This is an optimization exercise on Yosys and OpenROAD, whose aim is small area, a short achievable clock period and few clock cycles, not a production implementation. Where RTL was checked, it was by simulation tests only, not by an equivalence proof against the original. The series may have gaps, and a smaller design here may also do less where the tests do not look. The RTL of runs 3 to 6 was laid out without a check of its function.

===== flow/run.sh =====
#!/bin/bash
# synth_recipe.tcl (not shown) runs the flow's synth.tcl, then flattens the netlist and writes it again
# the make line also repeats each setting of config.mk as NAME=value (left out here)
make -C /OpenROAD-flow-scripts/flow DESIGN_CONFIG=/design/flow/config.mk WORK_HOME=/design/flow/orfs CLKGATE_MAP_FILE= SYNTH_SCRIPT=/design/flow/synth_recipe.tcl finish

===== flow/config.mk =====
export PLATFORM = sky130hd
export DESIGN_NAME = accelerator
export DESIGN_NICKNAME = accelerator
export VERILOG_FILES = /design/flow/design.v
export SDC_FILE = /design/flow/constraint.sdc
export NUM_CORES = 4
export LEC_CHECK = 0
export CAP_MARGIN = 20
export CORE_MARGIN = 2
export CORE_UTILIZATION = 40
export PLACE_DENSITY = 0.6
export SLEW_MARGIN = 20

===== flow/constraint.sdc =====
create_clock -name core_clock -period 7.5 [get_ports {clk}]
set_input_delay 1.5000 -clock core_clock [delete_from_list [all_inputs] [get_ports {clk}]]
set_output_delay 1.5000 -clock core_clock [all_outputs]
set_load 0.01 [all_outputs]

===== flow/design.v =====
module accelerator(
input clk,
input reset_n,
output reg SDRAM_readn,
output reg SDRAM_writen,
output SDRAM_chipselect,
input SDRAM_waitrequest,
output reg [31:0] SDRAM_address,
output [1:0] SDRAM_byteenable,
input SDRAM_readdatavalid,
input [15:0] SDRAM_readdata,
output reg [15:0] SDRAM_writedata,
input start,
output reg done
);
assign SDRAM_chipselect = 1'b1;
assign SDRAM_byteenable = 2'b11;
localparam INITIAL = 	 6'd1;   
localparam IMG_READ =	 6'd2;
localparam LOAD_IMG =	 6'd3;	 	
localparam W1_READ = 	 6'd4;		
localparam LOAD_W1 = 	 6'd5;
localparam WAIT_W1 =     6'd6;		
localparam IMGxW1 =  	 6'd7;	
localparam WAIT_ADD =    6'd8;	
localparam ADD =     	 6'd9;		
localparam B1_READ = 	 6'd10;		
localparam LOAD_B1 = 	 6'd11;
localparam ADD_BIAS =	 6'd12;
localparam WRITEBACK =	 6'd13;
localparam WRITE_COUNT = 6'd14;	
localparam CONTINUE =    6'd15;
localparam DONE = 		 6'd16;
localparam Z1_READ =	 6'd17;
localparam LOAD_Z1 =	 6'd18;	 	
localparam W2_READ = 	 6'd19;		
localparam LOAD_W2 = 	 6'd20;	
localparam Z1xW2 =  	 6'd21;	
localparam WAIT_ADD2 =   6'd22;	
localparam ADD2 =     	 6'd23;		
localparam B2_READ = 	 6'd24;		
localparam LOAD_B2 = 	 6'd25;
localparam ADD_BIAS2 =	 6'd26;
localparam WRITEBACK2 =	 6'd27;
localparam WRITE_COUNT2 =6'd28;	
localparam CONTINUE2 =   6'd39;
localparam DONE2 = 		 6'd30;
localparam N_IMG = 4;
localparam N_OUT = 200*N_IMG;
reg [31:0] dxwcount;   
reg [31:0] img_count;   
reg [31:0] node_count;  
reg [31:0] bias_count;
reg [31:0] wb_count;
reg [31:0] img_inc;
reg [31:0] w1_loadcount;
reg [31:0] pixel_count;
reg  add_finish;
reg [5:0] state;
reg [5:0] nextstate;
reg [15:0] img;
reg [15:0] w11,w12,w13,w14;
reg signed [15:0] b1;
reg signed [15:0] mux0, mux1, mux2, mux3, mux4, mux5, mux6, mux7, mux8, mux9, mux10, mux11, mux12, mux13, mux14, mux15;
reg signed [15:0] out_add;
reg [31:0] IMG_address;        
reg [31:0] W1_address;           
reg [31:0] B1_address;            
reg [31:0] WB_address;                      
reg [31:0] newIMG_address;
reg [31:0] newB1_address;
reg [31:0] newW1_address;
reg [31:0] Z1_address; 
reg [31:0] W2_address;
reg [31:0] B2_address;
reg [31:0] WB2_address;
reg [31:0] newZ1_address;
reg [31:0] newB2_address;
reg [31:0] newW2_address;
reg [31:0] dxwcount2;
reg [31:0] z1_count;
reg [31:0] node_count2;
reg [31:0] bias_count2;
reg [31:0] wb_count2;
reg  add_finish2;
reg [15:0] w2;
reg [15:0] z1;
reg signed [15:0] b2;
reg signed [15:0] out_add2;
reg signed [15:0] mux20, mux21, mux22, mux23;
always @(posedge clk)
begin 
	if(!reset_n)
		state <= INITIAL;
	else
		state <= nextstate; 
end
always @(*)
begin
	nextstate = INITIAL;
	case(state)
		INITIAL: begin
				nextstate = (start) ? IMG_READ : INITIAL;
				end
		IMG_READ: begin
				nextstate = (!SDRAM_waitrequest) ? LOAD_IMG : IMG_READ;
				end
		LOAD_IMG: begin
				nextstate = (SDRAM_readdatavalid) ? W1_READ : LOAD_IMG;
				end
		W1_READ: begin
				nextstate = (!SDRAM_waitrequest) ? LOAD_W1 : W1_READ;
				end
		LOAD_W1: begin
				if(SDRAM_readdatavalid)
					begin
					if(w1_loadcount == 3)
						nextstate = IMGxW1;
					else
						nextstate = WAIT_W1;
					end
				else
					nextstate = LOAD_W1;			
				end
		WAIT_W1: begin
				nextstate = W1_READ;
				end
		IMGxW1: begin
				nextstate = WAIT_ADD;
				end
		WAIT_ADD: begin
				nextstate = ADD;
				end
		ADD: begin
				nextstate = (add_finish) ? B1_READ : IMG_READ;
			 end
		B1_READ: begin
				nextstate = (!SDRAM_waitrequest) ? LOAD_B1 : B1_READ;
				end
		LOAD_B1: begin
				nextstate =  (SDRAM_readdatavalid) ? ADD_BIAS : LOAD_B1;
				end
		ADD_BIAS: begin
				nextstate = (pixel_count ==3) ? WRITEBACK: WRITE_COUNT;
				end
		WRITEBACK: begin
					nextstate = (SDRAM_waitrequest) ? WRITEBACK : WRITE_COUNT;
					end
		WRITE_COUNT: begin
					nextstate = CONTINUE;
					end
		CONTINUE: begin
				nextstate = (wb_count == N_OUT) ? DONE : IMG_READ;    
				end
		DONE: begin
				nextstate = Z1_READ;
			end
		Z1_READ: begin
				nextstate = (!SDRAM_waitrequest) ? LOAD_Z1 : Z1_READ;
				end
		LOAD_Z1: begin
				nextstate = (SDRAM_readdatavalid) ? W2_READ : LOAD_Z1;
				end
		W2_READ: begin
				nextstate = (!SDRAM_waitrequest) ? LOAD_W2 : W2_READ;
				end
		LOAD_W2: begin
					nextstate = (SDRAM_readdatavalid) ? Z1xW2 : LOAD_W2;
				end	
		Z1xW2: begin
				nextstate = WAIT_ADD2;
				end
		WAIT_ADD2: begin
				nextstate = ADD2;
				end
		ADD2: begin
				nextstate = (add_finish2) ? B2_READ : Z1_READ;
			 end
		B2_READ: begin
				nextstate = (!SDRAM_waitrequest) ? LOAD_B2 : B2_READ;
				end
		LOAD_B2: begin
				nextstate =  (SDRAM_readdatavalid) ? ADD_BIAS2 : LOAD_B2;
				end
		ADD_BIAS2: begin
				nextstate = WRITEBACK2;
				end
		WRITEBACK2: begin
					nextstate = (SDRAM_waitrequest) ? WRITEBACK2 : WRITE_COUNT2;
					end
		WRITE_COUNT2: begin
					nextstate = CONTINUE2;
					end
		CONTINUE2: begin
				nextstate = (wb_count2 == N_OUT) ? DONE2 : Z1_READ;    
				end
		DONE2: begin
				nextstate = (start == 0) ? INITIAL : DONE2; 
			end
		default: begin
				nextstate = INITIAL;
			end
	endcase
end
always @ (*) 
begin
	newIMG_address = (98*img_count) + img_inc;
	newW1_address = 40800 + (392*node_count) + dxwcount;
	newB1_address = 40000 + bias_count;
	newZ1_address = 143200 + (100*z1_count) + dxwcount2;
	newW2_address = 119200 + (100*node_count2) + dxwcount2;
	newB2_address = 40400 + bias_count2;
end	
always @ (*)
begin
	SDRAM_address = 32'd0;
	if(state == IMG_READ)      
		SDRAM_address = IMG_address;
	if(state == W1_READ)
		SDRAM_address = W1_address;
	if(state == B1_READ)
		SDRAM_address = B1_address;
	if(state == WRITEBACK)
		SDRAM_address = WB_address;
	if(state == Z1_READ)
		SDRAM_address = Z1_address;
	if(state == W2_READ)
		SDRAM_address = W2_address;
	if(state == B2_READ)
		SDRAM_address = B2_address;
	if(state == WRITEBACK2)
		SDRAM_address = WB2_address;
end
always @(*)
begin
	SDRAM_readn = (state == IMG_READ || state == W1_READ || state == B1_READ || state == Z1_READ || state == W2_READ || state == B2_READ) ? 0 : 1;    
	SDRAM_writen = (state == WRITEBACK || state == WRITEBACK2) ? 0 : 1;										 
	done = (state == DONE2) ? 1 : 0;
end
always @ (posedge clk)	
begin
	if(!reset_n) begin
		out_add <= 0;
	end
	else begin
	if(state == IMGxW1) begin
		mux0 <= (img[0] == 0) ? 0 : $signed(w11[3:0]);
		mux1 <= (img[1] == 0) ? 0 : $signed(w11[7:4]);
		mux2 <= (img[2] == 0) ? 0 : $signed(w11[11:8]);
		mux3 <= (img[3] == 0) ? 0 : $signed(w11[15:12]);
		mux4 <= (img[4] == 0) ? 0 : $signed(w12[3:0]);
		mux5 <= (img[5] == 0) ? 0 : $signed(w12[7:4]);
		mux6 <= (img[6] == 0) ? 0 : $signed(w12[11:8]);
		mux7 <= (img[7] == 0) ? 0 : $signed(w12[15:12]);
		mux8 <= (img[8] == 0) ? 0 : $signed(w13[3:0]);
		mux9 <= (img[9] == 0) ? 0 : $signed(w13[7:4]);
		mux10 <= (img[10] == 0) ? 0 : $signed(w13[11:8]);
		mux11 <= (img[11] == 0) ? 0 : $signed(w13[15:12]);
		mux12 <= (img[12] == 0) ? 0 : $signed(w14[3:0]);
		mux13 <= (img[13] == 0) ? 0 : $signed(w14[7:4]);
		mux14 <= (img[14] == 0) ? 0 : $signed(w14[11:8]);
		mux15 <= (img[15] == 0) ? 0 : $signed(w14[15:12]);
		end 
	else begin
		mux0 <= mux0;
		mux1 <= mux1;
		mux2 <= mux2;
		mux3 <= mux3;
		mux4 <= mux4;
		mux5 <= mux5;
		mux6 <= mux6;
		mux7 <= mux7;
		mux8 <= mux8;
		mux9 <= mux9;
		mux10 <= mux10;
		mux11 <= mux11;
		mux12 <= mux12;
		mux13 <= mux13;
		mux14 <= mux14;
		mux15 <= mux15;
		end
	if(state == ADD) 
		out_add <= out_add + mux0 + mux1 + mux2 + mux3 + mux4 + mux5 + mux6 + mux7 + mux8 + mux9 + mux10 + mux11 + mux12 + mux13 + mux14 + mux15;
	else if(state == WRITE_COUNT || state == DONE)
		out_add <= 0; 
	else 
		out_add <= out_add; 
	img <= (state == LOAD_IMG && SDRAM_readdatavalid) ? SDRAM_readdata : img;
	b1 <= (state == LOAD_B1 && SDRAM_readdatavalid) ? SDRAM_readdata : b1;
	if(state == LOAD_W1 && SDRAM_readdatavalid) begin
		case(w1_loadcount)
		0: w11 <= SDRAM_readdata;
		1: w12 <= SDRAM_readdata;
		2: w13 <= SDRAM_readdata;
		3: w14 <= SDRAM_readdata;
		endcase
	end
	else begin
		w11 <= w11;
		w12 <= w12;
		w13 <= w13;
		w14 <= w14;
	end
	end
end
always @ (posedge clk)
begin
	if(!reset_n) begin
		dxwcount <= 0;
		add_finish <= 0;
		w1_loadcount <= 0;
	end
	else begin
	if(state == W1_READ && SDRAM_waitrequest ==0)
	begin
		if(dxwcount == 390) begin     
			add_finish <= 1;
			dxwcount <= 0; 
			end
		else begin
			add_finish <= 0;
			dxwcount <= dxwcount + 2;
			end	
	end
	else if(state == DONE)
		begin
		add_finish <= 0;
		dxwcount <= 0;	
		end
	else begin
		add_finish <= add_finish;
		dxwcount <= dxwcount;
		end
	if(state == LOAD_W1 && SDRAM_readdatavalid ==1)
	begin
		if(w1_loadcount ==3)
			w1_loadcount <= 0;
		else 
			w1_loadcount <= w1_loadcount +1;
	end
	else if(state == DONE)
		w1_loadcount <= 0;
	else 
		w1_loadcount <= w1_loadcount;
	end
end
always@(posedge clk)
begin
	if(!reset_n) begin
		img_inc <= 0;
		img_count <= 0;
		node_count <= 0;
		bias_count <= 0;
		wb_count <= 0;
		pixel_count <= 0;
	end
	else begin
	if(state == IMGxW1) begin
		if(add_finish ==1)
			img_inc <= 0;
		else	
			img_inc <= img_inc +2; end
	else if(state == DONE)
		img_inc <= 0;
	else
		img_inc <= img_inc;
	if(state == ADD && add_finish == 1)
	begin
		if(node_count == 199) begin
			img_count <= img_count + 1;
			node_count <= 0;
			end 
		else begin
			img_count <= img_count;
			node_count <= node_count + 1;
			end
	end	
	else if(state == DONE)
		begin
		img_count <= 0;
		node_count <= 0;
		end
	else begin
		img_count <= img_count;
		node_count <= node_count;
		end
	if(state == LOAD_B1 && SDRAM_readdatavalid)
	begin
		if(bias_count == 398)    
			bias_count <= 0;
		else
			bias_count <= bias_count + 2;
	end
	else if(state == DONE)
		bias_count <= 0;
	else 
		bias_count <= bias_count;
	if(state == ADD_BIAS) begin
			wb_count <= wb_count + 1;
			if(pixel_count == 3)
				pixel_count <= 0;
			else
				pixel_count <= pixel_count +1;
			end
	else if(state == DONE) begin
		wb_count <= 0;
		pixel_count <=0;
		end
	else begin
		wb_count <= wb_count;
		pixel_count <= pixel_count;
		end
	end
end
always @(posedge clk)	
begin	
	if(!reset_n) begin
		IMG_address <= 32'd0;
		W1_address <= 32'd40800;
		B1_address <= 32'd40000;
		WB_address <= 32'd143200;
	end
	else begin
	if(state == WAIT_ADD || state == WRITE_COUNT)
		IMG_address <= newIMG_address;
	else if(state == DONE)
		IMG_address <= 32'd0;
	else
		IMG_address <= IMG_address;
	if((state == LOAD_W1 && SDRAM_readdatavalid ==1) || state == WRITE_COUNT)
		W1_address <= newW1_address;
	else if(state == DONE)
		W1_address <= 32'd40800;
	else 
		W1_address <= W1_address;
	if(state == ADD_BIAS)
		B1_address <= newB1_address;
	else if(state == DONE)
		B1_address <= 32'd40000; 
	else 
		B1_address <= B1_address;
	if(state == WRITEBACK && SDRAM_waitrequest == 0)
		WB_address <= (WB_address + 2);
	else if(state == DONE)
		WB_address <= 32'd143200;  
	else
		WB_address <= WB_address;
	end
end	
always @(posedge clk)
begin
	if(state == ADD_BIAS) begin
		case(pixel_count)
		0: SDRAM_writedata[3:0] <= ((out_add + b1)>= 0) ? 1 : 0;
		1: SDRAM_writedata[7:4] <= ((out_add + b1)>= 0) ? 1 : 0;
		2: SDRAM_writedata[11:8] <= ((out_add + b1)>= 0) ? 1 : 0;
		3: SDRAM_writedata[15:12] <= ((out_add + b1)>= 0) ? 1 : 0;
		endcase
		end
	if(state == ADD_BIAS2) begin
		if((out_add2 + b2)>= 0)
			SDRAM_writedata <= 1;
		else
			SDRAM_writedata <= 0;
		end
	if((state != ADD_BIAS) && (state != ADD_BIAS2))
		SDRAM_writedata <= SDRAM_writedata;
end
always @ (posedge clk)	
begin
	if(!reset_n) begin
		out_add2 <= 0;
	end
	else begin
	if(state == Z1xW2) begin
		mux20 <= (z1[3:0] == 0) ? 0 : $signed(w2[3:0]);
		mux21 <= (z1[7:4] == 0) ? 0 : $signed(w2[7:4]);
		mux22 <= (z1[11:8] == 0) ? 0 : $signed(w2[11:8]);
		mux23 <= (z1[15:12] == 0) ? 0 : $signed(w2[15:12]);
		end 
	else begin
		mux20 <= mux20;
		mux21 <= mux21;
		mux22 <= mux22;
		mux23 <= mux23;
		end
	if(state == ADD2) 
		out_add2 <= out_add2 + mux20 + mux21 + mux22 + mux23;
	else if(state == WRITE_COUNT2 || state == DONE2)
		out_add2 <= 0; 
	else 
		out_add2 <= out_add2; 
	z1 <= (state == LOAD_Z1 && SDRAM_readdatavalid) ? SDRAM_readdata : z1;
	w2 <= (state == LOAD_W2 && SDRAM_readdatavalid) ? SDRAM_readdata : w2;
	b2 <= (state == LOAD_B2 && SDRAM_readdatavalid) ? SDRAM_readdata : b2;
	end
end
always @ (posedge clk)
begin
	if(!reset_n) begin
		dxwcount2 <= 0;
		add_finish2 <= 0;
	end
	else begin
	if(state == W2_READ && SDRAM_waitrequest ==0)
	begin
		if(dxwcount2 == 98) begin     
			add_finish2 <= 1;
			dxwcount2 <= 0; 
			end
		else begin
			add_finish2 <= 0;
			dxwcount2 <= dxwcount2 + 2;
			end	
	end
	else if(state == DONE2)
		begin
		add_finish2 <= 0;
		dxwcount2 <= 0;	
		end
	else begin
		add_finish2 <= add_finish2;
		dxwcount2 <= dxwcount2;
		end
	end
end
always@(posedge clk)
begin
	if(!reset_n) begin
		z1_count <= 0;
		node_count2 <= 0;
		bias_count2 <= 0;
		wb_count2 <= 0;
	end
	else begin
	if(state == ADD2 && add_finish2 == 1)
	begin
		if(node_count2 == 199) begin
			z1_count <= z1_count + 1;
			node_count2 <= 0;
			end 
		else begin
			z1_count <= z1_count;
			node_count2 <= node_count2 + 1;
			end
	end	
	else if(state == DONE2)
		begin
		z1_count <= 0;
		node_count2 <= 0;
		end
	else begin
		z1_count <= z1_count;
		node_count2 <= node_count2;
		end
	if(state == LOAD_B2 && SDRAM_readdatavalid)
	begin
		if(bias_count2 == 398)    
			bias_count2 <= 0;
		else
			bias_count2 <= bias_count2 + 2;
	end
	else if(state == DONE2)
		bias_count2 <= 0;
	else 
		bias_count2 <= bias_count2;
	if(state == WRITEBACK2 && !SDRAM_waitrequest)
		wb_count2 <= wb_count2 + 1;
	else if(state == DONE2)
		wb_count2 <= 0;
	else
		wb_count2 <= wb_count2; 
	end
end
always@(posedge clk)	
begin	
	if(!reset_n) begin
		Z1_address <= 32'd143200;
		W2_address <= 32'd119200;
		B2_address <= 32'd40400;
		WB2_address <= 32'd183200;
	end
	else begin
	if(state == Z1xW2 || state == WRITE_COUNT2)
		Z1_address <= newZ1_address;
	else if(state == DONE2)
		Z1_address <= 32'd143200;
	else
		Z1_address <= Z1_address;
	if(state == Z1xW2 || state == WRITE_COUNT2)
		W2_address <= newW2_address;
	else if(state == DONE2)
		W2_address <= 32'd119200;
	else 
		W2_address <= W2_address;
	if(state == ADD_BIAS2)
		B2_address <= newB2_address;
	else if(state == DONE2)
		B2_address <= 32'd40400; 
	else 
		B2_address <= B2_address;
	if(state == WRITEBACK2 && SDRAM_waitrequest == 0)
		WB2_address <= (WB2_address + 2);
	else if(state == DONE2)
		WB2_address <= 32'd183200;  
	else
		WB2_address <= WB2_address;
	end
end
endmodule

Run 1, PDN straps and rails:
Pins as bars on the die edge.
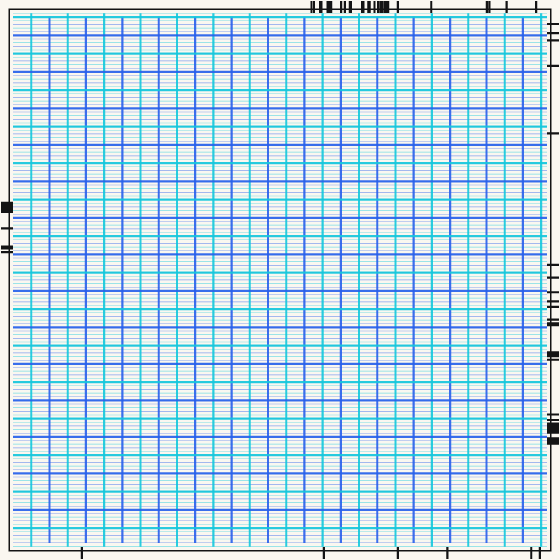
color	net
blue	VDD
cyan	VSS
met1 rails	147
met5 straps	29
signal pins	75
chip width: 402.4 um
core area: 158000 um2
die height: 402.4 um

Run 1, cells colored by class:
The bar under the picture is 100 um long.
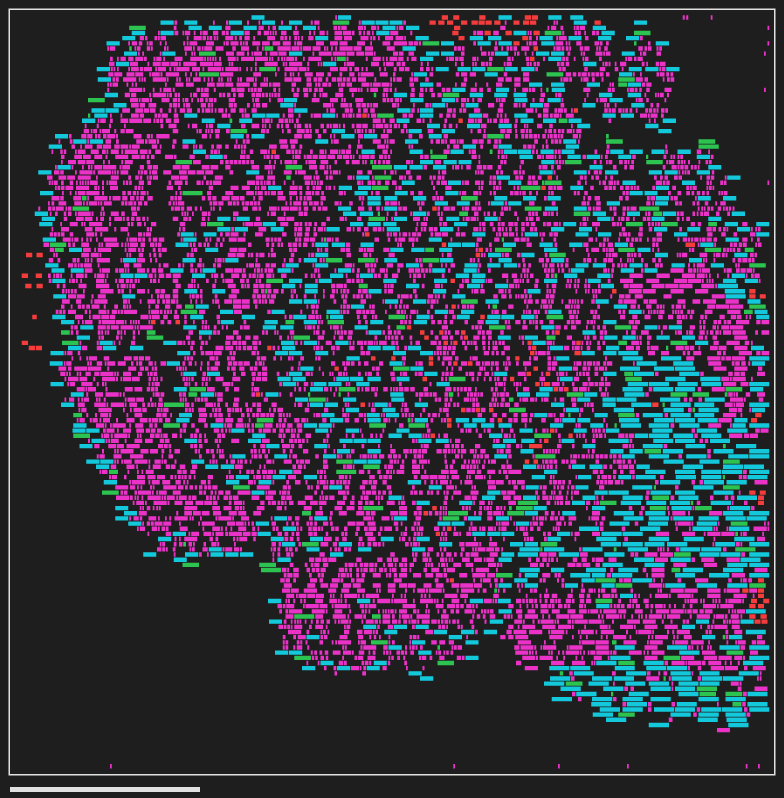
color	class	cells
cyan	registers	925
red	remaining buffers and delay cells	129
green	clock drivers and dummy loads	200
magenta	remaining logic cells	6151

Run 1, clock distribution:
The bar under the picture is 100 um long.
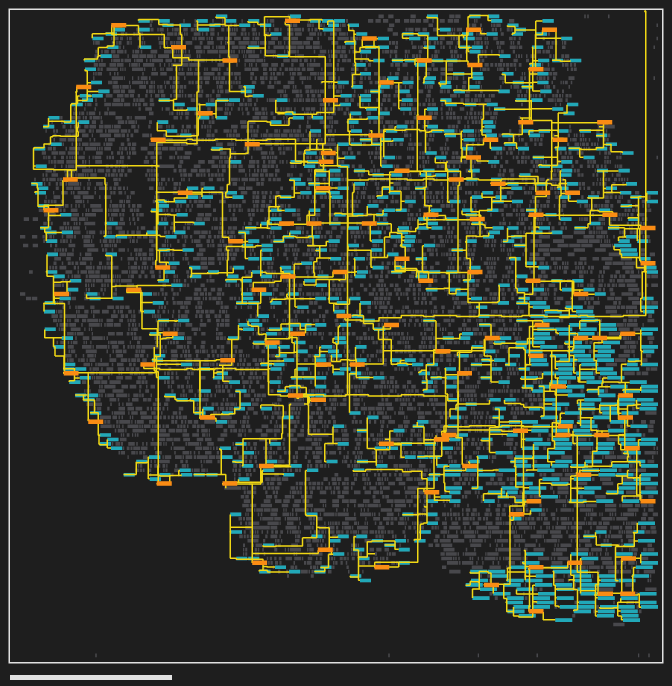
[yellow] clock wires | length: 13700 um
[cyan] flip-flops | count: 925
[orange] clock-net drivers | count: 107
routed clock nets	108
flops lie	all over the die

==> results.json, run 1 <==
{
  "grt_pass1_wl_um": 282200,
  "worst-r2r-setup-slack_ns": 1.00,
  "wl_um": 178100,
  "synth_top_area_share": 0.2197,
  "fin_area_um2": 69990,
  "status": "finished clean",
  "crit_chain": "buf_4, nand2b_1, nor3_2, a22oi_1, nand3_1, o21ai_0, a211oi_1, a221o_1, clkdlybuf4s50_1",
  "crit_family": "compound AO/OA/AOI/OAI gates",
  "netlist_instances": 7367,
  "synth_top_family_by_area": "adder cells",
  "r2r_cells": 24,
  "synthAdderAreaFrac": 0.1991,
  "yosys_warnings": 1,
  "seq_cells": 925,
  "multi_input_cells": 5388,
  "diodes": 1,
  "ios": 75,
  "finalNonFillerCells": 9478,
  "ys_ff_latch": 925,
  "hold_ws_ns": 0.4588,
  "ant_nets": 0,
  "h-tree-depth": 3,
  "fin_skew_ns": 0.09463,
  "worst-path-buf-inv": 2,
  "grtUsageTotal": 0.2158,
  "fill_cells": 15480,
  "grt_overflow": 0,
  "grt_use_met3": 0.03010,
  "drv_slew": 0,
  "startpoint": "state[3]",
  "inverters": 763,
  "endpoint": "SDRAM_address[4]",
  "cts-root-buf": "clkbuf_16",
  "cp_slowest_cell": "nor3_2",
  "synth_ff_type": "dfxtp_1",
  "clk_pin_slew_ns": 0.06,
  "clkbuf_count": 154,
  "port-buffer-count": 59,
  "setup_ws_ns": 0.9086,
  "fin_crit_ns": 6.591,
  "layout_common_cells": "inv_1 (762), nor2_1 (735), dfxtp_1 (697)",
  "pre_cts_ws_ns": 1.059
}
Testbench counts for the RTL of run 1, summed over its fixed seeds: cycles 5,681,360.
==> run 2: a larger rewrite; changed files in full <==
==> flow/design.v <==
module nn_ctr(
	input clk,
	input init,
	input step,
	output reg lay,         
	output reg bf,          
	output reg bs,          
	output reg [2:0] ph,    
	output reg [5:0] k,     
	output reg [7:0] n,     
	output reg a,           
	output reg fin,         
	output node_end,        
	output lay_end,         
	output all_end          
);
	wire grp_last = lay ? (ph[1:0] == 2'd3) : (ph == 3'd7);
	wire k_last   = lay ? (k == 6'd49) : (k == 6'd48);
	wire n_last   = lay ? (n == 8'd198) : (n == 8'd199);
	assign node_end = step && !bf && grp_last && k_last;
	assign lay_end  = node_end && n_last && !lay;
	assign all_end  = node_end && n_last && lay && a;
	always @(posedge clk) begin
		if (init) begin
			lay <= 1'b0; bf <= 1'b1; bs <= 1'b0; ph <= 3'd0;
			k <= 6'd0; n <= 8'd0; a <= 1'b0; fin <= 1'b0;
		end else if (step) begin
			if (bf) begin
				if (lay && !bs)
					bs <= 1'b1;
				else begin
					bs <= 1'b0;
					bf <= 1'b0;
				end
			end else begin
				ph <= grp_last ? 3'd0 : ph + 3'd1;
				if (grp_last) begin
					if (k_last) begin
						k <= 6'd0;
						bf <= 1'b1;
						if (n_last) begin
							n <= 8'd0;
							if (!lay) lay <= 1'b1;
							else if (!a) a <= 1'b1;
							else fin <= 1'b1;
						end else
							n <= n + (lay ? 8'd2 : 8'd1);
					end else
						k <= k + 6'd1;
				end
			end
		end
	end
endmodule
module accelerator(
input clk,
input reset_n,
output SDRAM_readn,
output SDRAM_writen,
output SDRAM_chipselect,
input SDRAM_waitrequest,
output [31:0] SDRAM_address,
output [1:0] SDRAM_byteenable,
input SDRAM_readdatavalid,
input [15:0] SDRAM_readdata,
output [15:0] SDRAM_writedata,
input start,
output done
);
assign SDRAM_chipselect = 1'b1;
assign SDRAM_byteenable = 2'b11;
localparam [16:0] B1_W = 17'd20000;
localparam [16:0] B2_W = 17'd20200;
localparam [16:0] W1_W = 17'd20400;
localparam [16:0] W2_W = 17'd59600;
localparam [16:0] Z1_W = 17'd71600;
localparam [16:0] Z2_W = 17'd91600;
localparam S_IDLE = 3'd0;
localparam S_RUN  = 3'd1;
localparam S_BAR  = 3'd2;
localparam S_END  = 3'd3;
localparam S_DONE = 3'd4;
reg [2:0] st;
reg done_r;
reg o_rd, o_wr;
reg [16:0] o_addr;
reg [3:0] o_wd;
assign SDRAM_readn = ~o_rd;
assign SDRAM_writen = ~o_wr;
assign SDRAM_address = {14'd0, o_addr, 1'b0};
assign SDRAM_writedata = {3'd0, o_wd[3], 3'd0, o_wd[2], 3'd0, o_wd[1], 3'd0, o_wd[0]};
assign done = done_r;
wire idle = (st == S_IDLE);
wire adv = !(o_rd || o_wr) || !SDRAM_waitrequest;
reg wpend;             
reg [1:0] wi;          
reg w_lay, w_a;
reg [7:0] w_n;         
reg [3:0] res [0:3];   
wire issue_wr = adv && wpend;
wire issue_rd = adv && !wpend && (st == S_RUN);
reg [16:0] w_addr;
reg [3:0] w_data;
always @(*) begin
	if (!w_lay) begin
		w_addr = Z1_W + 17'd50 * wi + w_n;
		w_data = res[wi];
	end else begin
		w_addr = Z2_W + {w_a, wi[0]} * 17'd200 + {w_n[7:1], wi[1]};
		w_data = {3'd0, res[wi][3]};
	end
end
wire s_lay, s_bf, s_bs, s_a, s_fin;
wire [2:0] s_ph;
wire [5:0] s_k;
wire [7:0] s_n;
wire s_node_end, s_lay_end, s_all_end;
reg [16:0] s_w;        
nn_ctr u_sctr(.clk(clk), .init(idle), .step(issue_rd),
	.lay(s_lay), .bf(s_bf), .bs(s_bs), .ph(s_ph), .k(s_k), .n(s_n), .a(s_a), .fin(s_fin),
	.node_end(s_node_end), .lay_end(s_lay_end), .all_end(s_all_end));
reg [16:0] s_addr;
always @(*) begin
	if (s_bf)
		s_addr = (s_lay ? B2_W : B1_W) + {s_n[7:1], s_n[0] | s_bs};
	else if (!s_lay && !s_ph[2])
		s_addr = 17'd49 * s_ph[1:0] + s_k;
	else if (s_lay && !s_ph[1])
		s_addr = Z1_W + {s_a, s_ph[0]} * 17'd50 + s_k;
	else
		s_addr = s_w + ((s_lay && s_ph[0]) ? 17'd50 : 17'd0);
end
wire s_is_w = !s_bf && (s_lay ? s_ph[1] : s_ph[2]);
always @(posedge clk) begin
	if (idle)
		s_w <= W1_W;
	else if (issue_rd && s_is_w) begin
		if (!s_lay)
			s_w <= s_w + 17'd1;
		else if (s_ph[0]) begin
			if (s_k == 6'd49)
				s_w <= (s_n == 8'd198) ? W2_W : s_w + 17'd51;
			else
				s_w <= s_w + 17'd1;
		end
	end
end
reg rv_q;
reg [15:0] rd_q;
always @(posedge clk) begin
	rv_q <= SDRAM_readdatavalid;
	rd_q <= SDRAM_readdata;
end
wire p_lay, p_bf, p_bs, p_a, p_fin;
wire [2:0] p_ph;
wire [5:0] p_k;
wire [7:0] p_n;
wire p_node_end, p_lay_end, p_all_end;
nn_ctr u_pctr(.clk(clk), .init(idle), .step(rv_q),
	.lay(p_lay), .bf(p_bf), .bs(p_bs), .ph(p_ph), .k(p_k), .n(p_n), .a(p_a), .fin(p_fin),
	.node_end(p_node_end), .lay_end(p_lay_end), .all_end(p_all_end));
reg [15:0] img [0:3];
reg signed [14:0] acc [0:3];
wire signed [14:0] bclamp = (rd_q[15:13] == 3'b000 || rd_q[15:13] == 3'b111) ? rd_q[14:0] :
                            (rd_q[15] ? 15'h6000 : 15'h1fff);
wire [3:0] zor = {|rd_q[15:12], |rd_q[11:8], |rd_q[7:4], |rd_q[3:0]};
wire [1:0] jsel = p_lay ? 2'd0 : p_ph[1:0];
function signed [5:0] wsum;
	input [15:0] w;
	input [3:0] m;
	reg signed [5:0] t0, t1, t2, t3;
	begin
		t0 = m[0] ? {{2{w[3]}},  w[3:0]}   : 6'sd0;
		t1 = m[1] ? {{2{w[7]}},  w[7:4]}   : 6'sd0;
		t2 = m[2] ? {{2{w[11]}}, w[11:8]}  : 6'sd0;
		t3 = m[3] ? {{2{w[15]}}, w[15:12]} : 6'sd0;
		wsum = (t0 + t1) + (t2 + t3);
	end
endfunction
reg e1;         
reg e1_grp;     
integer i;
always @(posedge clk) begin
	if (rv_q) begin
		if (p_bf) begin
			for (i = 0; i < 4; i = i + 1)
				if (!p_lay || (p_bs == i[1]))
					acc[i] <= bclamp;
		end else if (!p_lay) begin
			if (!p_ph[2])
				img[p_ph[1:0]] <= rd_q;
			else
				for (i = 0; i < 4; i = i + 1)
					acc[i] <= acc[i] + wsum(rd_q, img[i][4*jsel +: 4]);
		end else begin
			if (!p_ph[1]) begin
				img[{1'b0, p_ph[0]}][3:0] <= zor;
				img[{1'b1, p_ph[0]}][3:0] <= zor;
			end else
				for (i = 0; i < 4; i = i + 1)
					if (p_ph[0] == i[1])
						acc[i] <= acc[i] + wsum(rd_q, img[i][4*jsel +: 4]);
		end
	end
	if (e1)
		for (i = 0; i < 4; i = i + 1)
			res[i] <= {~acc[i][14], res[i][3:1]};
end
wire drained = !e1 && !wpend && !o_wr;
always @(posedge clk) begin
	if (!reset_n) begin
		st <= S_IDLE;
		done_r <= 1'b0;
		o_rd <= 1'b0;
		o_wr <= 1'b0;
		wpend <= 1'b0;
		e1 <= 1'b0;
	end else begin
		e1 <= p_node_end && !idle;
		e1_grp <= p_lay || (p_n[1:0] == 2'd3);
		case (st)
		S_IDLE: if (start) st <= S_RUN;
		S_RUN:  if (issue_rd && s_lay_end) st <= S_BAR;
		        else if (issue_rd && s_all_end) st <= S_END;
		S_BAR:  if (p_lay && drained) st <= S_RUN;
		S_END:  if (p_fin && drained) begin st <= S_DONE; done_r <= 1'b1; end
		S_DONE: if (!start) begin st <= S_IDLE; done_r <= 1'b0; end
		default: st <= S_IDLE;
		endcase
		if (adv) begin
			o_wr <= wpend;
			o_rd <= !wpend && (st == S_RUN);
		end
		if (e1 && e1_grp)
			wpend <= 1'b1;
		else if (issue_wr && wi == 2'd3)
			wpend <= 1'b0;
	end
end
always @(posedge clk) begin
	if (issue_wr) begin
		o_addr <= w_addr;
		o_wd <= w_data;
	end else if (issue_rd)
		o_addr <= s_addr;
	if (idle) begin
		wi <= 2'd0;
		w_lay <= 1'b0;
		w_a <= 1'b0;
		w_n <= 8'd0;
	end else if (issue_wr) begin
		wi <= wi + 2'd1;
		if (wi == 2'd3) begin
			if (!w_lay) begin
				if (w_n == 8'd49) begin
					w_lay <= 1'b1;
					w_n <= 8'd0;
				end else
					w_n <= w_n + 8'd1;
			end else begin
				if (w_n == 8'd198) begin
					w_a <= 1'b1;
					w_n <= 8'd0;
				end else
					w_n <= w_n + 8'd2;
			end
		end
	end
end
endmodule
Run 2, cells colored by class:
The bar under the picture is 50 um long.
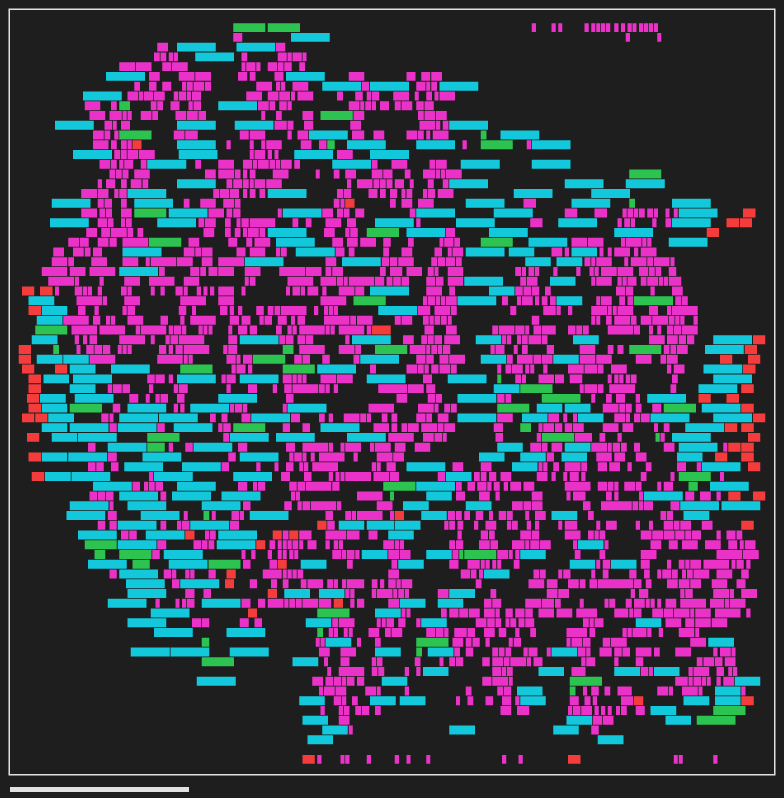
color	class	cells
magenta	remaining logic cells	1508
green	clock drivers and dummy loads	58
cyan	registers	259
red	remaining buffers and delay cells	60

Run 2, clock distribution:
The bar under the picture is 50 um long.
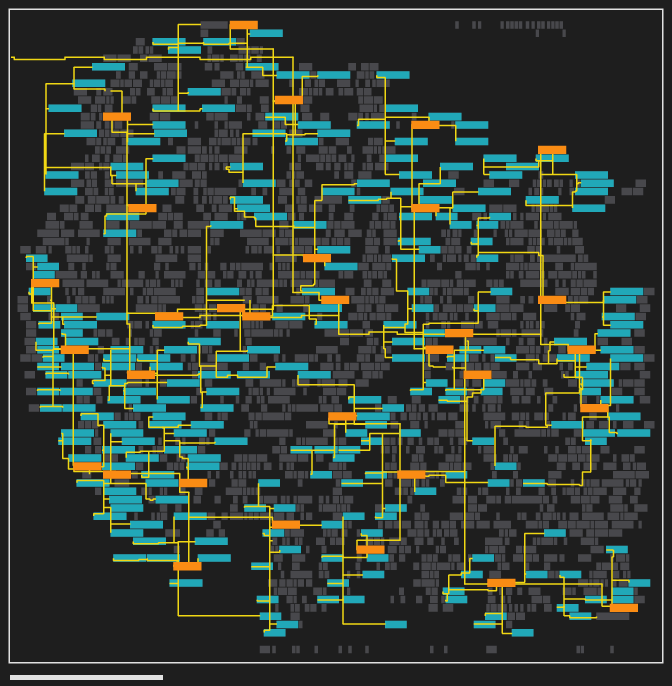
[orange] clock-net drivers | count: 31
[yellow] clock wires | length: 3900 um
[cyan] flip-flops | count: 259
flops lie	all over the die
routed clock nets	32
Worst-Skew Late Latency: 0.58 ns
Setup Skew: 0.01176 ns

==> run 2 against run 1 <==
Non-clock buffer count fell by 69. Area after synthesis fell by 72%. Critical path depth is 12 higher. Global-route usage down 2.2 points. Die area shrank 72%. Synthesized cell count shrank 75%. Final cell count is 74% lower. Maximum frequency down 2.6%. Utilization increased by 1.1 points. Routed wire length fell by 76%. Hold slack worse by 0.0067 ns. Critical path type is now reg -> reg. Critical endpoint is now acc[0][14].
==> results.json, run 2 <==
{
  "status": "finished clean",
  "wl_um": 43040,
  "fin_area_um2": 19540,
  "diodes": 0,
  "grt_pass1_wl_um": 70060,
  "wire_per_inst_um": 17.43,
  "pre_cts_ws_ns": 0.7668,
  "drv_slew": 0,
  "grtUsageTotal": 0.1938,
  "synth_compound_area_frac": 0.1707,
  "holdBufCountCts": 0,
  "cts-root-buf": "clkbuf_16",
  "dpl.hpwl_um": 30840,
  "dp.cells": 2411,
  "clk_pin_slew_ns": 0.06,
  "synth_ff_type": "edfxtp_1",
  "crit_family": "compound AO/OA/AOI/OAI gates",
  "hold_ws_ns": 0.4521,
  "die_y_um": 213.0,
  "port-buffer-count": 44,
  "ios": 75,
  "ant_nets": 0,
  "netlist_instances": 1829,
  "synthTopCellsByArea": "edfxtp_1 (28%), dfxtp_1 (11%), ha_1 (10%), fa_1 (5.6%), nand2_1 (4.0%)",
  "ys_types": 85,
  "endpoint": "acc[0][14]",
  "seq_cells": 259,
  "fin_tns_setup_ns": 0,
  "core_um2": 43080,
  "cp_slowest_cell": "o311ai_0",
  "worst-r2r-setup-slack_ns": 0.74,
  "synth_top_area_share": 0.2785,
  "layout_common_cells": "nand2_1 (187), edfxtp_1 (162), ha_1 (145)",
  "crit_arrival_ns": 7.06,
  "synth_top_family_by_area": "compound AO/OA/AOI/OAI gates",
  "grt_overflow": 0,
  "inverters": 118,
  "synth_area_leader_cell": "edfxtp_1",
  "h-tree-depth": 1,
  "multi_input_area_share": 0.5061,
  "yosys_warnings": 4,
  "fill_cells": 4105,
  "die_w_um": 213.0,
  "clkbuf_count": 39,
  "startpoint": "u_pctr.lay",
  "r2r_cells": 21,
  "finalNonFillerCells": 2470,
  "setup_ws_ns": 0.7358,
  "multi_input_cells": 1390,
  "synthAdderAreaFrac": 0.1600
}
Testbench counts for the RTL of run 2, summed over its fixed seeds: cycles 641,852.
==> run 3: a larger rewrite; changed files in full <==
==> flow/design.v <==
module nn_ctr(
	input clk,
	input init,
	input step,
	output reg lay,         
	output reg bf,          
	output reg df,          
	output reg [1:0] r,     
	output reg [1:0] j,     
	output reg [5:0] k,     
	output reg [5:0] n,     
	output reg fin,         
	output grp_end,         
	output node_end,        
	output lay_end,         
	output all_end          
);
	wire wph = !bf && !df;
	wire k_last = lay ? (k == 6'd49) : (k == 6'd48);
	assign grp_end  = step && wph && (r == 2'd3) && (lay || j == 2'd3);
	assign node_end = grp_end && k_last;
	assign lay_end  = node_end && (n == 6'd49) && !lay;
	assign all_end  = node_end && (n == 6'd49) && lay;
	always @(posedge clk) begin
		if (init) begin
			lay <= 1'b0; bf <= 1'b1; df <= 1'b0; r <= 2'd0; j <= 2'd0;
			k <= 6'd0; n <= 6'd0; fin <= 1'b0;
		end else if (step) begin
			r <= r + 2'd1;
			if (r == 2'd3) begin
				if (bf || df) begin
					bf <= 1'b0;
					df <= !df;
				end else if (lay || j == 2'd3) begin
					j <= 2'd0;
					if (k_last) begin
						k <= 6'd0;
						bf <= 1'b1;
						if (n == 6'd49) begin
							n <= 6'd0;
							if (!lay) lay <= 1'b1;
							else fin <= 1'b1;
						end else
							n <= n + 6'd1;
					end else begin
						k <= k + 6'd1;
						df <= 1'b1;
					end
				end else
					j <= j + 2'd1;
			end
		end
	end
endmodule
module accelerator(
input clk,
input reset_n,
output SDRAM_readn,
output SDRAM_writen,
output SDRAM_chipselect,
input SDRAM_waitrequest,
output [31:0] SDRAM_address,
output [1:0] SDRAM_byteenable,
input SDRAM_readdatavalid,
input [15:0] SDRAM_readdata,
output [15:0] SDRAM_writedata,
input start,
output done
);
assign SDRAM_chipselect = 1'b1;
assign SDRAM_byteenable = 2'b11;
localparam [16:0] B1_W = 17'd20000;
localparam [16:0] B2_W = 17'd20200;
localparam [16:0] W1_W = 17'd20400;
localparam [16:0] Z1_W = 17'd71600;
localparam [16:0] Z2_W = 17'd91600;
localparam S_IDLE = 3'd0;
localparam S_RUN  = 3'd1;
localparam S_BAR  = 3'd2;
localparam S_END  = 3'd3;
localparam S_DONE = 3'd4;
reg [2:0] st;
reg done_r;
reg o_rd, o_wr;
reg [16:0] o_addr;
reg [3:0] o_wd;
assign SDRAM_readn = ~o_rd;
assign SDRAM_writen = ~o_wr;
assign SDRAM_address = {14'd0, o_addr, 1'b0};
assign SDRAM_writedata = {3'd0, o_wd[3], 3'd0, o_wd[2], 3'd0, o_wd[1], 3'd0, o_wd[0]};
assign done = done_r;
wire idle = (st == S_IDLE);
wire adv = !(o_rd || o_wr) || !SDRAM_waitrequest;
reg wpend;             
reg [3:0] wi;          
reg w_lay;
reg [5:0] w_n;         
reg [3:0] res [0:3];   
wire issue_wr = adv && wpend;
wire issue_rd = adv && !wpend && (st == S_RUN);
wire w_last = w_lay ? (wi == 4'd15) : (wi[1:0] == 2'd3);
reg [16:0] w_addr;
reg [3:0] w_data;
always @(*) begin
	if (!w_lay) begin
		w_addr = Z1_W + 17'd50 * wi[1:0] + w_n;
		w_data = res[wi[1:0]];
	end else begin
		w_addr = Z2_W + 17'd200 * wi[3:2] + {w_n, wi[1:0]};
		w_data = {3'd0, res[wi[3:2]][wi[1:0]]};
	end
end
wire s_lay, s_bf, s_df, s_fin;
wire [1:0] s_r, s_j;
wire [5:0] s_k, s_n;
wire s_grp_end, s_node_end, s_lay_end, s_all_end;
reg [16:0] s_w;        
nn_ctr u_sctr(.clk(clk), .init(idle), .step(issue_rd),
	.lay(s_lay), .bf(s_bf), .df(s_df), .r(s_r), .j(s_j), .k(s_k), .n(s_n), .fin(s_fin),
	.grp_end(s_grp_end), .node_end(s_node_end), .lay_end(s_lay_end), .all_end(s_all_end));
reg [16:0] s_addr;
always @(*) begin
	if (s_bf)
		s_addr = (s_lay ? B2_W : B1_W) + {s_n, s_r};
	else if (s_df)
		s_addr = (s_lay ? Z1_W + 17'd50 * s_r : 17'd49 * s_r) + s_k;
	else
		s_addr = s_w;
end
reg [16:0] s_wstep;
always @(*) begin
	if (s_node_end)
		s_wstep = 17'd1;
	else if (s_r != 2'd3)
		s_wstep = s_lay ? 17'd50 : 17'd196;
	else
		s_wstep = s_lay ? (17'd1 - 17'd150) : (17'd1 - 17'd588);
end
always @(posedge clk) begin
	if (idle)
		s_w <= W1_W;
	else if (issue_rd && !s_bf && !s_df)
		s_w <= s_w + s_wstep;
end
reg rv_q;
reg [15:0] rd_q;
always @(posedge clk) begin
	rv_q <= SDRAM_readdatavalid;
	rd_q <= SDRAM_readdata;
end
wire p_lay, p_bf, p_df, p_fin;
wire [1:0] p_r, p_j;
wire [5:0] p_k, p_n;
wire p_grp_end, p_node_end, p_lay_end, p_all_end;
nn_ctr u_pctr(.clk(clk), .init(idle), .step(rv_q),
	.lay(p_lay), .bf(p_bf), .df(p_df), .r(p_r), .j(p_j), .k(p_k), .n(p_n), .fin(p_fin),
	.grp_end(p_grp_end), .node_end(p_node_end), .lay_end(p_lay_end), .all_end(p_all_end));
reg [15:0] img [0:3];
reg signed [14:0] acc0 [0:3];
reg signed [14:0] acc1 [0:3];
reg signed [14:0] acc2 [0:3];
reg signed [14:0] acc3 [0:3];
wire signed [14:0] bclamp = (rd_q[15:13] == 3'b000 || rd_q[15:13] == 3'b111) ? rd_q[14:0] :
                            (rd_q[15] ? 15'h6000 : 15'h1fff);
wire [3:0] zor = {|rd_q[15:12], |rd_q[11:8], |rd_q[7:4], |rd_q[3:0]};
wire [1:0] jsel = p_lay ? 2'd0 : p_j;
function signed [5:0] wsum;
	input [15:0] w;
	input [3:0] m;
	reg signed [5:0] t0, t1, t2, t3;
	begin
		t0 = m[0] ? {{2{w[3]}},  w[3:0]}   : 6'sd0;
		t1 = m[1] ? {{2{w[7]}},  w[7:4]}   : 6'sd0;
		t2 = m[2] ? {{2{w[11]}}, w[11:8]}  : 6'sd0;
		t3 = m[3] ? {{2{w[15]}}, w[15:12]} : 6'sd0;
		wsum = (t0 + t1) + (t2 + t3);
	end
endfunction
reg e1;         
integer i;
always @(posedge clk) begin
	if (rv_q) begin
		if (p_df) begin
			if (!p_lay)
				img[p_r] <= rd_q;
			else
				img[p_r][3:0] <= zor;
		end else begin
			for (i = 0; i < 4; i = i + 1) begin
				acc0[i] <= acc1[i];
				acc1[i] <= acc2[i];
				acc2[i] <= acc3[i];
				acc3[i] <= p_bf ? bclamp : acc0[i] + wsum(rd_q, img[i][4*jsel +: 4]);
			end
		end
	end
	if (e1)
		for (i = 0; i < 4; i = i + 1)
			res[i] <= {~acc3[i][14], ~acc2[i][14], ~acc1[i][14], ~acc0[i][14]};
end
wire drained = !e1 && !wpend && !o_wr;
always @(posedge clk) begin
	if (!reset_n) begin
		st <= S_IDLE;
		done_r <= 1'b0;
		o_rd <= 1'b0;
		o_wr <= 1'b0;
		wpend <= 1'b0;
		e1 <= 1'b0;
	end else begin
		e1 <= p_node_end && !idle;
		case (st)
		S_IDLE: if (start) st <= S_RUN;
		S_RUN:  if (issue_rd && s_lay_end) st <= S_BAR;
		        else if (issue_rd && s_all_end) st <= S_END;
		S_BAR:  if (p_lay && drained) st <= S_RUN;
		S_END:  if (p_fin && drained) begin st <= S_DONE; done_r <= 1'b1; end
		S_DONE: if (!start) begin st <= S_IDLE; done_r <= 1'b0; end
		default: st <= S_IDLE;
		endcase
		if (adv) begin
			o_wr <= wpend;
			o_rd <= !wpend && (st == S_RUN);
		end
		if (e1)
			wpend <= 1'b1;
		else if (issue_wr && w_last)
			wpend <= 1'b0;
	end
end
always @(posedge clk) begin
	if (issue_wr) begin
		o_addr <= w_addr;
		o_wd <= w_data;
	end else if (issue_rd)
		o_addr <= s_addr;
	if (idle) begin
		wi <= 4'd0;
		w_lay <= 1'b0;
		w_n <= 6'd0;
	end else if (issue_wr) begin
		if (w_last) begin
			wi <= 4'd0;
			if (w_n == 6'd49) begin
				w_lay <= 1'b1;
				w_n <= 6'd0;
			end else
				w_n <= w_n + 6'd1;
		end else
			wi <= wi + 4'd1;
	end
end
endmodule
==> flow/config.mk <==
export PLATFORM = sky130hd
export DESIGN_NAME = accelerator
export DESIGN_NICKNAME = accelerator
export VERILOG_FILES = /design/flow/design.v
export SDC_FILE = /design/flow/constraint.sdc
export NUM_CORES = 4
export LEC_CHECK = 0
export ABC_CLOCK_PERIOD_IN_PS = 3000
export CAP_MARGIN = 20
export CORE_MARGIN = 2
export CORE_UTILIZATION = 40
export PLACE_DENSITY = 0.6
export SETUP_SLACK_MARGIN = 3.5
export SLEW_MARGIN = 20
Run 3, clock distribution:
The bar under the picture is 50 um long.
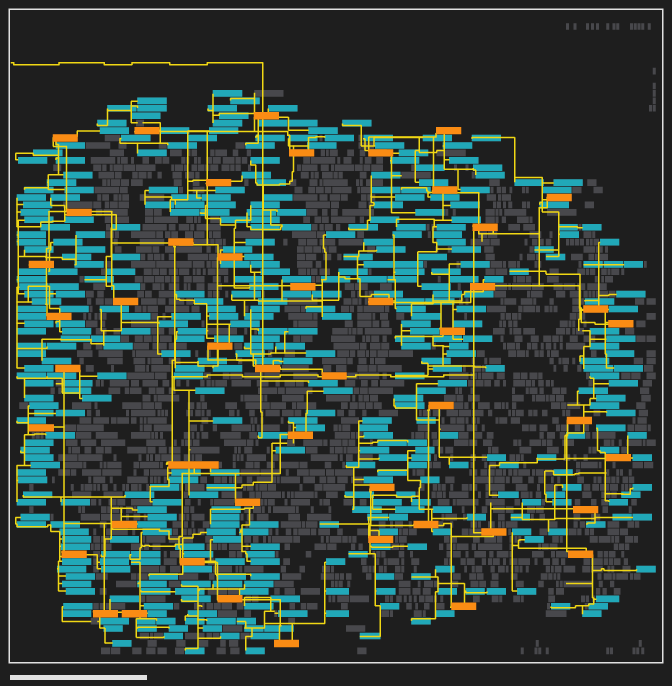
[orange] clock-net drivers | count: 48
[yellow] clock wires | length: 5750 um
[cyan] flip-flops | count: 433
routed clock nets	49
flops lie	all over the die
Setup Skew: 0.02605 ns
Worst-Skew Late Latency: 0.60 ns

Run 3, signal wires by layer:
Only two layers are drawn.
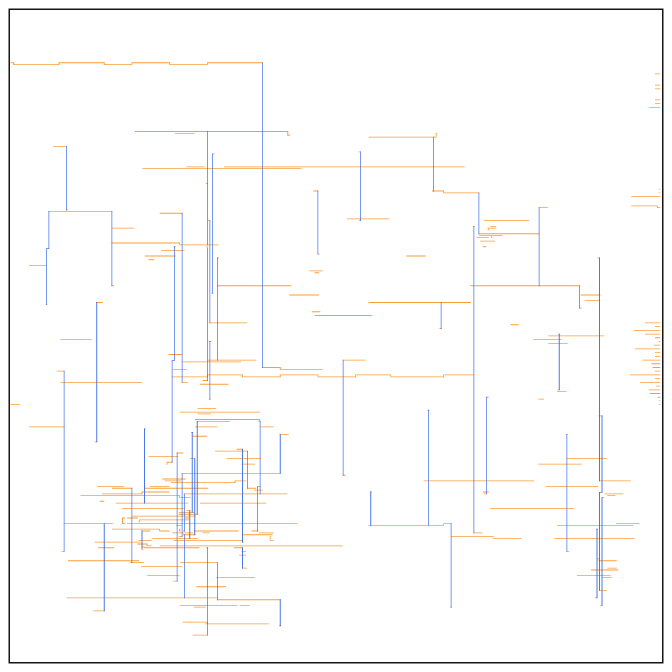
color	layer	wire length
orange	M3	2570 um
blue	M4	1840 um
total vias in the final route: 14810
WL final: 51690 um
DR WL/cell: 18.43 um
GRT Total Usage: 0.1787

==> run 3 against run 2 <==
Utilization is 6.0 points higher. Clock skew is 0.014 ns higher. Non-clock buffer count is 112 higher. Routed wire length is 20% higher. Global-route usage is 1.5 points lower. Maximum frequency is 26% higher. Critical endpoint is now acc3[1][13].
==> results.json, run 3 <==
{
  "grt_pass1_wl_um": 79860,
  "layout_common_cells": "edfxtp_1 (341), nand2_1 (177), nor2_1 (118)",
  "ant_nets": 0,
  "seq_cells": 433,
  "cp_slowest_cell": "fa_1",
  "finalNonFillerCells": 2805,
  "die_w_um": 238.6,
  "multi_input_area_share": 0.3911,
  "ys_types": 74,
  "dp.cells": 2591,
  "synth_area_leader_cell": "edfxtp_1",
  "h-tree-depth": 2,
  "fin_area_um2": 27790,
  "dpl.hpwl_um": 31870,
  "yosys_warnings": 7,
  "r2r_cells": 22,
  "worst-path-buf-inv": 5,
  "port-buffer-count": 44,
  "status": "finished clean",
  "multi_input_cells": 1285,
  "netlist_instances": 1895,
  "clk_pin_slew_ns": 0.06,
  "diodes": 0,
  "setup_ws_ns": 2.123,
  "fill_cells": 4482,
  "die_y_um": 238.6,
  "crit_family": "adder cells",
  "ys_ff_latch": 433,
  "inverters": 129,
  "pre_cts_ws_ns": 1.436,
  "holdBufCountCts": 0,
  "core_um2": 54130,
  "fin_crit_ns": 5.377,
  "crit_arrival_ns": 5.67,
  "startpoint": "u_pctr.lay",
  "crit_chain": "nand2b_4, buf_6, buf_6, a211oi_4, a31oi_4, and2_4, fa_1, inv_2, fa_1, inv_2, ha_4, fa_2, a21o_1, a21oi_4, xnor2_4, buf_12, ha_4, and2_4, a32o_2, a211oi_4, mux2i_1, a21oi_1",
  "synth_compound_area_frac": 0.1122,
  "clkbuf_count": 54
}
==> run 3 -> run 4 <==
--- a/flow/config.mk
+++ b/flow/config.mk
@@ -12,3 +12,3 @@
 export PLACE_DENSITY = 0.6
-export SETUP_SLACK_MARGIN = 3.5
+export SETUP_SLACK_MARGIN = 4.5
 export SLEW_MARGIN = 20
Run 4, supply voltage drop heat map:
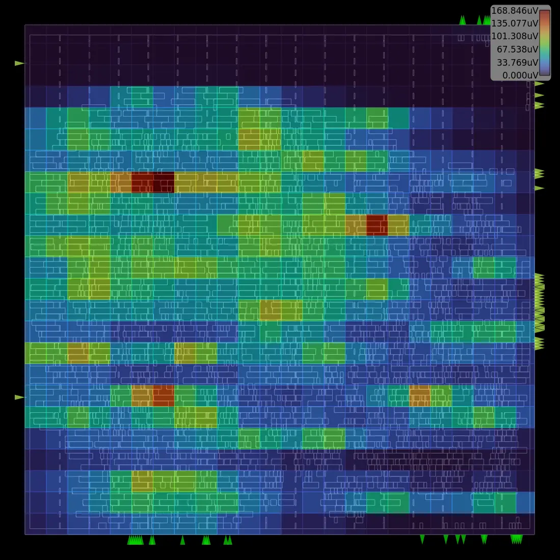

Run 4, cells colored by class:
The bar under the picture is 50 um long.
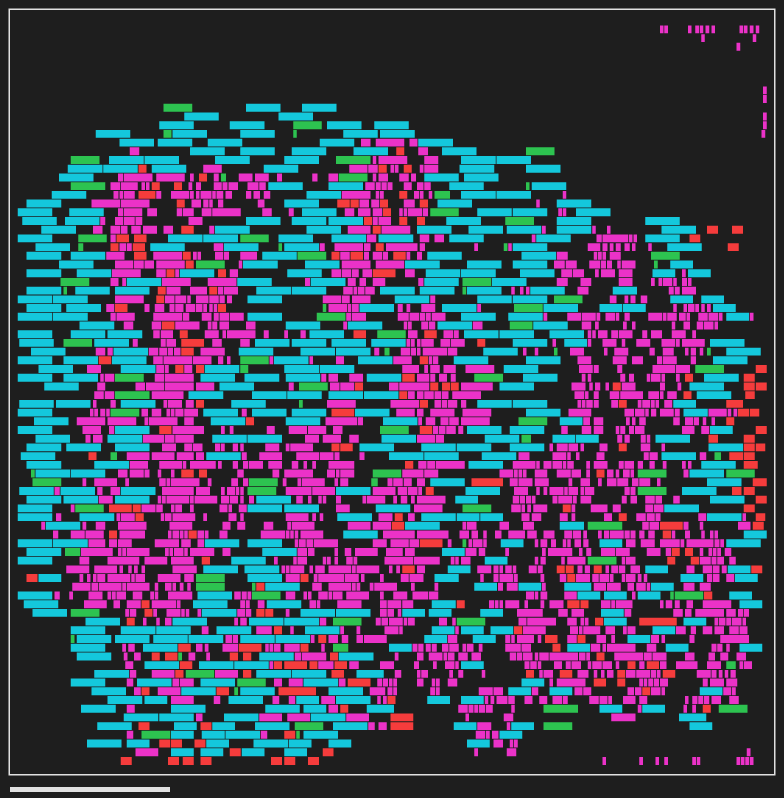
final instance area: 28180 um2
core area: 54130 um2
Row Count: 85
Seq area share: 0.4295
Final Util: 0.5205

==> run 4 against run 3 <==
Still clean on timing, DRC and antenna. Count of clock-buffer cells in the layout rose by 13. Utilization rose by 0.72 points. Maximum frequency rose by 1.7%. Synthesized cell count did not move. Non-clock buffer count rose by 25. Critical endpoint is now acc3[1][11]. Highest routed layer unchanged.
==> results.json, run 4 <==
{
  "seq_cells": 433,
  "ys_types": 74,
  "synthAdderAreaFrac": 0.1254,
  "crit_arrival_ns": 5.57,
  "wire_per_inst_um": 18.73,
  "diodes": 1,
  "num_vias": 14920,
  "port-buffer-count": 44,
  "inverters": 131,
  "insertion_delay_ns": 0.60,
  "grtUsageTotal": 0.1826,
  "multi_input_cells": 1287,
  "pre_cts_ws_ns": 1.447,
  "grt_use_met3": 0.02748,
  "dpl.hpwl_um": 32420,
  "synthTopCellsByArea": "edfxtp_1 (47%), dfxtp_1 (8.4%), ha_1 (8.4%), fa_1 (4.2%), nand2_1 (3.2%)",
  "holdBufCountCts": 0,
  "synth_area_leader_cell": "edfxtp_1",
  "grt_overflow": 0,
  "fin_crit_ns": 5.287,
  "die_w_um": 238.6,
  "drv_slew": 0,
  "ant_nets": 0,
  "worst-path-buf-inv": 7,
  "endpoint": "acc3[1][11]",
  "netlist_instances": 1895,
  "h-tree-depth": 2,
  "dp.cells": 2593,
  "startpoint": "u_pctr.j[0]",
  "finalNonFillerCells": 2833,
  "fin_tns_setup_ns": 0,
  "ys_ff_latch": 433,
  "synth_ff_type": "edfxtp_1",
  "crit_family": "adder cells",
  "clk_pin_slew_ns": 0.06,
  "crit_chain": "buf_12, buf_4, a211oi_4, a31oi_4, and2_4, fa_1, inv_2, fa_1, inv_2, ha_4, fa_2, a21o_1, a21oi_4, buf_12, xnor2_4, buf_6, ha_4, nand2_4, nor2_2, a32o_2, a211oi_4, buf_4, xor2_1, o21ai_1",
  "yosys_warnings": 7,
  "cts-root-buf": "clkbuf_16",
  "r2r_cells": 24,
  "wl_um": 53080,
  "grt_pass1_wl_um": 81750,
  "fin_skew_ns": 0.02507,
  "cp_slowest_cell": "fa_1",
  "synth_compound_area_frac": 0.1122,
  "status": "finished clean",
  "hold_ws_ns": 0.4091,
  "synth_top_area_share": 0.4651
}
==> run 4 -> run 5 <==
--- a/flow/design.v
+++ b/flow/design.v
@@ -178,20 +178,26 @@
 endfunction
-reg e1;         
+reg q_v, q_b;
+reg signed [14:0] q_bias;
+reg signed [5:0] q_d [0:3];
+reg e0, e1;     
 integer i;
 always @(posedge clk) begin
-	if (rv_q) begin
-		if (p_df) begin
-			if (!p_lay)
-				img[p_r] <= rd_q;
-			else
-				img[p_r][3:0] <= zor;
-		end else begin
-			for (i = 0; i < 4; i = i + 1) begin
-				acc0[i] <= acc1[i];
-				acc1[i] <= acc2[i];
-				acc2[i] <= acc3[i];
-				acc3[i] <= p_bf ? bclamp : acc0[i] + wsum(rd_q, img[i][4*jsel +: 4]);
-			end
+	q_v <= rv_q && !p_df;
+	q_b <= p_bf;
+	q_bias <= bclamp;
+	for (i = 0; i < 4; i = i + 1)
+		q_d[i] <= wsum(rd_q, img[i][4*jsel +: 4]);
+	if (rv_q && p_df) begin
+		if (!p_lay)
+			img[p_r] <= rd_q;
+		else
+			img[p_r][3:0] <= zor;
+	end
+	if (q_v)
+		for (i = 0; i < 4; i = i + 1) begin
+			acc0[i] <= acc1[i];
+			acc1[i] <= acc2[i];
+			acc2[i] <= acc3[i];
+			acc3[i] <= q_b ? q_bias : acc0[i] + q_d[i];
 		end
-	end
 	if (e1)
@@ -200,3 +206,3 @@
 end
-wire drained = !e1 && !wpend && !o_wr;
+wire drained = !e0 && !e1 && !wpend && !o_wr;
 always @(posedge clk) begin
@@ -208,5 +214,7 @@
 		wpend <= 1'b0;
+		e0 <= 1'b0;
 		e1 <= 1'b0;
 	end else begin
-		e1 <= p_node_end && !idle;
+		e0 <= p_node_end && !idle;
+		e1 <= e0;
 		case (st)
--- a/flow/config.mk
+++ b/flow/config.mk
@@ -7,3 +7,3 @@
 export LEC_CHECK = 0
-export ABC_CLOCK_PERIOD_IN_PS = 3000
+export ABC_CLOCK_PERIOD_IN_PS = 2500
 export CAP_MARGIN = 20
Run 5, placement view:
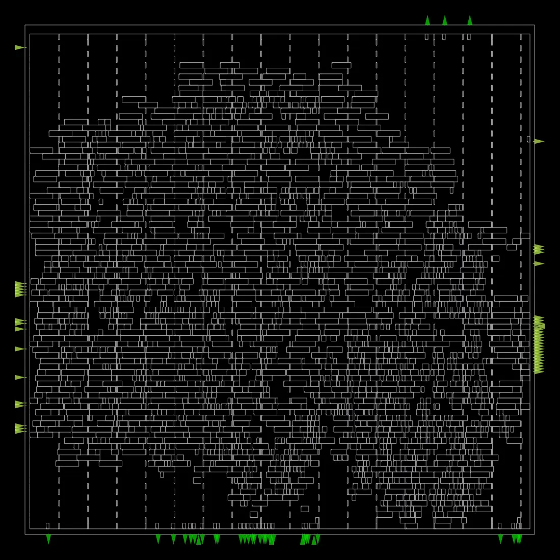
# Taps: 756
fill count: 4998
Seq area share: 0.4692

Run 5, clock distribution:
The bar under the picture is 50 um long.
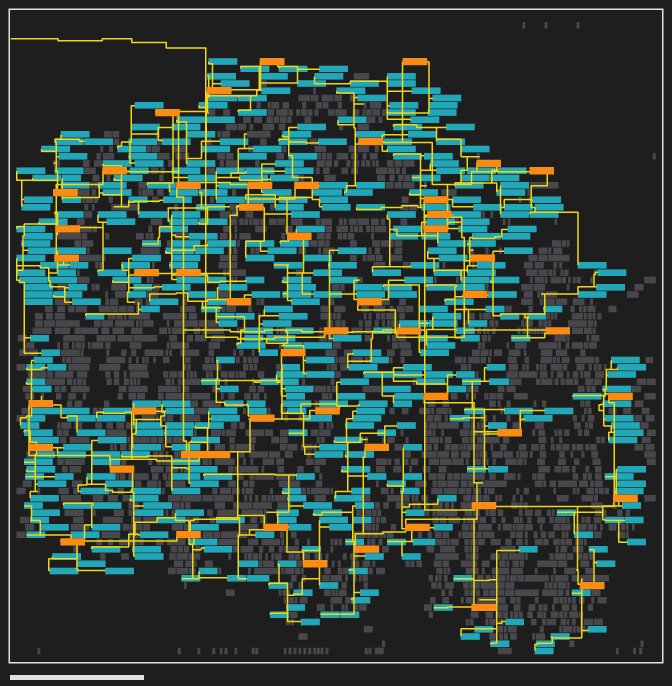
[yellow] clock wires | length: 5990 um
[orange] clock-net drivers | count: 51
[cyan] flip-flops | count: 475
flops lie	all over the die
routed clock nets	52

==> run 5 against run 4 <==
Still clean on timing, DRC and antenna. Clock skew grew 0.0028 ns. Synthesized cell count rose by 3.9%. Sequential share of layout area is 4.0 points higher. Count of clock-buffer cells in the layout rose by 2. Worst setup slack improved by 1.5 ns. Flip-flop and latch count up 42. Critical endpoint is now s_w[10]. Highest routed layer unchanged.
==> results.json, run 5 <==
{
  "clk_pin_slew_ns": 0.07,
  "ios": 75,
  "finalNonFillerCells": 2890,
  "port-buffer-count": 44,
  "cts-root-buf": "clkbuf_16",
  "ys_types": 76,
  "yosys_warnings": 8,
  "drv_slew": 0,
  "cp_slowest_cell": "fa_2",
  "pre_cts_ws_ns": 1.996,
  "setup_ws_ns": 3.664,
  "status": "finished clean",
  "multi_input_cells": 1297,
  "netlist_instances": 1968,
  "num_vias": 15090,
  "core_um2": 56600,
  "h-tree-depth": 2,
  "wl_um": 49610,
  "grt_pass1_wl_um": 79660,
  "seq_cells": 475,
  "dpl.hpwl_um": 31530,
  "layout_common_cells": "edfxtp_1 (341), nor2_1 (133), nand2_1 (132)",
  "insertion_delay_ns": 0.60,
  "r2r_cells": 17,
  "worst-r2r-setup-slack_ns": 3.75,
  "holdBufCountCts": 0,
  "fin_crit_ns": 3.836,
  "ant_nets": 0,
  "synth_area_leader_cell": "edfxtp_1",
  "endpoint": "s_w[10]"
}
==> run 5 -> run 6 <==
--- a/flow/design.v
+++ b/flow/design.v
@@ -12,6 +12,5 @@
 	output reg fin,         
-	output grp_end,         
-	output node_end,        
-	output lay_end,         
-	output all_end          
+	output node_last,       
+	output lay_last,        
+	output all_last         
 );
@@ -19,6 +18,6 @@
 	wire k_last = lay ? (k == 6'd49) : (k == 6'd48);
-	assign grp_end  = step && wph && (r == 2'd3) && (lay || j == 2'd3);
-	assign node_end = grp_end && k_last;
-	assign lay_end  = node_end && (n == 6'd49) && !lay;
-	assign all_end  = node_end && (n == 6'd49) && lay;
+	wire grp_last = wph && (r == 2'd3) && (lay || j == 2'd3);
+	assign node_last = grp_last && k_last;
+	assign lay_last  = node_last && (n == 6'd49) && !lay;
+	assign all_last  = node_last && (n == 6'd49) && lay;
 	always @(posedge clk) begin
@@ -115,3 +114,3 @@
 wire [5:0] s_k, s_n;
-wire s_grp_end, s_node_end, s_lay_end, s_all_end;
+wire s_node_last, s_lay_last, s_all_last;
 reg [16:0] s_w;        
@@ -119,3 +118,3 @@
 	.lay(s_lay), .bf(s_bf), .df(s_df), .r(s_r), .j(s_j), .k(s_k), .n(s_n), .fin(s_fin),
-	.grp_end(s_grp_end), .node_end(s_node_end), .lay_end(s_lay_end), .all_end(s_all_end));
+	.node_last(s_node_last), .lay_last(s_lay_last), .all_last(s_all_last));
 reg [16:0] s_addr;
@@ -131,3 +130,3 @@
 always @(*) begin
-	if (s_node_end)
+	if (s_node_last)
 		s_wstep = 17'd1;
@@ -153,6 +152,6 @@
 wire [5:0] p_k, p_n;
-wire p_grp_end, p_node_end, p_lay_end, p_all_end;
+wire p_node_last, p_lay_last, p_all_last;
 nn_ctr u_pctr(.clk(clk), .init(idle), .step(rv_q),
 	.lay(p_lay), .bf(p_bf), .df(p_df), .r(p_r), .j(p_j), .k(p_k), .n(p_n), .fin(p_fin),
-	.grp_end(p_grp_end), .node_end(p_node_end), .lay_end(p_lay_end), .all_end(p_all_end));
+	.node_last(p_node_last), .lay_last(p_lay_last), .all_last(p_all_last));
 reg [15:0] img [0:3];
@@ -217,3 +216,3 @@
 	end else begin
-		e0 <= p_node_end && !idle;
+		e0 <= rv_q && p_node_last && !idle;
 		e1 <= e0;
@@ -221,4 +220,4 @@
 		S_IDLE: if (start) st <= S_RUN;
-		S_RUN:  if (issue_rd && s_lay_end) st <= S_BAR;
-		        else if (issue_rd && s_all_end) st <= S_END;
+		S_RUN:  if (issue_rd && s_lay_last) st <= S_BAR;
+		        else if (issue_rd && s_all_last) st <= S_END;
 		S_BAR:  if (p_lay && drained) st <= S_RUN;
@@ -239,7 +238,6 @@
 always @(posedge clk) begin
-	if (issue_wr) begin
-		o_addr <= w_addr;
+	if (adv) begin
+		o_addr <= wpend ? w_addr : s_addr;
 		o_wd <= w_data;
-	end else if (issue_rd)
-		o_addr <= s_addr;
+	end
 	if (idle) begin
Run 6, cells colored by class:
The bar under the picture is 50 um long.
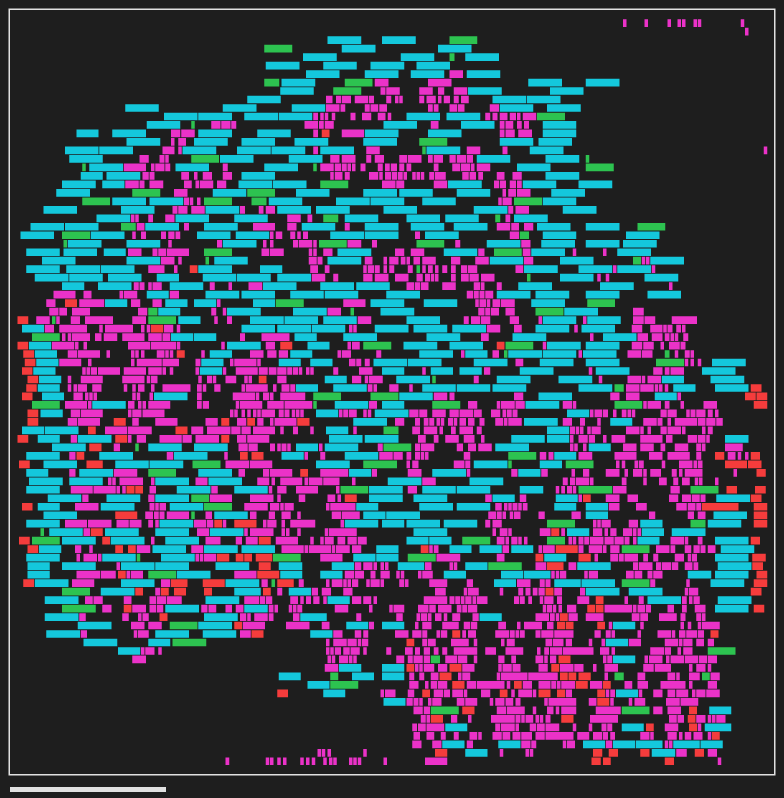
color	class	cells
red	remaining buffers and delay cells	144
green	clock drivers and dummy loads	99
magenta	remaining logic cells	1476
cyan	registers	475
Seq area share: 0.4576
final instance area: 28320 um2
Row Count: 88
core area: 57590 um2

Run 6, placement view:
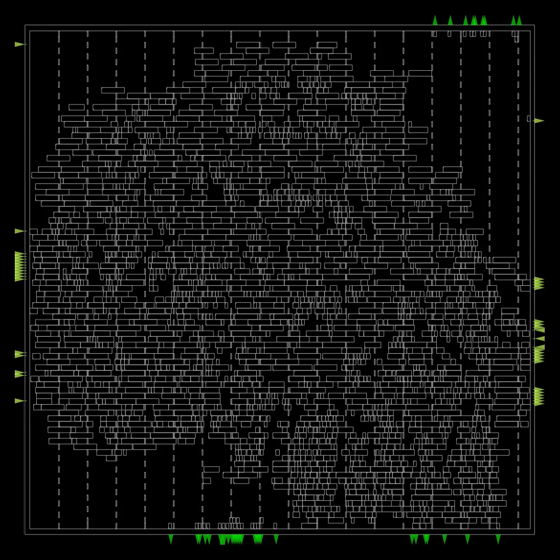
fill count: 5011
seq_cells: 475
# Taps: 765

==> run 6 against run 5 <==
Utilization grew 0.43 points. Final cell count increased by 2.4%. Via count grew 1.0%. Area after synthesis rose by 1.1%. Largest cell class unchanged.
==> results.json, run 6 <==
{
  "grt_pass1_wl_um": 82600,
  "wl_um": 51630,
  "worst-path-buf-inv": 3,
  "r2r_cells": 17,
  "pre_cts_ws_ns": 3.123,
  "crit_chain": "or3_4, or3_4, nor2_4, buf_6, nor2_4, ha_4, a21o_1, buf_6, nand4_1, a22oi_2, nor2_2, a31oi_4, buf_6, o211ai_1, o21ai_2, mux2i_1, mux2i_1",
  "multi_input_cells": 1347,
  "finalNonFillerCells": 2959,
  "layout_common_cells": "edfxtp_1 (341), nand2_1 (179), nor2_1 (126)",
  "hold_ws_ns": 0.4085,
  "inverters": 129,
  "cp_slowest_cell": "or3_4",
  "dp.cells": 2768,
  "synth_compound_area_frac": 0.1113,
  "startpoint": "u_sctr.k[2]",
  "synth_top_family_by_area": "simple AND/OR/NAND/NOR gates",
  "synthAdderAreaFrac": 0.1121,
  "fin_skew_ns": 0.01528,
  "grt_use_met3": 0.02602,
  "drv_slew": 0,
  "synth_area_leader_cell": "edfxtp_1",
  "h-tree-depth": 2,
  "crit_family": "simple AND/OR/NAND/NOR gates",
  "ys_types": 77,
  "status": "finished clean",
  "num_vias": 15240
}
==> run 6 -> run 7 <==
--- a/flow/design.v
+++ b/flow/design.v
@@ -164,3 +164,2 @@
 wire [3:0] zor = {|rd_q[15:12], |rd_q[11:8], |rd_q[7:4], |rd_q[3:0]};
-wire [1:0] jsel = p_lay ? 2'd0 : p_j;
 function signed [5:0] wsum;
@@ -187,9 +186,8 @@
 	for (i = 0; i < 4; i = i + 1)
-		q_d[i] <= wsum(rd_q, img[i][4*jsel +: 4]);
-	if (rv_q && p_df) begin
-		if (!p_lay)
-			img[p_r] <= rd_q;
-		else
-			img[p_r][3:0] <= zor;
-	end
+		q_d[i] <= wsum(rd_q, img[i][3:0]);
+	for (i = 0; i < 4; i = i + 1)
+		if (rv_q && p_df && p_r == i)
+			img[i] <= {rd_q[15:4], p_lay ? zor : rd_q[3:0]};
+		else if (rv_q && !p_df && !p_bf && p_r == 2'd3)
+			img[i] <= {rd_q[15:12], img[i][15:4]};
 	if (q_v)
Run 7, placement view:
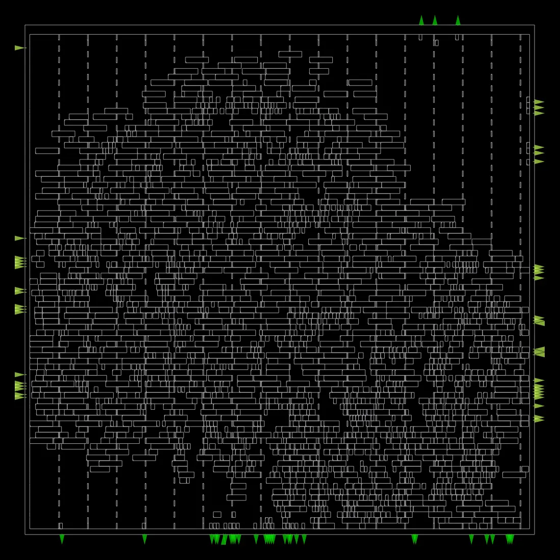
Final Util: 0.4705
fill count: 5073
Seq area share: 0.4872

Run 7, signal wires by layer:
Only two layers are drawn.
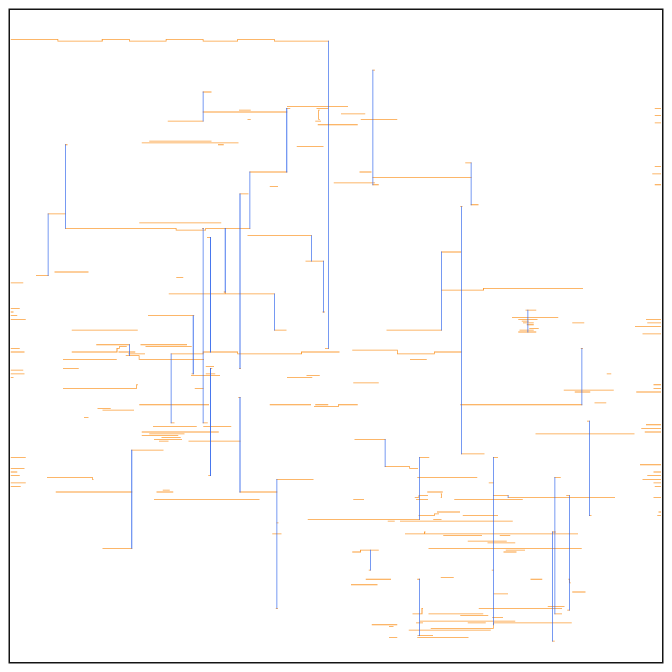
color	layer	wire length
blue	M4	1190 um
orange	M3	2470 um

==> run 7 against run 6 <==
Still clean on timing, DRC and antenna. Maximum frequency rose by 4.9%. Utilization down 2.1 points. Area after synthesis fell by 0.89%. Synthesized cell count fell by 3.6%. Worst setup slack improved by 0.16 ns. Critical path depth decreased by 4. Count of clock-buffer cells in the layout is 6 lower. Largest cell class unchanged. Highest routed layer unchanged.
==> results.json, run 7 <==
{
  "die_w_um": 243.9,
  "grt_pass1_wl_um": 76670,
  "drv_slew": 0,
  "seq_cells": 475,
  "worst-path-buf-inv": 0,
  "startpoint": "u_sctr.r[0]",
  "synth_top_family_by_area": "adder cells",
  "grt_overflow": 0,
  "layout_common_cells": "edfxtp_1 (341), nand2_1 (141), nor2_1 (136)",
  "endpoint": "s_w[13]",
  "fin_crit_ns": 3.323,
  "die_y_um": 243.9,
  "finalNonFillerCells": 2835,
  "grtUsageTotal": 0.1598,
  "core_um2": 56600,
  "synth_ff_type": "edfxtp_1",
  "inverters": 126,
  "port-buffer-count": 44,
  "wl_um": 47580,
  "synth_area_leader_cell": "edfxtp_1",
  "setup_ws_ns": 4.177,
  "crit_arrival_ns": 3.86,
  "fin_area_um2": 26630,
  "status": "finished clean",
  "multi_input_cells": 1285,
  "crit_family": "simple AND/OR/NAND/NOR gates",
  "pre_cts_ws_ns": 2.857,
  "ant_nets": 0,
  "insertion_delay_ns": 0.61,
  "dpl.hpwl_um": 31080,
  "ys_ff_latch": 475,
  "diodes": 0,
  "cp_slowest_cell": "or3b_4",
  "fin_tns_setup_ns": 0,
  "dp.cells": 2692,
  "clkbuf_count": 70,
  "netlist_instances": 1951,
  "holdBufCountCts": 0,
  "num_vias": 14640,
  "clk_pin_slew_ns": 0.06,
  "worst-r2r-setup-slack_ns": 4.18,
  "crit_chain": "ha_4, or3b_4, or2_4, nor2_4, nor2_2, ha_1, a21o_1, a221oi_4, o21bai_4, maj3_2, mux2_4, a211o_1, nand2_1"
}
Testbench counts for the RTL of run 7, summed over its fixed seeds: cycles 376,314.
==> run 8: a larger rewrite; changed files in full <==
==> flow/design.v <==
module nn_ctr(
	input clk,
	input init,
	input step,
	output reg lay,         
	output reg bf,          
	output reg df,          
	output reg [1:0] r,     
	output reg [1:0] j,     
	output reg [5:0] k,     
	output reg [6:0] n,     
	output reg nl,          
	output reg fin,         
	output lay_last,        
	output all_last         
);
	wire wph = !bf && !df;
	wire k_last = lay ? (k == 6'd49) : (k == 6'd48);
	wire n_last = lay ? (n == 7'd99) : (n == 7'd49);
	assign lay_last = nl && n_last && !lay;
	assign all_last = nl && n_last && lay;
	always @(posedge clk) begin
		if (init) begin
			lay <= 1'b0; bf <= 1'b1; df <= 1'b0; r <= 2'd0; j <= 2'd0;
			k <= 6'd0; n <= 7'd0; nl <= 1'b0; fin <= 1'b0;
		end else if (step) begin
			r <= r + 2'd1;
			nl <= wph && (r == 2'd2) && (lay || j == 2'd3) && k_last;
			if (r == 2'd3) begin
				if (bf || df) begin
					bf <= 1'b0;
					df <= !df;
				end else if (lay || j == 2'd3) begin
					j <= 2'd0;
					if (k_last) begin
						k <= 6'd0;
						bf <= 1'b1;
						n <= n + 7'd1;
						if (n_last) begin
							if (!lay) lay <= 1'b1;
							else fin <= 1'b1;
						end
					end else begin
						k <= k + 6'd1;
						df <= 1'b1;
					end
				end else
					j <= j + 2'd1;
			end
		end
	end
endmodule
module accelerator(
input clk,
input reset_n,
output SDRAM_readn,
output SDRAM_writen,
output SDRAM_chipselect,
input SDRAM_waitrequest,
output [31:0] SDRAM_address,
output [1:0] SDRAM_byteenable,
input SDRAM_readdatavalid,
input [15:0] SDRAM_readdata,
output [15:0] SDRAM_writedata,
input start,
output done
);
assign SDRAM_chipselect = 1'b1;
assign SDRAM_byteenable = 2'b11;
localparam [16:0] B1_W = 17'd20000;
localparam [16:0] W1_W = 17'd20400;
localparam [16:0] Z1_W = 17'd71600;
localparam [16:0] Z2_W = 17'd91600;
localparam S_IDLE = 3'd0;
localparam S_RUN  = 3'd1;
localparam S_BAR  = 3'd2;
localparam S_END  = 3'd3;
localparam S_DONE = 3'd4;
reg [2:0] st;
reg done_r;
reg o_rd, o_wr;
reg [16:0] o_addr;
reg [3:0] o_wd;
assign SDRAM_readn = ~o_rd;
assign SDRAM_writen = ~o_wr;
assign SDRAM_address = {14'd0, o_addr, 1'b0};
assign SDRAM_writedata = {3'd0, o_wd[3], 3'd0, o_wd[2], 3'd0, o_wd[1], 3'd0, o_wd[0]};
assign done = done_r;
wire idle = (st == S_IDLE);
wire adv = !(o_rd || o_wr) || !SDRAM_waitrequest;
reg rv_q;
reg [15:0] rd_q;
always @(posedge clk) begin
	rv_q <= SDRAM_readdatavalid;
	rd_q <= SDRAM_readdata;
end
reg wpend;             
wire issue_wr = adv && wpend;
wire issue_rd = adv && !wpend && (st == S_RUN);
wire s_lay, s_bf, s_df, s_nl, s_fin;
wire [1:0] s_r, s_j;
wire [5:0] s_k;
wire [6:0] s_n;
wire s_lay_last, s_all_last;
nn_ctr u_sctr(.clk(clk), .init(idle), .step(issue_rd),
	.lay(s_lay), .bf(s_bf), .df(s_df), .r(s_r), .j(s_j), .k(s_k), .n(s_n), .nl(s_nl), .fin(s_fin),
	.lay_last(s_lay_last), .all_last(s_all_last));
wire p_lay, p_bf, p_df, p_nl, p_fin;
wire [1:0] p_r, p_j;
wire [5:0] p_k;
wire [6:0] p_n;
wire p_lay_last, p_all_last;
nn_ctr u_pctr(.clk(clk), .init(idle), .step(rv_q),
	.lay(p_lay), .bf(p_bf), .df(p_df), .r(p_r), .j(p_j), .k(p_k), .n(p_n), .nl(p_nl), .fin(p_fin),
	.lay_last(p_lay_last), .all_last(p_all_last));
reg [3:0] wi;          
reg w_lay;
reg [3:0] res [0:3];   
reg [16:0] a_base;
reg [8:0] a_off;
always @(*) begin
	if (wpend) begin
		if (!w_lay) begin
			a_base = Z1_W - 17'd1 + 17'd50 * wi[1:0];
			a_off = {2'd0, p_n};
		end else begin
			a_base = Z2_W - 17'd204 + 17'd200 * wi[3:2];
			a_off = {p_n, wi[1:0]};
		end
	end else if (s_bf) begin
		a_base = B1_W;
		a_off = {s_n, s_r};
	end else if (!s_lay) begin
		a_base = 17'd49 * s_r;
		a_off = {3'd0, s_k};
	end else begin
		a_base = Z1_W + 17'd50 * s_r;
		a_off = {3'd0, s_k};
	end
end
wire [16:0] a_sum = a_base + a_off;
wire s_isw = !s_bf && !s_df;
reg [16:0] s_w;        
reg [16:0] s_wstep;
always @(*) begin
	if (s_nl)
		s_wstep = 17'd1;
	else if (s_r != 2'd3)
		s_wstep = s_lay ? 17'd50 : 17'd196;
	else
		s_wstep = s_lay ? (17'd1 - 17'd150) : (17'd1 - 17'd588);
end
always @(posedge clk) begin
	if (idle)
		s_w <= W1_W;
	else if (issue_rd && s_isw)
		s_w <= s_w + s_wstep;
end
reg [15:0] img [0:3];
reg signed [14:0] acc0 [0:3];
reg signed [14:0] acc1 [0:3];
reg signed [14:0] acc2 [0:3];
reg signed [14:0] acc3 [0:3];
wire signed [14:0] bclamp = (rd_q[15:13] == 3'b000 || rd_q[15:13] == 3'b111) ? rd_q[14:0] :
                            (rd_q[15] ? 15'h6000 : 15'h1fff);
wire [3:0] zor = {|rd_q[15:12], |rd_q[11:8], |rd_q[7:4], |rd_q[3:0]};
function signed [5:0] wsum;
	input [15:0] w;
	input [3:0] m;
	reg signed [5:0] t0, t1, t2, t3;
	begin
		t0 = m[0] ? {{2{w[3]}},  w[3:0]}   : 6'sd0;
		t1 = m[1] ? {{2{w[7]}},  w[7:4]}   : 6'sd0;
		t2 = m[2] ? {{2{w[11]}}, w[11:8]}  : 6'sd0;
		t3 = m[3] ? {{2{w[15]}}, w[15:12]} : 6'sd0;
		wsum = (t0 + t1) + (t2 + t3);
	end
endfunction
reg q_v, q_b;
reg signed [14:0] q_bias;
reg signed [5:0] q_d [0:3];
reg e0, e1;     
integer i;
always @(posedge clk) begin
	q_v <= rv_q && !p_df;
	q_b <= p_bf;
	q_bias <= bclamp;
	for (i = 0; i < 4; i = i + 1)
		q_d[i] <= wsum(rd_q, img[i][3:0]);
	for (i = 0; i < 4; i = i + 1)
		if (rv_q && p_df && p_r == i)
			img[i] <= {rd_q[15:4], p_lay ? zor : rd_q[3:0]};
		else if (rv_q && !p_df && !p_bf && p_r == 2'd3)
			img[i] <= {rd_q[15:12], img[i][15:4]};
	if (q_v)
		for (i = 0; i < 4; i = i + 1) begin
			acc0[i] <= acc1[i];
			acc1[i] <= acc2[i];
			acc2[i] <= acc3[i];
			acc3[i] <= q_b ? q_bias : acc0[i] + q_d[i];
		end
	if (e1)
		for (i = 0; i < 4; i = i + 1)
			res[i] <= {~acc3[i][14], ~acc2[i][14], ~acc1[i][14], ~acc0[i][14]};
end
wire drained = !e0 && !e1 && !wpend && !o_wr;
wire w_last = w_lay ? (wi == 4'd15) : (wi[1:0] == 2'd3);
always @(posedge clk) begin
	if (!reset_n) begin
		st <= S_IDLE;
		done_r <= 1'b0;
		o_rd <= 1'b0;
		o_wr <= 1'b0;
		wpend <= 1'b0;
		e0 <= 1'b0;
		e1 <= 1'b0;
	end else begin
		e0 <= rv_q && p_nl && !idle;
		e1 <= e0;
		case (st)
		S_IDLE: if (start) st <= S_RUN;
		S_RUN:  if (issue_rd && s_lay_last) st <= S_BAR;
		        else if (issue_rd && s_all_last) st <= S_END;
		S_BAR:  if (p_lay && drained) st <= S_RUN;
		S_END:  if (p_fin && drained) begin st <= S_DONE; done_r <= 1'b1; end
		S_DONE: if (!start) begin st <= S_IDLE; done_r <= 1'b0; end
		default: st <= S_IDLE;
		endcase
		if (adv) begin
			o_wr <= wpend;
			o_rd <= !wpend && (st == S_RUN);
		end
		if (e1)
			wpend <= 1'b1;
		else if (issue_wr && w_last)
			wpend <= 1'b0;
	end
end
always @(posedge clk) begin
	if (adv) begin
		o_addr <= (!wpend && s_isw) ? s_w : a_sum;
		o_wd <= w_lay ? {3'd0, res[wi[3:2]][wi[1:0]]} : res[wi[1:0]];
	end
	if (idle) begin
		wi <= 4'd0;
		w_lay <= 1'b0;
	end else if (issue_wr) begin
		if (w_last) begin
			wi <= 4'd0;
			w_lay <= p_lay;
		end else
			wi <= wi + 4'd1;
	end
end
endmodule
Run 8, clock distribution:
The bar under the picture is 50 um long.
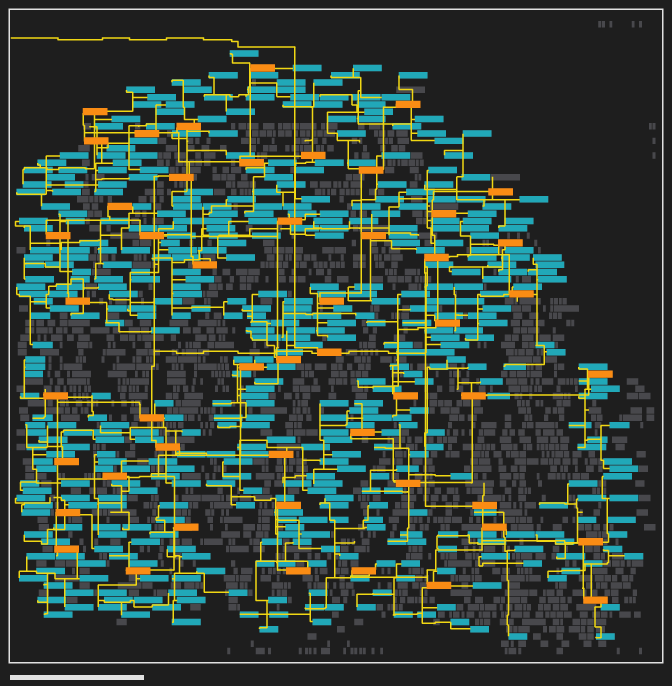
[cyan] flip-flops | count: 473
[orange] clock-net drivers | count: 50
[yellow] clock wires | length: 6130 um
routed clock nets	51
flops lie	all over the die
Setup Skew: 0.01553 ns

Run 8, cells colored by class:
The bar under the picture is 50 um long.
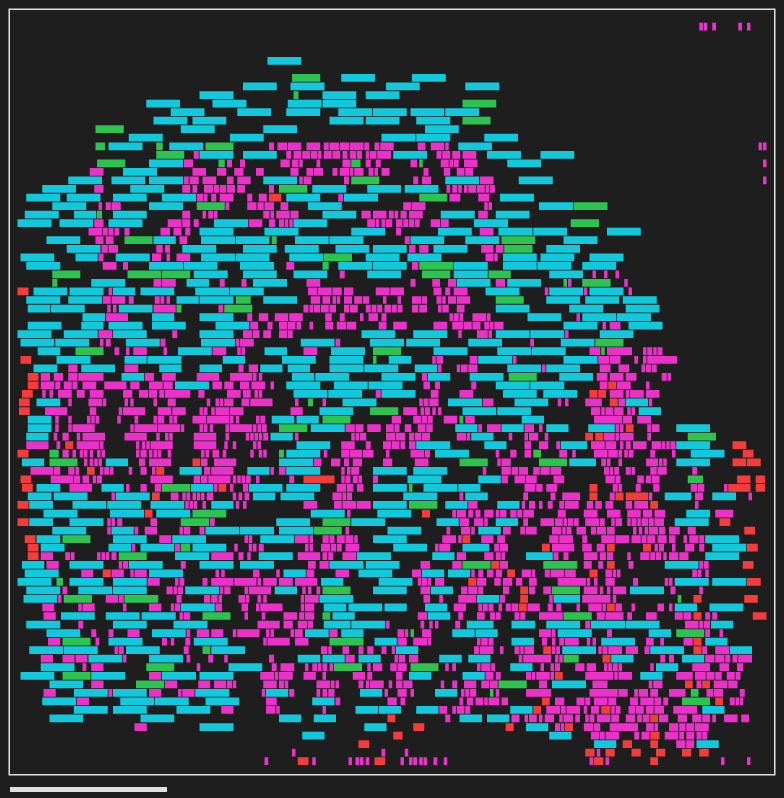
color	class	cells
red	remaining buffers and delay cells	99
cyan	registers	473
magenta	remaining logic cells	1410
green	clock drivers and dummy loads	94

==> run 8 against run 7 <==
Still clean on timing, DRC and antenna. Die area down 0.44%. First-iteration DRC count grew 18%. Final cell count fell by 0.11%. Count of clock-buffer cells in the layout fell by 7. Critical path depth shrank 12. Non-clock buffer count is 2 higher. Flip-flop and latch count down 2. Utilization decreased by 0.16 points. Clock skew shrank 0.019 ns. Sequential share of layout area up 0.11 points. Critical path type is now reg -> out.
==> results.json, run 8 <==
{
  "hold_ws_ns": 0.4063,
  "status": "finished clean",
  "worst-path-buf-inv": 1,
  "die_w_um": 243.3,
  "rows": 87,
  "crit_chain": "clkdlybuf4s50_1",
  "worst-r2r-setup-slack_ns": 4.57,
  "ys_types": 75,
  "diodes": 0,
  "ys_ff_latch": 473,
  "num_vias": 14570,
  "cp_slowest_cell": "clkdlybuf4s50_1",
  "finalNonFillerCells": 2832,
  "fin_crit_ns": 2.950,
  "netlist_instances": 1950,
  "seq_share": 0.4883,
  "pre_cts_ws_ns": 3.053,
  "synth_ff_type": "edfxtp_1",
  "crit_arrival_ns": 1.45,
  "wl_um": 48120,
  "startpoint": "o_wd[2]",
  "insertion_delay_ns": 0.60,
  "synth_top_family_by_area": "compound AO/OA/AOI/OAI gates",
  "inverters": 121,
  "grt_pass1_wl_um": 75830,
  "wire_per_inst_um": 16.99
}
Testbench counts for the RTL of run 8, summed over its fixed seeds: cycles 376,314.
==> run 8 -> run 9 <==
--- a/flow/config.mk
+++ b/flow/config.mk
@@ -12,3 +12,3 @@
 export PLACE_DENSITY = 0.6
-export SETUP_SLACK_MARGIN = 4.5
+export SETUP_SLACK_MARGIN = 5.0
 export SLEW_MARGIN = 20
Run 9, clock distribution:
The bar under the picture is 50 um long.
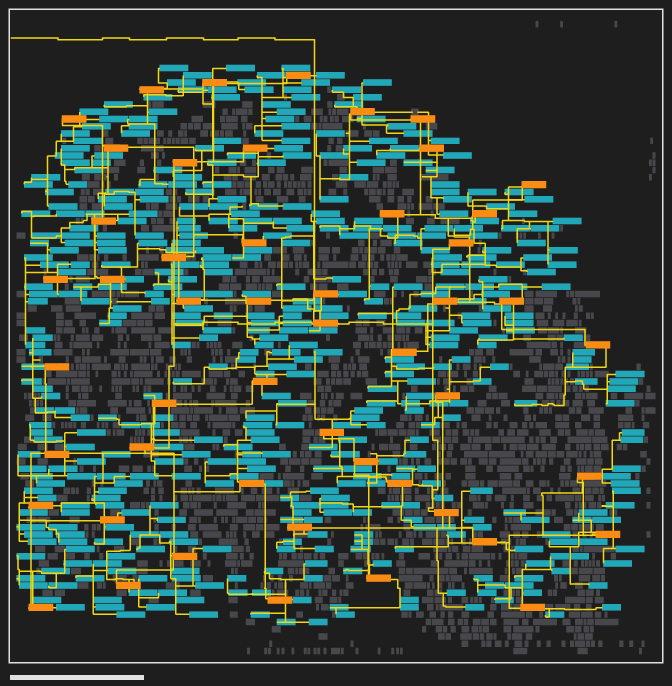
[yellow] clock wires | length: 6150 um
[orange] clock-net drivers | count: 50
[cyan] flip-flops | count: 473
routed clock nets	51
flops lie	all over the die

Run 9, cells colored by class:
The bar under the picture is 50 um long.
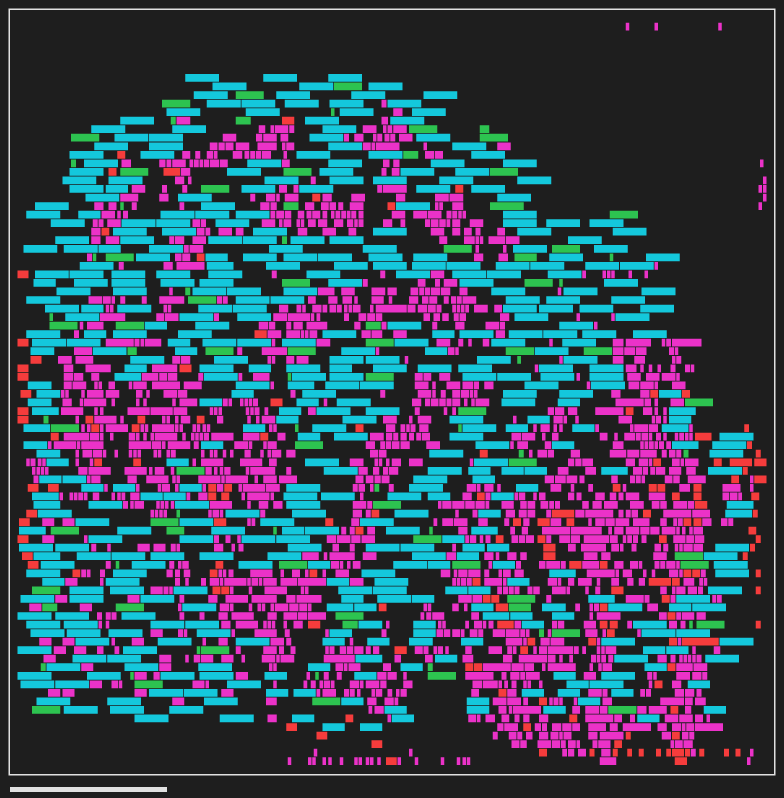
Final Util: 0.4841
final instance area: 27350 um2
Seq area share: 0.4744
Row Count: 87
core area: 56500 um2

==> run 9 against run 8 <==
Non-clock buffer count increased by 52. Utilization rose by 1.5 points. Clock skew is 0.012 ns higher. Final area rose by 3.2%. Maximum frequency rose by 2.2%. Hold slack worse by 0.0052 ns. Worst setup slack better by 0.062 ns. Routed wire length grew 5.5%. Via count grew 2.3%. Critical endpoint is now s_w[16].
==> results.json, run 9 <==
{
  "clkbuf_count": 74,
  "clk_pin_slew_ns": 0.06,
  "die_w_um": 243.3,
  "endpoint": "s_w[16]",
  "crit_arrival_ns": 3.38,
  "fin_crit_ns": 2.887,
  "ys_ff_latch": 473,
  "dp.cells": 2693,
  "h-tree-depth": 2,
  "r2r_cells": 11,
  "finalNonFillerCells": 2882,
  "crit_family": "compound AO/OA/AOI/OAI gates",
  "worst-path-buf-inv": 1,
  "synthAdderAreaFrac": 0.1088,
  "status": "finished clean",
  "synth_top_family_by_area": "compound AO/OA/AOI/OAI gates",
  "grt_overflow": 0,
  "inverters": 121,
  "synth_area_leader_cell": "edfxtp_1",
  "synth_compound_area_frac": 0.1138,
  "dpl.hpwl_um": 32440,
  "fin_tns_setup_ns": 0,
  "setup_ws_ns": 4.613,
  "cp_slowest_cell": "dfxtp_4",
  "ant_nets": 0,
  "synth_top_area_share": 0.4470,
  "synth_ff_type": "edfxtp_1",
  "die_y_um": 243.3,
  "ios": 75,
  "netlist_instances": 1950,
  "fill_cells": 4989,
  "cts-root-buf": "clkbuf_16",
  "startpoint": "u_sctr.r[1]",
  "layout_common_cells": "edfxtp_1 (341), nand2_1 (157), nor2_1 (150)",
  "drv_slew": 0,
  "holdBufCountCts": 0,
  "wire_per_inst_um": 17.62,
  "crit_chain": "ha_4, or2_4, ha_4, fa_2, a211o_1, a31oi_2, o211ai_1, a221oi_2, xor2_1, buf_4, o31ai_1",
  "pre_cts_ws_ns": 3.384,
  "insertion_delay_ns": 0.61,
  "seq_cells": 473,
  "synthTopCellsByArea": "edfxtp_1 (45%), dfxtp_1 (12%), ha_1 (7.2%), fa_1 (3.7%), nand2_1 (2.7%)"
}
==> run 9 -> run 10 <==
--- a/flow/config.mk
+++ b/flow/config.mk
@@ -12,3 +12,3 @@
 export PLACE_DENSITY = 0.6
-export SETUP_SLACK_MARGIN = 5.0
+export SETUP_SLACK_MARGIN = 4.8
 export SLEW_MARGIN = 20
Run 10, cells colored by class:
The bar under the picture is 50 um long.
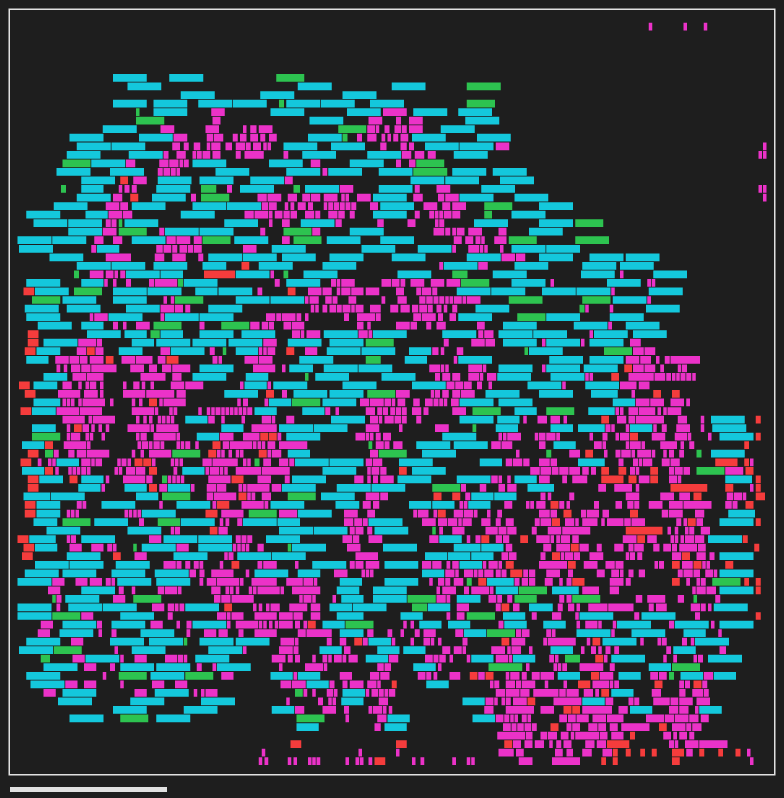
Final Util: 0.4797
Seq area share: 0.4781
final instance area: 27100 um2

Run 10, PDN straps and rails:
Pins as bars on the die edge.
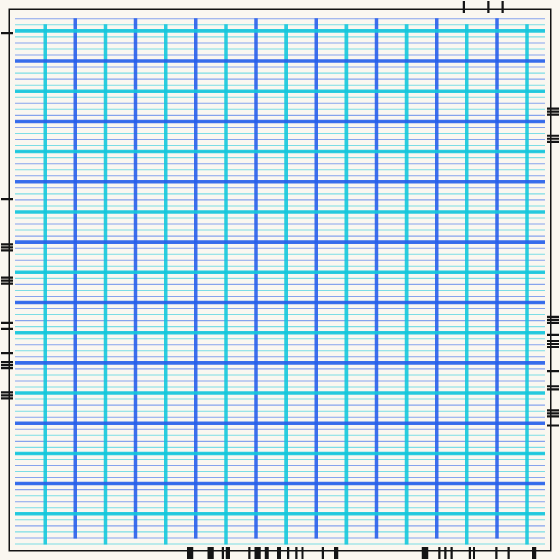
color	net
cyan	VSS
blue	VDD
met4 straps	17
met1 rails	88
die height: 243.3 um
chip width: 243.3 um

==> run 10 against run 9 <==
Register-to-register slack better by 0.05 ns. Worst setup slack gained 0.052 ns. Flip-flop and latch count is the same. Synthesized cell count is the same.
==> results.json, run 10 <==
{
  "status": "finished clean",
  "ys_ff_latch": 473,
  "inverters": 121,
  "multi_input_area_share": 0.3620,
  "layout_common_cells": "edfxtp_1 (341), nand2_1 (164), nor2_1 (151)",
  "hold_ws_ns": 0.3947,
  "fin_crit_ns": 2.836,
  "multi_input_cells": 1289,
  "r2r_cells": 12,
  "ios": 75,
  "crit_family": "simple AND/OR/NAND/NOR gates",
  "cp_slowest_cell": "or4b_1",
  "seq_cells": 473,
  "port-buffer-count": 44,
  "fin_tns_setup_ns": 0,
  "ant_nets": 0,
  "worst-r2r-setup-slack_ns": 4.66,
  "endpoint": "s_w[15]",
  "synthTopCellsByArea": "edfxtp_1 (45%), dfxtp_1 (12%), ha_1 (7.2%), fa_1 (3.7%), nand2_1 (2.7%)",
  "clkbuf_count": 69,
  "ys_types": 75,
  "cts-root-buf": "clkbuf_16",
  "synth_area_leader_cell": "edfxtp_1",
  "setup_ws_ns": 4.664,
  "diodes": 0,
  "synth_compound_area_frac": 0.1138,
  "insertion_delay_ns": 0.61,
  "core_um2": 56500
}
==> run 10 -> run 11 <==
--- a/flow/config.mk
+++ b/flow/config.mk
@@ -11,2 +11,5 @@
 export CORE_UTILIZATION = 40
+export CTS_BUF_LIST = sky130_fd_sc_hd__clkbuf_16 sky130_fd_sc_hd__clkbuf_8
+export CTS_CLUSTER_DIAMETER = 80
+export CTS_CLUSTER_SIZE = 24
 export PLACE_DENSITY = 0.6
Run 11, placement view:
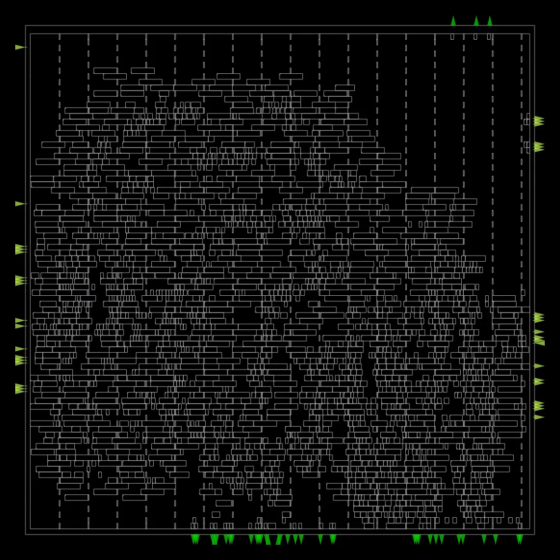
fill count: 5063
seq_cells: 473
Seq area share: 0.4888
Layout Cells excl Fill: 2849

Run 11, signal wires by layer:
Only two layers are drawn.
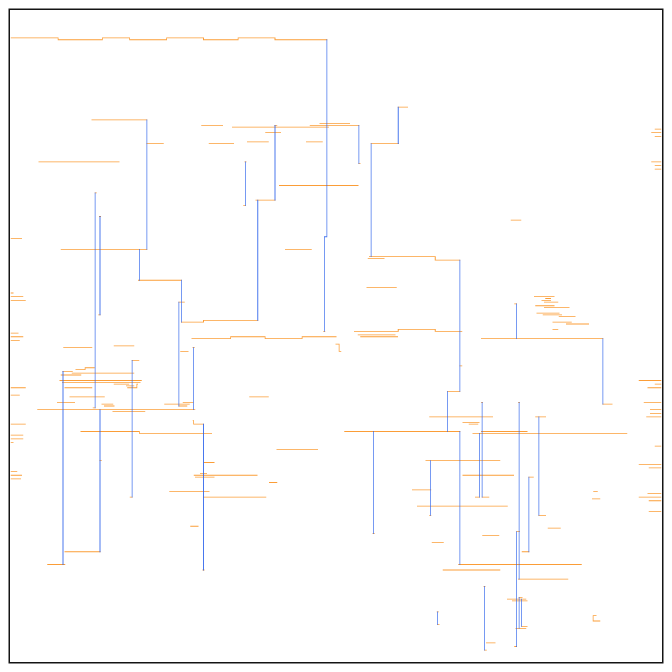
GRT Total Usage: 0.1652
WL final: 49780 um
DR WL/cell: 17.47 um
total vias in the final route: 14710

==> run 11 against run 10 <==
Still clean. Area after synthesis stayed put. Die area stayed put. Maximum frequency is 0.70% lower. Final cell count is 0.97% lower. Register-to-register slack worse by 0.02 ns. Non-clock buffer count is 18 higher. Via count is 0.17% lower.
==> results.json, run 11 <==
{
  "status": "finished clean",
  "rows": 87,
  "well_tap_count": 756,
  "fin_area_um2": 26500,
  "worst-r2r-setup-slack_ns": 4.64,
  "h-tree-depth": 1,
  "startpoint": "img[1][2]",
  "grt_use_met3": 0.02038,
  "worst-path-buf-inv": 2,
  "synthTopCellsByArea": "edfxtp_1 (45%), dfxtp_1 (12%), ha_1 (7.2%), fa_1 (3.7%), nand2_1 (2.7%)",
  "die_y_um": 243.3,
  "grt_pass1_wl_um": 79160,
  "yosys_warnings": 9,
  "crit_arrival_ns": 3.37,
  "clkbuf_count": 27,
  "cts-root-buf": "clkbuf_16",
  "synth_top_area_share": 0.4470,
  "ys_ff_latch": 473,
  "synth_compound_area_frac": 0.1138,
  "ios": 75,
  "fin_util": 0.4691,
  "holdBufCountCts": 0,
  "crit_family": "adder cells",
  "port-buffer-count": 44
}
==> run 11 -> run 12 <==
--- a/flow/config.mk
+++ b/flow/config.mk
@@ -11,5 +11,5 @@
 export CORE_UTILIZATION = 40
-export CTS_BUF_LIST = sky130_fd_sc_hd__clkbuf_16 sky130_fd_sc_hd__clkbuf_8
-export CTS_CLUSTER_DIAMETER = 80
-export CTS_CLUSTER_SIZE = 24
+export CTS_BUF_LIST = sky130_fd_sc_hd__clkbuf_8
+export CTS_CLUSTER_DIAMETER = 60
+export CTS_CLUSTER_SIZE = 16
 export PLACE_DENSITY = 0.6
Run 12, placement view:
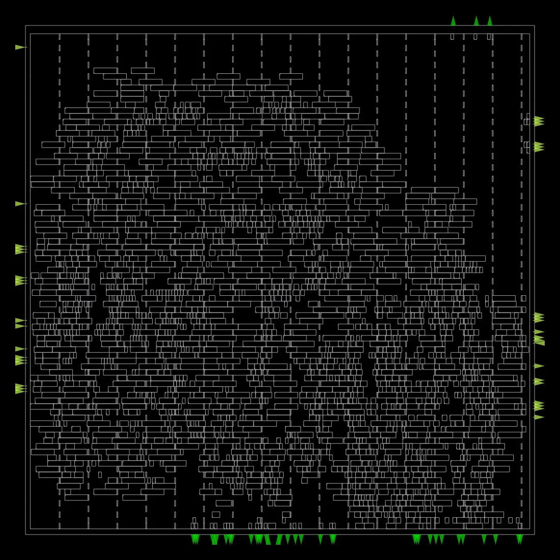
# Taps: 756
fill count: 5066
Seq area share: 0.4911
Layout Cells excl Fill: 2867
Final Util: 0.4670

Run 12, cells colored by class:
The bar under the picture is 50 um long.
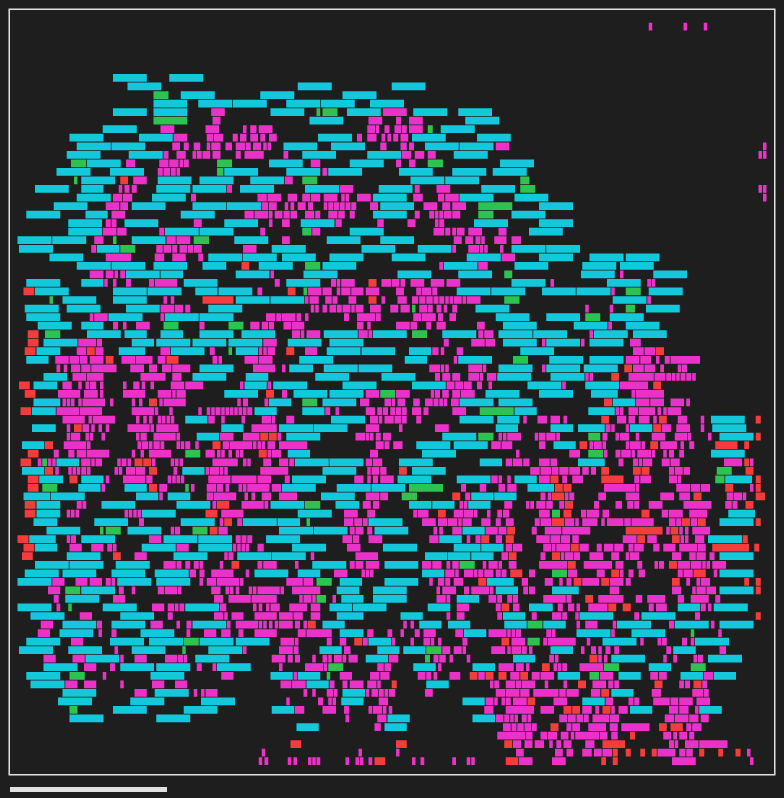
final instance area: 26380 um2

==> run 12 against run 11 <==
Still clean. Utilization is 0.21 points lower. Maximum frequency is 0.41% higher.
==> results.json, run 12 <==
{
  "ios": 75,
  "num_vias": 14750,
  "grtUsageTotal": 0.1673,
  "synth_compound_area_frac": 0.1138,
  "clkbuf_count": 41,
  "die_y_um": 243.3,
  "multi_input_area_share": 0.3736,
  "worst-path-buf-inv": 1,
  "wire_per_inst_um": 17.40,
  "dpl.hpwl_um": 32340,
  "fin_tns_setup_ns": 0,
  "fin_crit_ns": 2.844,
  "holdBufCountCts": 0,
  "crit_family": "simple AND/OR/NAND/NOR gates",
  "crit_arrival_ns": 3.39,
  "netlist_instances": 1950,
  "drv_slew": 0,
  "diodes": 1,
  "cp_slowest_cell": "or4b_1",
  "startpoint": "u_sctr.r[1]",
  "status": "finished clean",
  "endpoint": "s_w[15]",
  "h-tree-depth": 2,
  "cts-root-buf": "clkbuf_8"
}
==> run 12 -> run 13 <==
--- a/flow/config.mk
+++ b/flow/config.mk
@@ -7,2 +7,3 @@
 export LEC_CHECK = 0
+export ABC_AREA = 1
 export ABC_CLOCK_PERIOD_IN_PS = 2500
Run 13, clock distribution:
The bar under the picture is 50 um long.
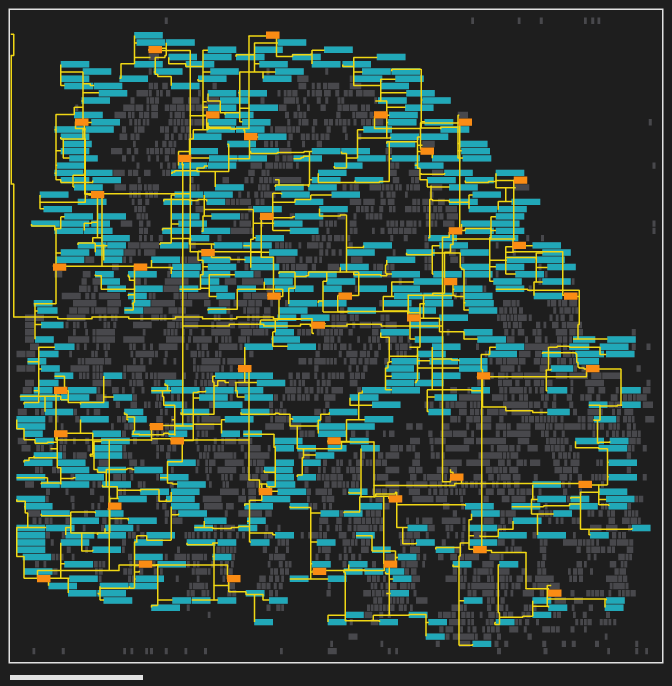
[orange] clock-net drivers | count: 43
[cyan] flip-flops | count: 473
[yellow] clock wires | length: 6010 um
flops lie	all over the die
Setup Skew: 0.06186 ns
Worst-Skew Late Latency: 0.66 ns

Run 13, signal wires by layer:
Only two layers are drawn.
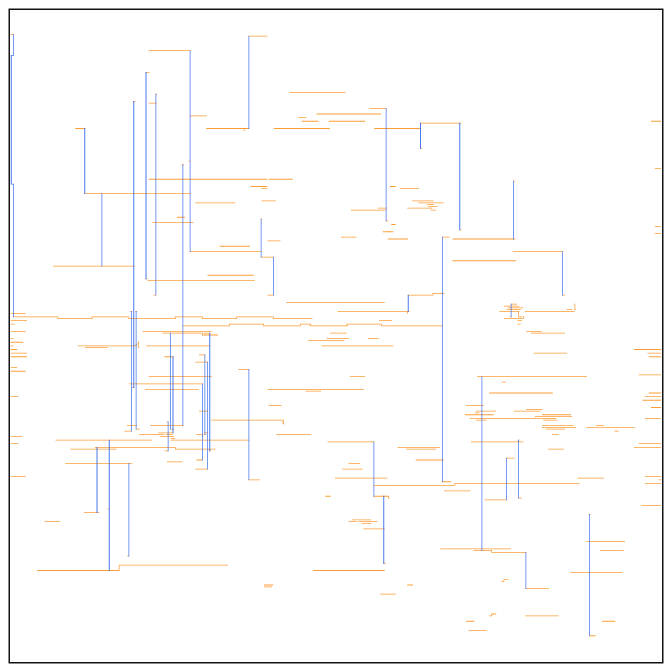
GRT Total Usage: 0.1796
DR WL/cell: 17.11 um
WL final: 54860 um
total vias in the final route: 16430

==> run 13 against run 12 <==
Flip-flop and latch count did not move. Synthesized cell count rose by 18%. Clock skew rose by 0.020 ns. Utilization fell by 1.1 points. Register-to-register slack improved by 0.12 ns. Via count rose by 11%. Area after synthesis rose by 1.2%. Final area fell by 0.55%. First-iteration DRC count rose by 0.47%. Global-route usage rose by 1.2 points. Worst setup slack improved by 0.074 ns. Critical endpoint is now SDRAM_address[15]. Highest routed layer unchanged.
==> results.json, run 13 <==
{
  "status": "finished clean",
  "cp_slowest_cell": "edfxtp_1",
  "clkbuf_count": 46,
  "inverters": 294,
  "netlist_instances": 2293,
  "synth_top_family_by_area": "simple AND/OR/NAND/NOR gates",
  "holdBufCountCts": 0,
  "dp.cells": 3070,
  "diodes": 2,
  "multi_input_cells": 1489,
  "synthTopCellsByArea": "edfxtp_1 (44%), dfxtp_1 (11%), nand2_1 (7.2%), ha_1 (7.1%), inv_1 (4.6%)",
  "multi_input_area_share": 0.3605,
  "synth_compound_area_frac": 0.1084,
  "synth_top_area_share": 0.4417,
  "setup_ws_ns": 4.730,
  "fill_cells": 5440,
  "hold_ws_ns": 0.3853,
  "worst-r2r-setup-slack_ns": 4.78,
  "port-buffer-count": 44,
  "fin_area_um2": 26240,
  "drv_slew": 0
}
==> run 13 -> run 14 <==
--- a/flow/config.mk
+++ b/flow/config.mk
@@ -16,3 +16,3 @@
 export PLACE_DENSITY = 0.6
-export SETUP_SLACK_MARGIN = 4.8
+export SETUP_SLACK_MARGIN = 5.0
 export SLEW_MARGIN = 20
Run 14, clock distribution:
The bar under the picture is 50 um long.
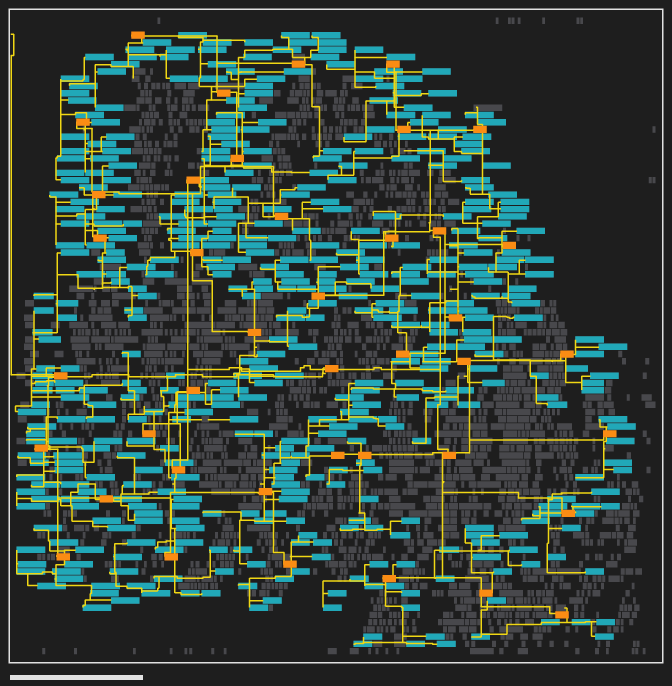
Worst-Skew Late Latency: 0.65 ns

Run 14, signal wires by layer:
Only two layers are drawn.
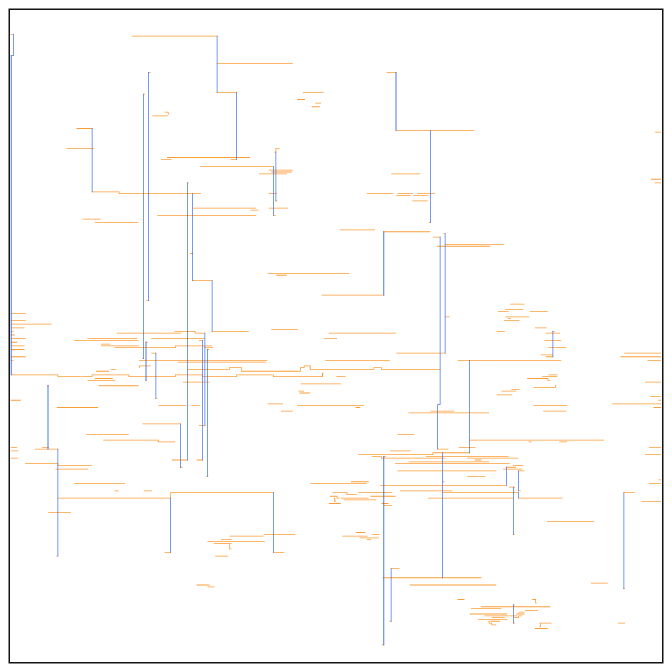
color	layer	wire length
orange	M3	2750 um
blue	M4	1320 um
GRT Total Usage: 0.1811
total vias in the final route: 16640
WL final: 55530 um

==> run 14 against run 13 <==
Critical path depth is the same. Area after synthesis is the same. Hold slack got worse by 0.0029 ns. Worst setup slack improved by 0.029 ns. Highest routed layer unchanged.
==> results.json, run 14 <==
{
  "setup_ws_ns": 4.759,
  "grt_pass1_wl_um": 86080,
  "grt_use_met3": 0.02471,
  "layout_common_cells": "nand2_1 (414), edfxtp_1 (341), inv_1 (262)",
  "multi_input_cells": 1489,
  "worst-path-buf-inv": 1,
  "multi_input_area_share": 0.3708,
  "rows": 88,
  "seq_share": 0.4790,
  "muxShareOfSynthArea": 0.001889,
  "synth_ff_type": "edfxtp_1",
  "worst-r2r-setup-slack_ns": 4.78,
  "crit_arrival_ns": 1.24,
  "cp_slowest_cell": "edfxtp_1",
  "finalNonFillerCells": 3228,
  "well_tap_count": 765,
  "port-buffer-count": 44,
  "status": "finished clean",
  "yosys_warnings": 9,
  "synth_area_leader_cell": "edfxtp_1",
  "synth_top_family_by_area": "simple AND/OR/NAND/NOR gates",
  "ios": 75,
  "clkbuf_count": 45,
  "crit_family": "flip-flops",
  "diodes": 1,
  "die_w_um": 244.7,
  "inverters": 294,
  "fin_area_um2": 27020,
  "ys_ff_latch": 473,
  "synth_compound_area_frac": 0.1084,
  "h-tree-depth": 2,
  "die_y_um": 244.7,
  "wire_per_inst_um": 17.20,
  "met1Wirelength_um": 24890,
  "fin_util": 0.4702,
  "synth_edf_count": 341,
  "dpl.hpwl_um": 36970,
  "fin_crit_ns": 2.741,
  "synthTopCellsByArea": "edfxtp_1 (44%), dfxtp_1 (11%), nand2_1 (7.2%), ha_1 (7.1%), inv_1 (4.6%)",
  "clk_pin_slew_ns": 0.09,
  "fin_skew_ns": 0.04080,
  "ant_nets": 0,
  "grt_overflow": 0,
  "ys_types": 56,
  "netlist_instances": 2293,
  "fin_tns_setup_ns": 0,
  "r2r_cells": 11,
  "synth_top_area_share": 0.4417,
  "dp.cells": 3068
}
==> run 14 -> run 15 <==
--- a/flow/config.mk
+++ b/flow/config.mk
@@ -11,3 +11,3 @@
 export CORE_MARGIN = 2
-export CORE_UTILIZATION = 40
+export CORE_UTILIZATION = 75
 export CTS_BUF_LIST = sky130_fd_sc_hd__clkbuf_8
@@ -15,4 +15,4 @@
 export CTS_CLUSTER_SIZE = 16
-export PLACE_DENSITY = 0.6
-export SETUP_SLACK_MARGIN = 5.0
+export PLACE_DENSITY = 0.88
+export SETUP_SLACK_MARGIN = 4.8
 export SLEW_MARGIN = 20
Run 15, PDN straps and rails:
Pins as bars on the die edge.
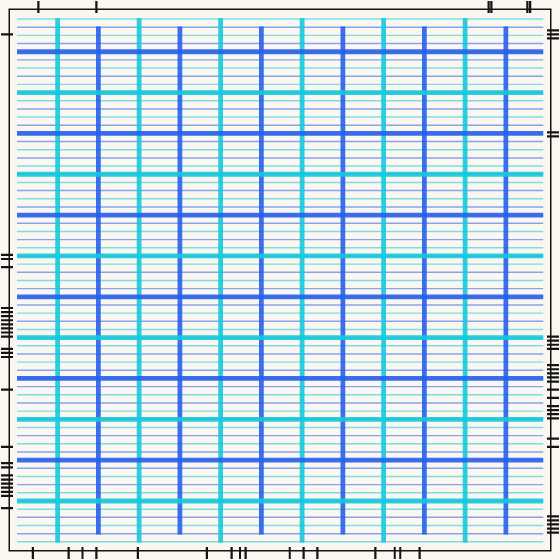
color	net
cyan	VSS
blue	VDD
met5 straps	12
rows	64
signal pins	75
met4 straps	12
core area: 30510 um2
die height: 179.8 um

Run 15, clock distribution:
The bar under the picture is 50 um long.
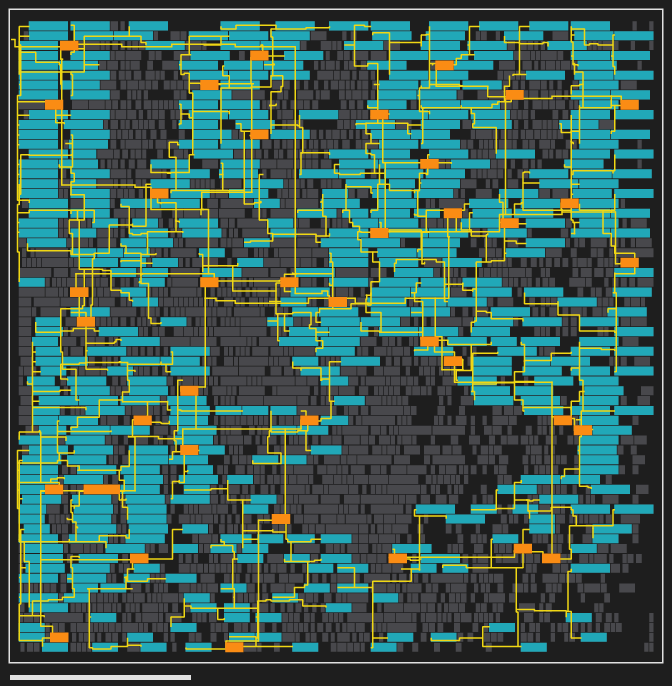
Setup Skew: 0.05684 ns
Worst-Skew Late Latency: 0.61 ns

==> run 15 against run 14 <==
Non-clock buffer count fell by 24. Utilization rose by 37 points. Critical path depth rose by 7. Routed wire length rose by 7.0%. Synthesized cell count did not move. Critical path type is now reg -> reg.
==> results.json, run 15 <==
{
  "status": "finished clean",
  "dp.cells": 2698,
  "synth_ff_type": "edfxtp_1",
  "drv_slew": 0,
  "synthTopCellsByArea": "edfxtp_1 (44%), dfxtp_1 (11%), nand2_1 (7.2%), ha_1 (7.1%), inv_1 (4.6%)",
  "ios": 75,
  "muxShareOfSynthArea": 0.001889,
  "hold_ws_ns": 0.3882,
  "well_tap_count": 396,
  "crit_chain": "nand2_1, inv_1, fa_1, inv_1, fa_2, fa_2, o21ai_2, xor2_2",
  "synth_compound_area_frac": 0.1084,
  "inverters": 294,
  "diodes": 0,
  "grt_pass1_wl_um": 88440,
  "r2r_cells": 8,
  "holdBufCountCts": 0,
  "wire_per_inst_um": 21.01,
  "seq_share": 0.5019,
  "startpoint": "rd_q[6]",
  "synth_area_leader_cell": "edfxtp_1",
  "fill_cells": 1557,
  "clk_pin_slew_ns": 0.09,
  "synthAdderAreaFrac": 0.1075,
  "dpl.hpwl_um": 37090,
  "cts-root-buf": "clkbuf_8",
  "multi_input_cells": 1489,
  "grt_use_met3": 0.05632,
  "crit_arrival_ns": 3.37,
  "multi_input_area_share": 0.3707,
  "layout_common_cells": "nand2_1 (429), edfxtp_1 (341), inv_1 (272)",
  "wl_um": 59430,
  "die_w_um": 179.8,
  "h-tree-depth": 2,
  "netlist_instances": 2293,
  "worst-r2r-setup-slack_ns": 4.59,
  "fin_area_um2": 25760,
  "seq_cells": 473,
  "num_vias": 17970,
  "cp_slowest_cell": "dfxtp_1",
  "finalNonFillerCells": 2829,
  "port-buffer-count": 44,
  "met1Wirelength_um": 22190,
  "setup_ws_ns": 4.595,
  "synth_top_family_by_area": "simple AND/OR/NAND/NOR gates",
  "grtUsageTotal": 0.3439,
  "fin_tns_setup_ns": 0
}

afterwards: timing with drivers on the ports:
How much do the figures lean on ideal ports? The routed layouts below were timed once more, with nothing changed but the port constraints. Step 1 sets driving cells, clkbuf_16 on the clock port and buf_2 on the other inputs (assumed; they add their load-dependent delay and slew). Step 2 adds t to the input delays and takes it off the output delays; t is the mean of the earliest and latest rising clock arrival at the registers after step 1. Input paths then give back, and output paths get back, about the clock's delay inside the block. Slacks: no drivers / after step 1 / after step 2; pairs: no drivers / after step 1.
run	shift t [ns]	slack for setup (ns)	hold WS [ns]
run 1	0.820	0.909 / 0.824 / 0.996	0.459 / 0.459 / 0.459
run 2	0.623	0.736 / 0.736 / 0.736	0.452 / 0.452 / 0.452
run 3	0.646	2.123 / 2.123 / 2.123	0.413 / 0.413 / 0.413
run 4	0.643	2.213 / 2.213 / 2.213	0.409 / 0.409 / 0.409
run 5	0.649	3.664 / 3.659 / 3.009	0.376 / 0.376 / 0.376
run 6	0.653	4.015 / 4.015 / 3.959	0.409 / 0.409 / 0.409
run 7	0.645	4.177 / 4.177 / 3.908	0.396 / 0.396 / 0.396
run 8	0.653	4.550 / 4.493 / 4.297	0.406 / 0.406 / 0.406
run 9	0.654	4.613 / 4.613 / 4.505	0.401 / 0.401 / 0.401
run 10	0.645	4.664 / 4.664 / 4.298	0.395 / 0.395 / 0.395
run 11	0.636	4.644 / 4.644 / 4.292	0.399 / 0.399 / 0.399
run 12	0.672	4.656 / 4.656 / 4.285	0.402 / 0.402 / 0.402
run 13	0.683	4.730 / 4.678 / 4.203	0.385 / 0.385 / 0.385
run 14	0.686	4.759 / 4.703 / 4.428	0.382 / 0.382 / 0.382
run 15	0.627	4.595 / 4.595 / 4.311	0.388 / 0.388 / 0.388
After both steps setup and hold are still met in every run listed. For run 5, which loses most, drivers alone change the setup slack by -0.005 ns; drivers and shift together by -0.655 ns.
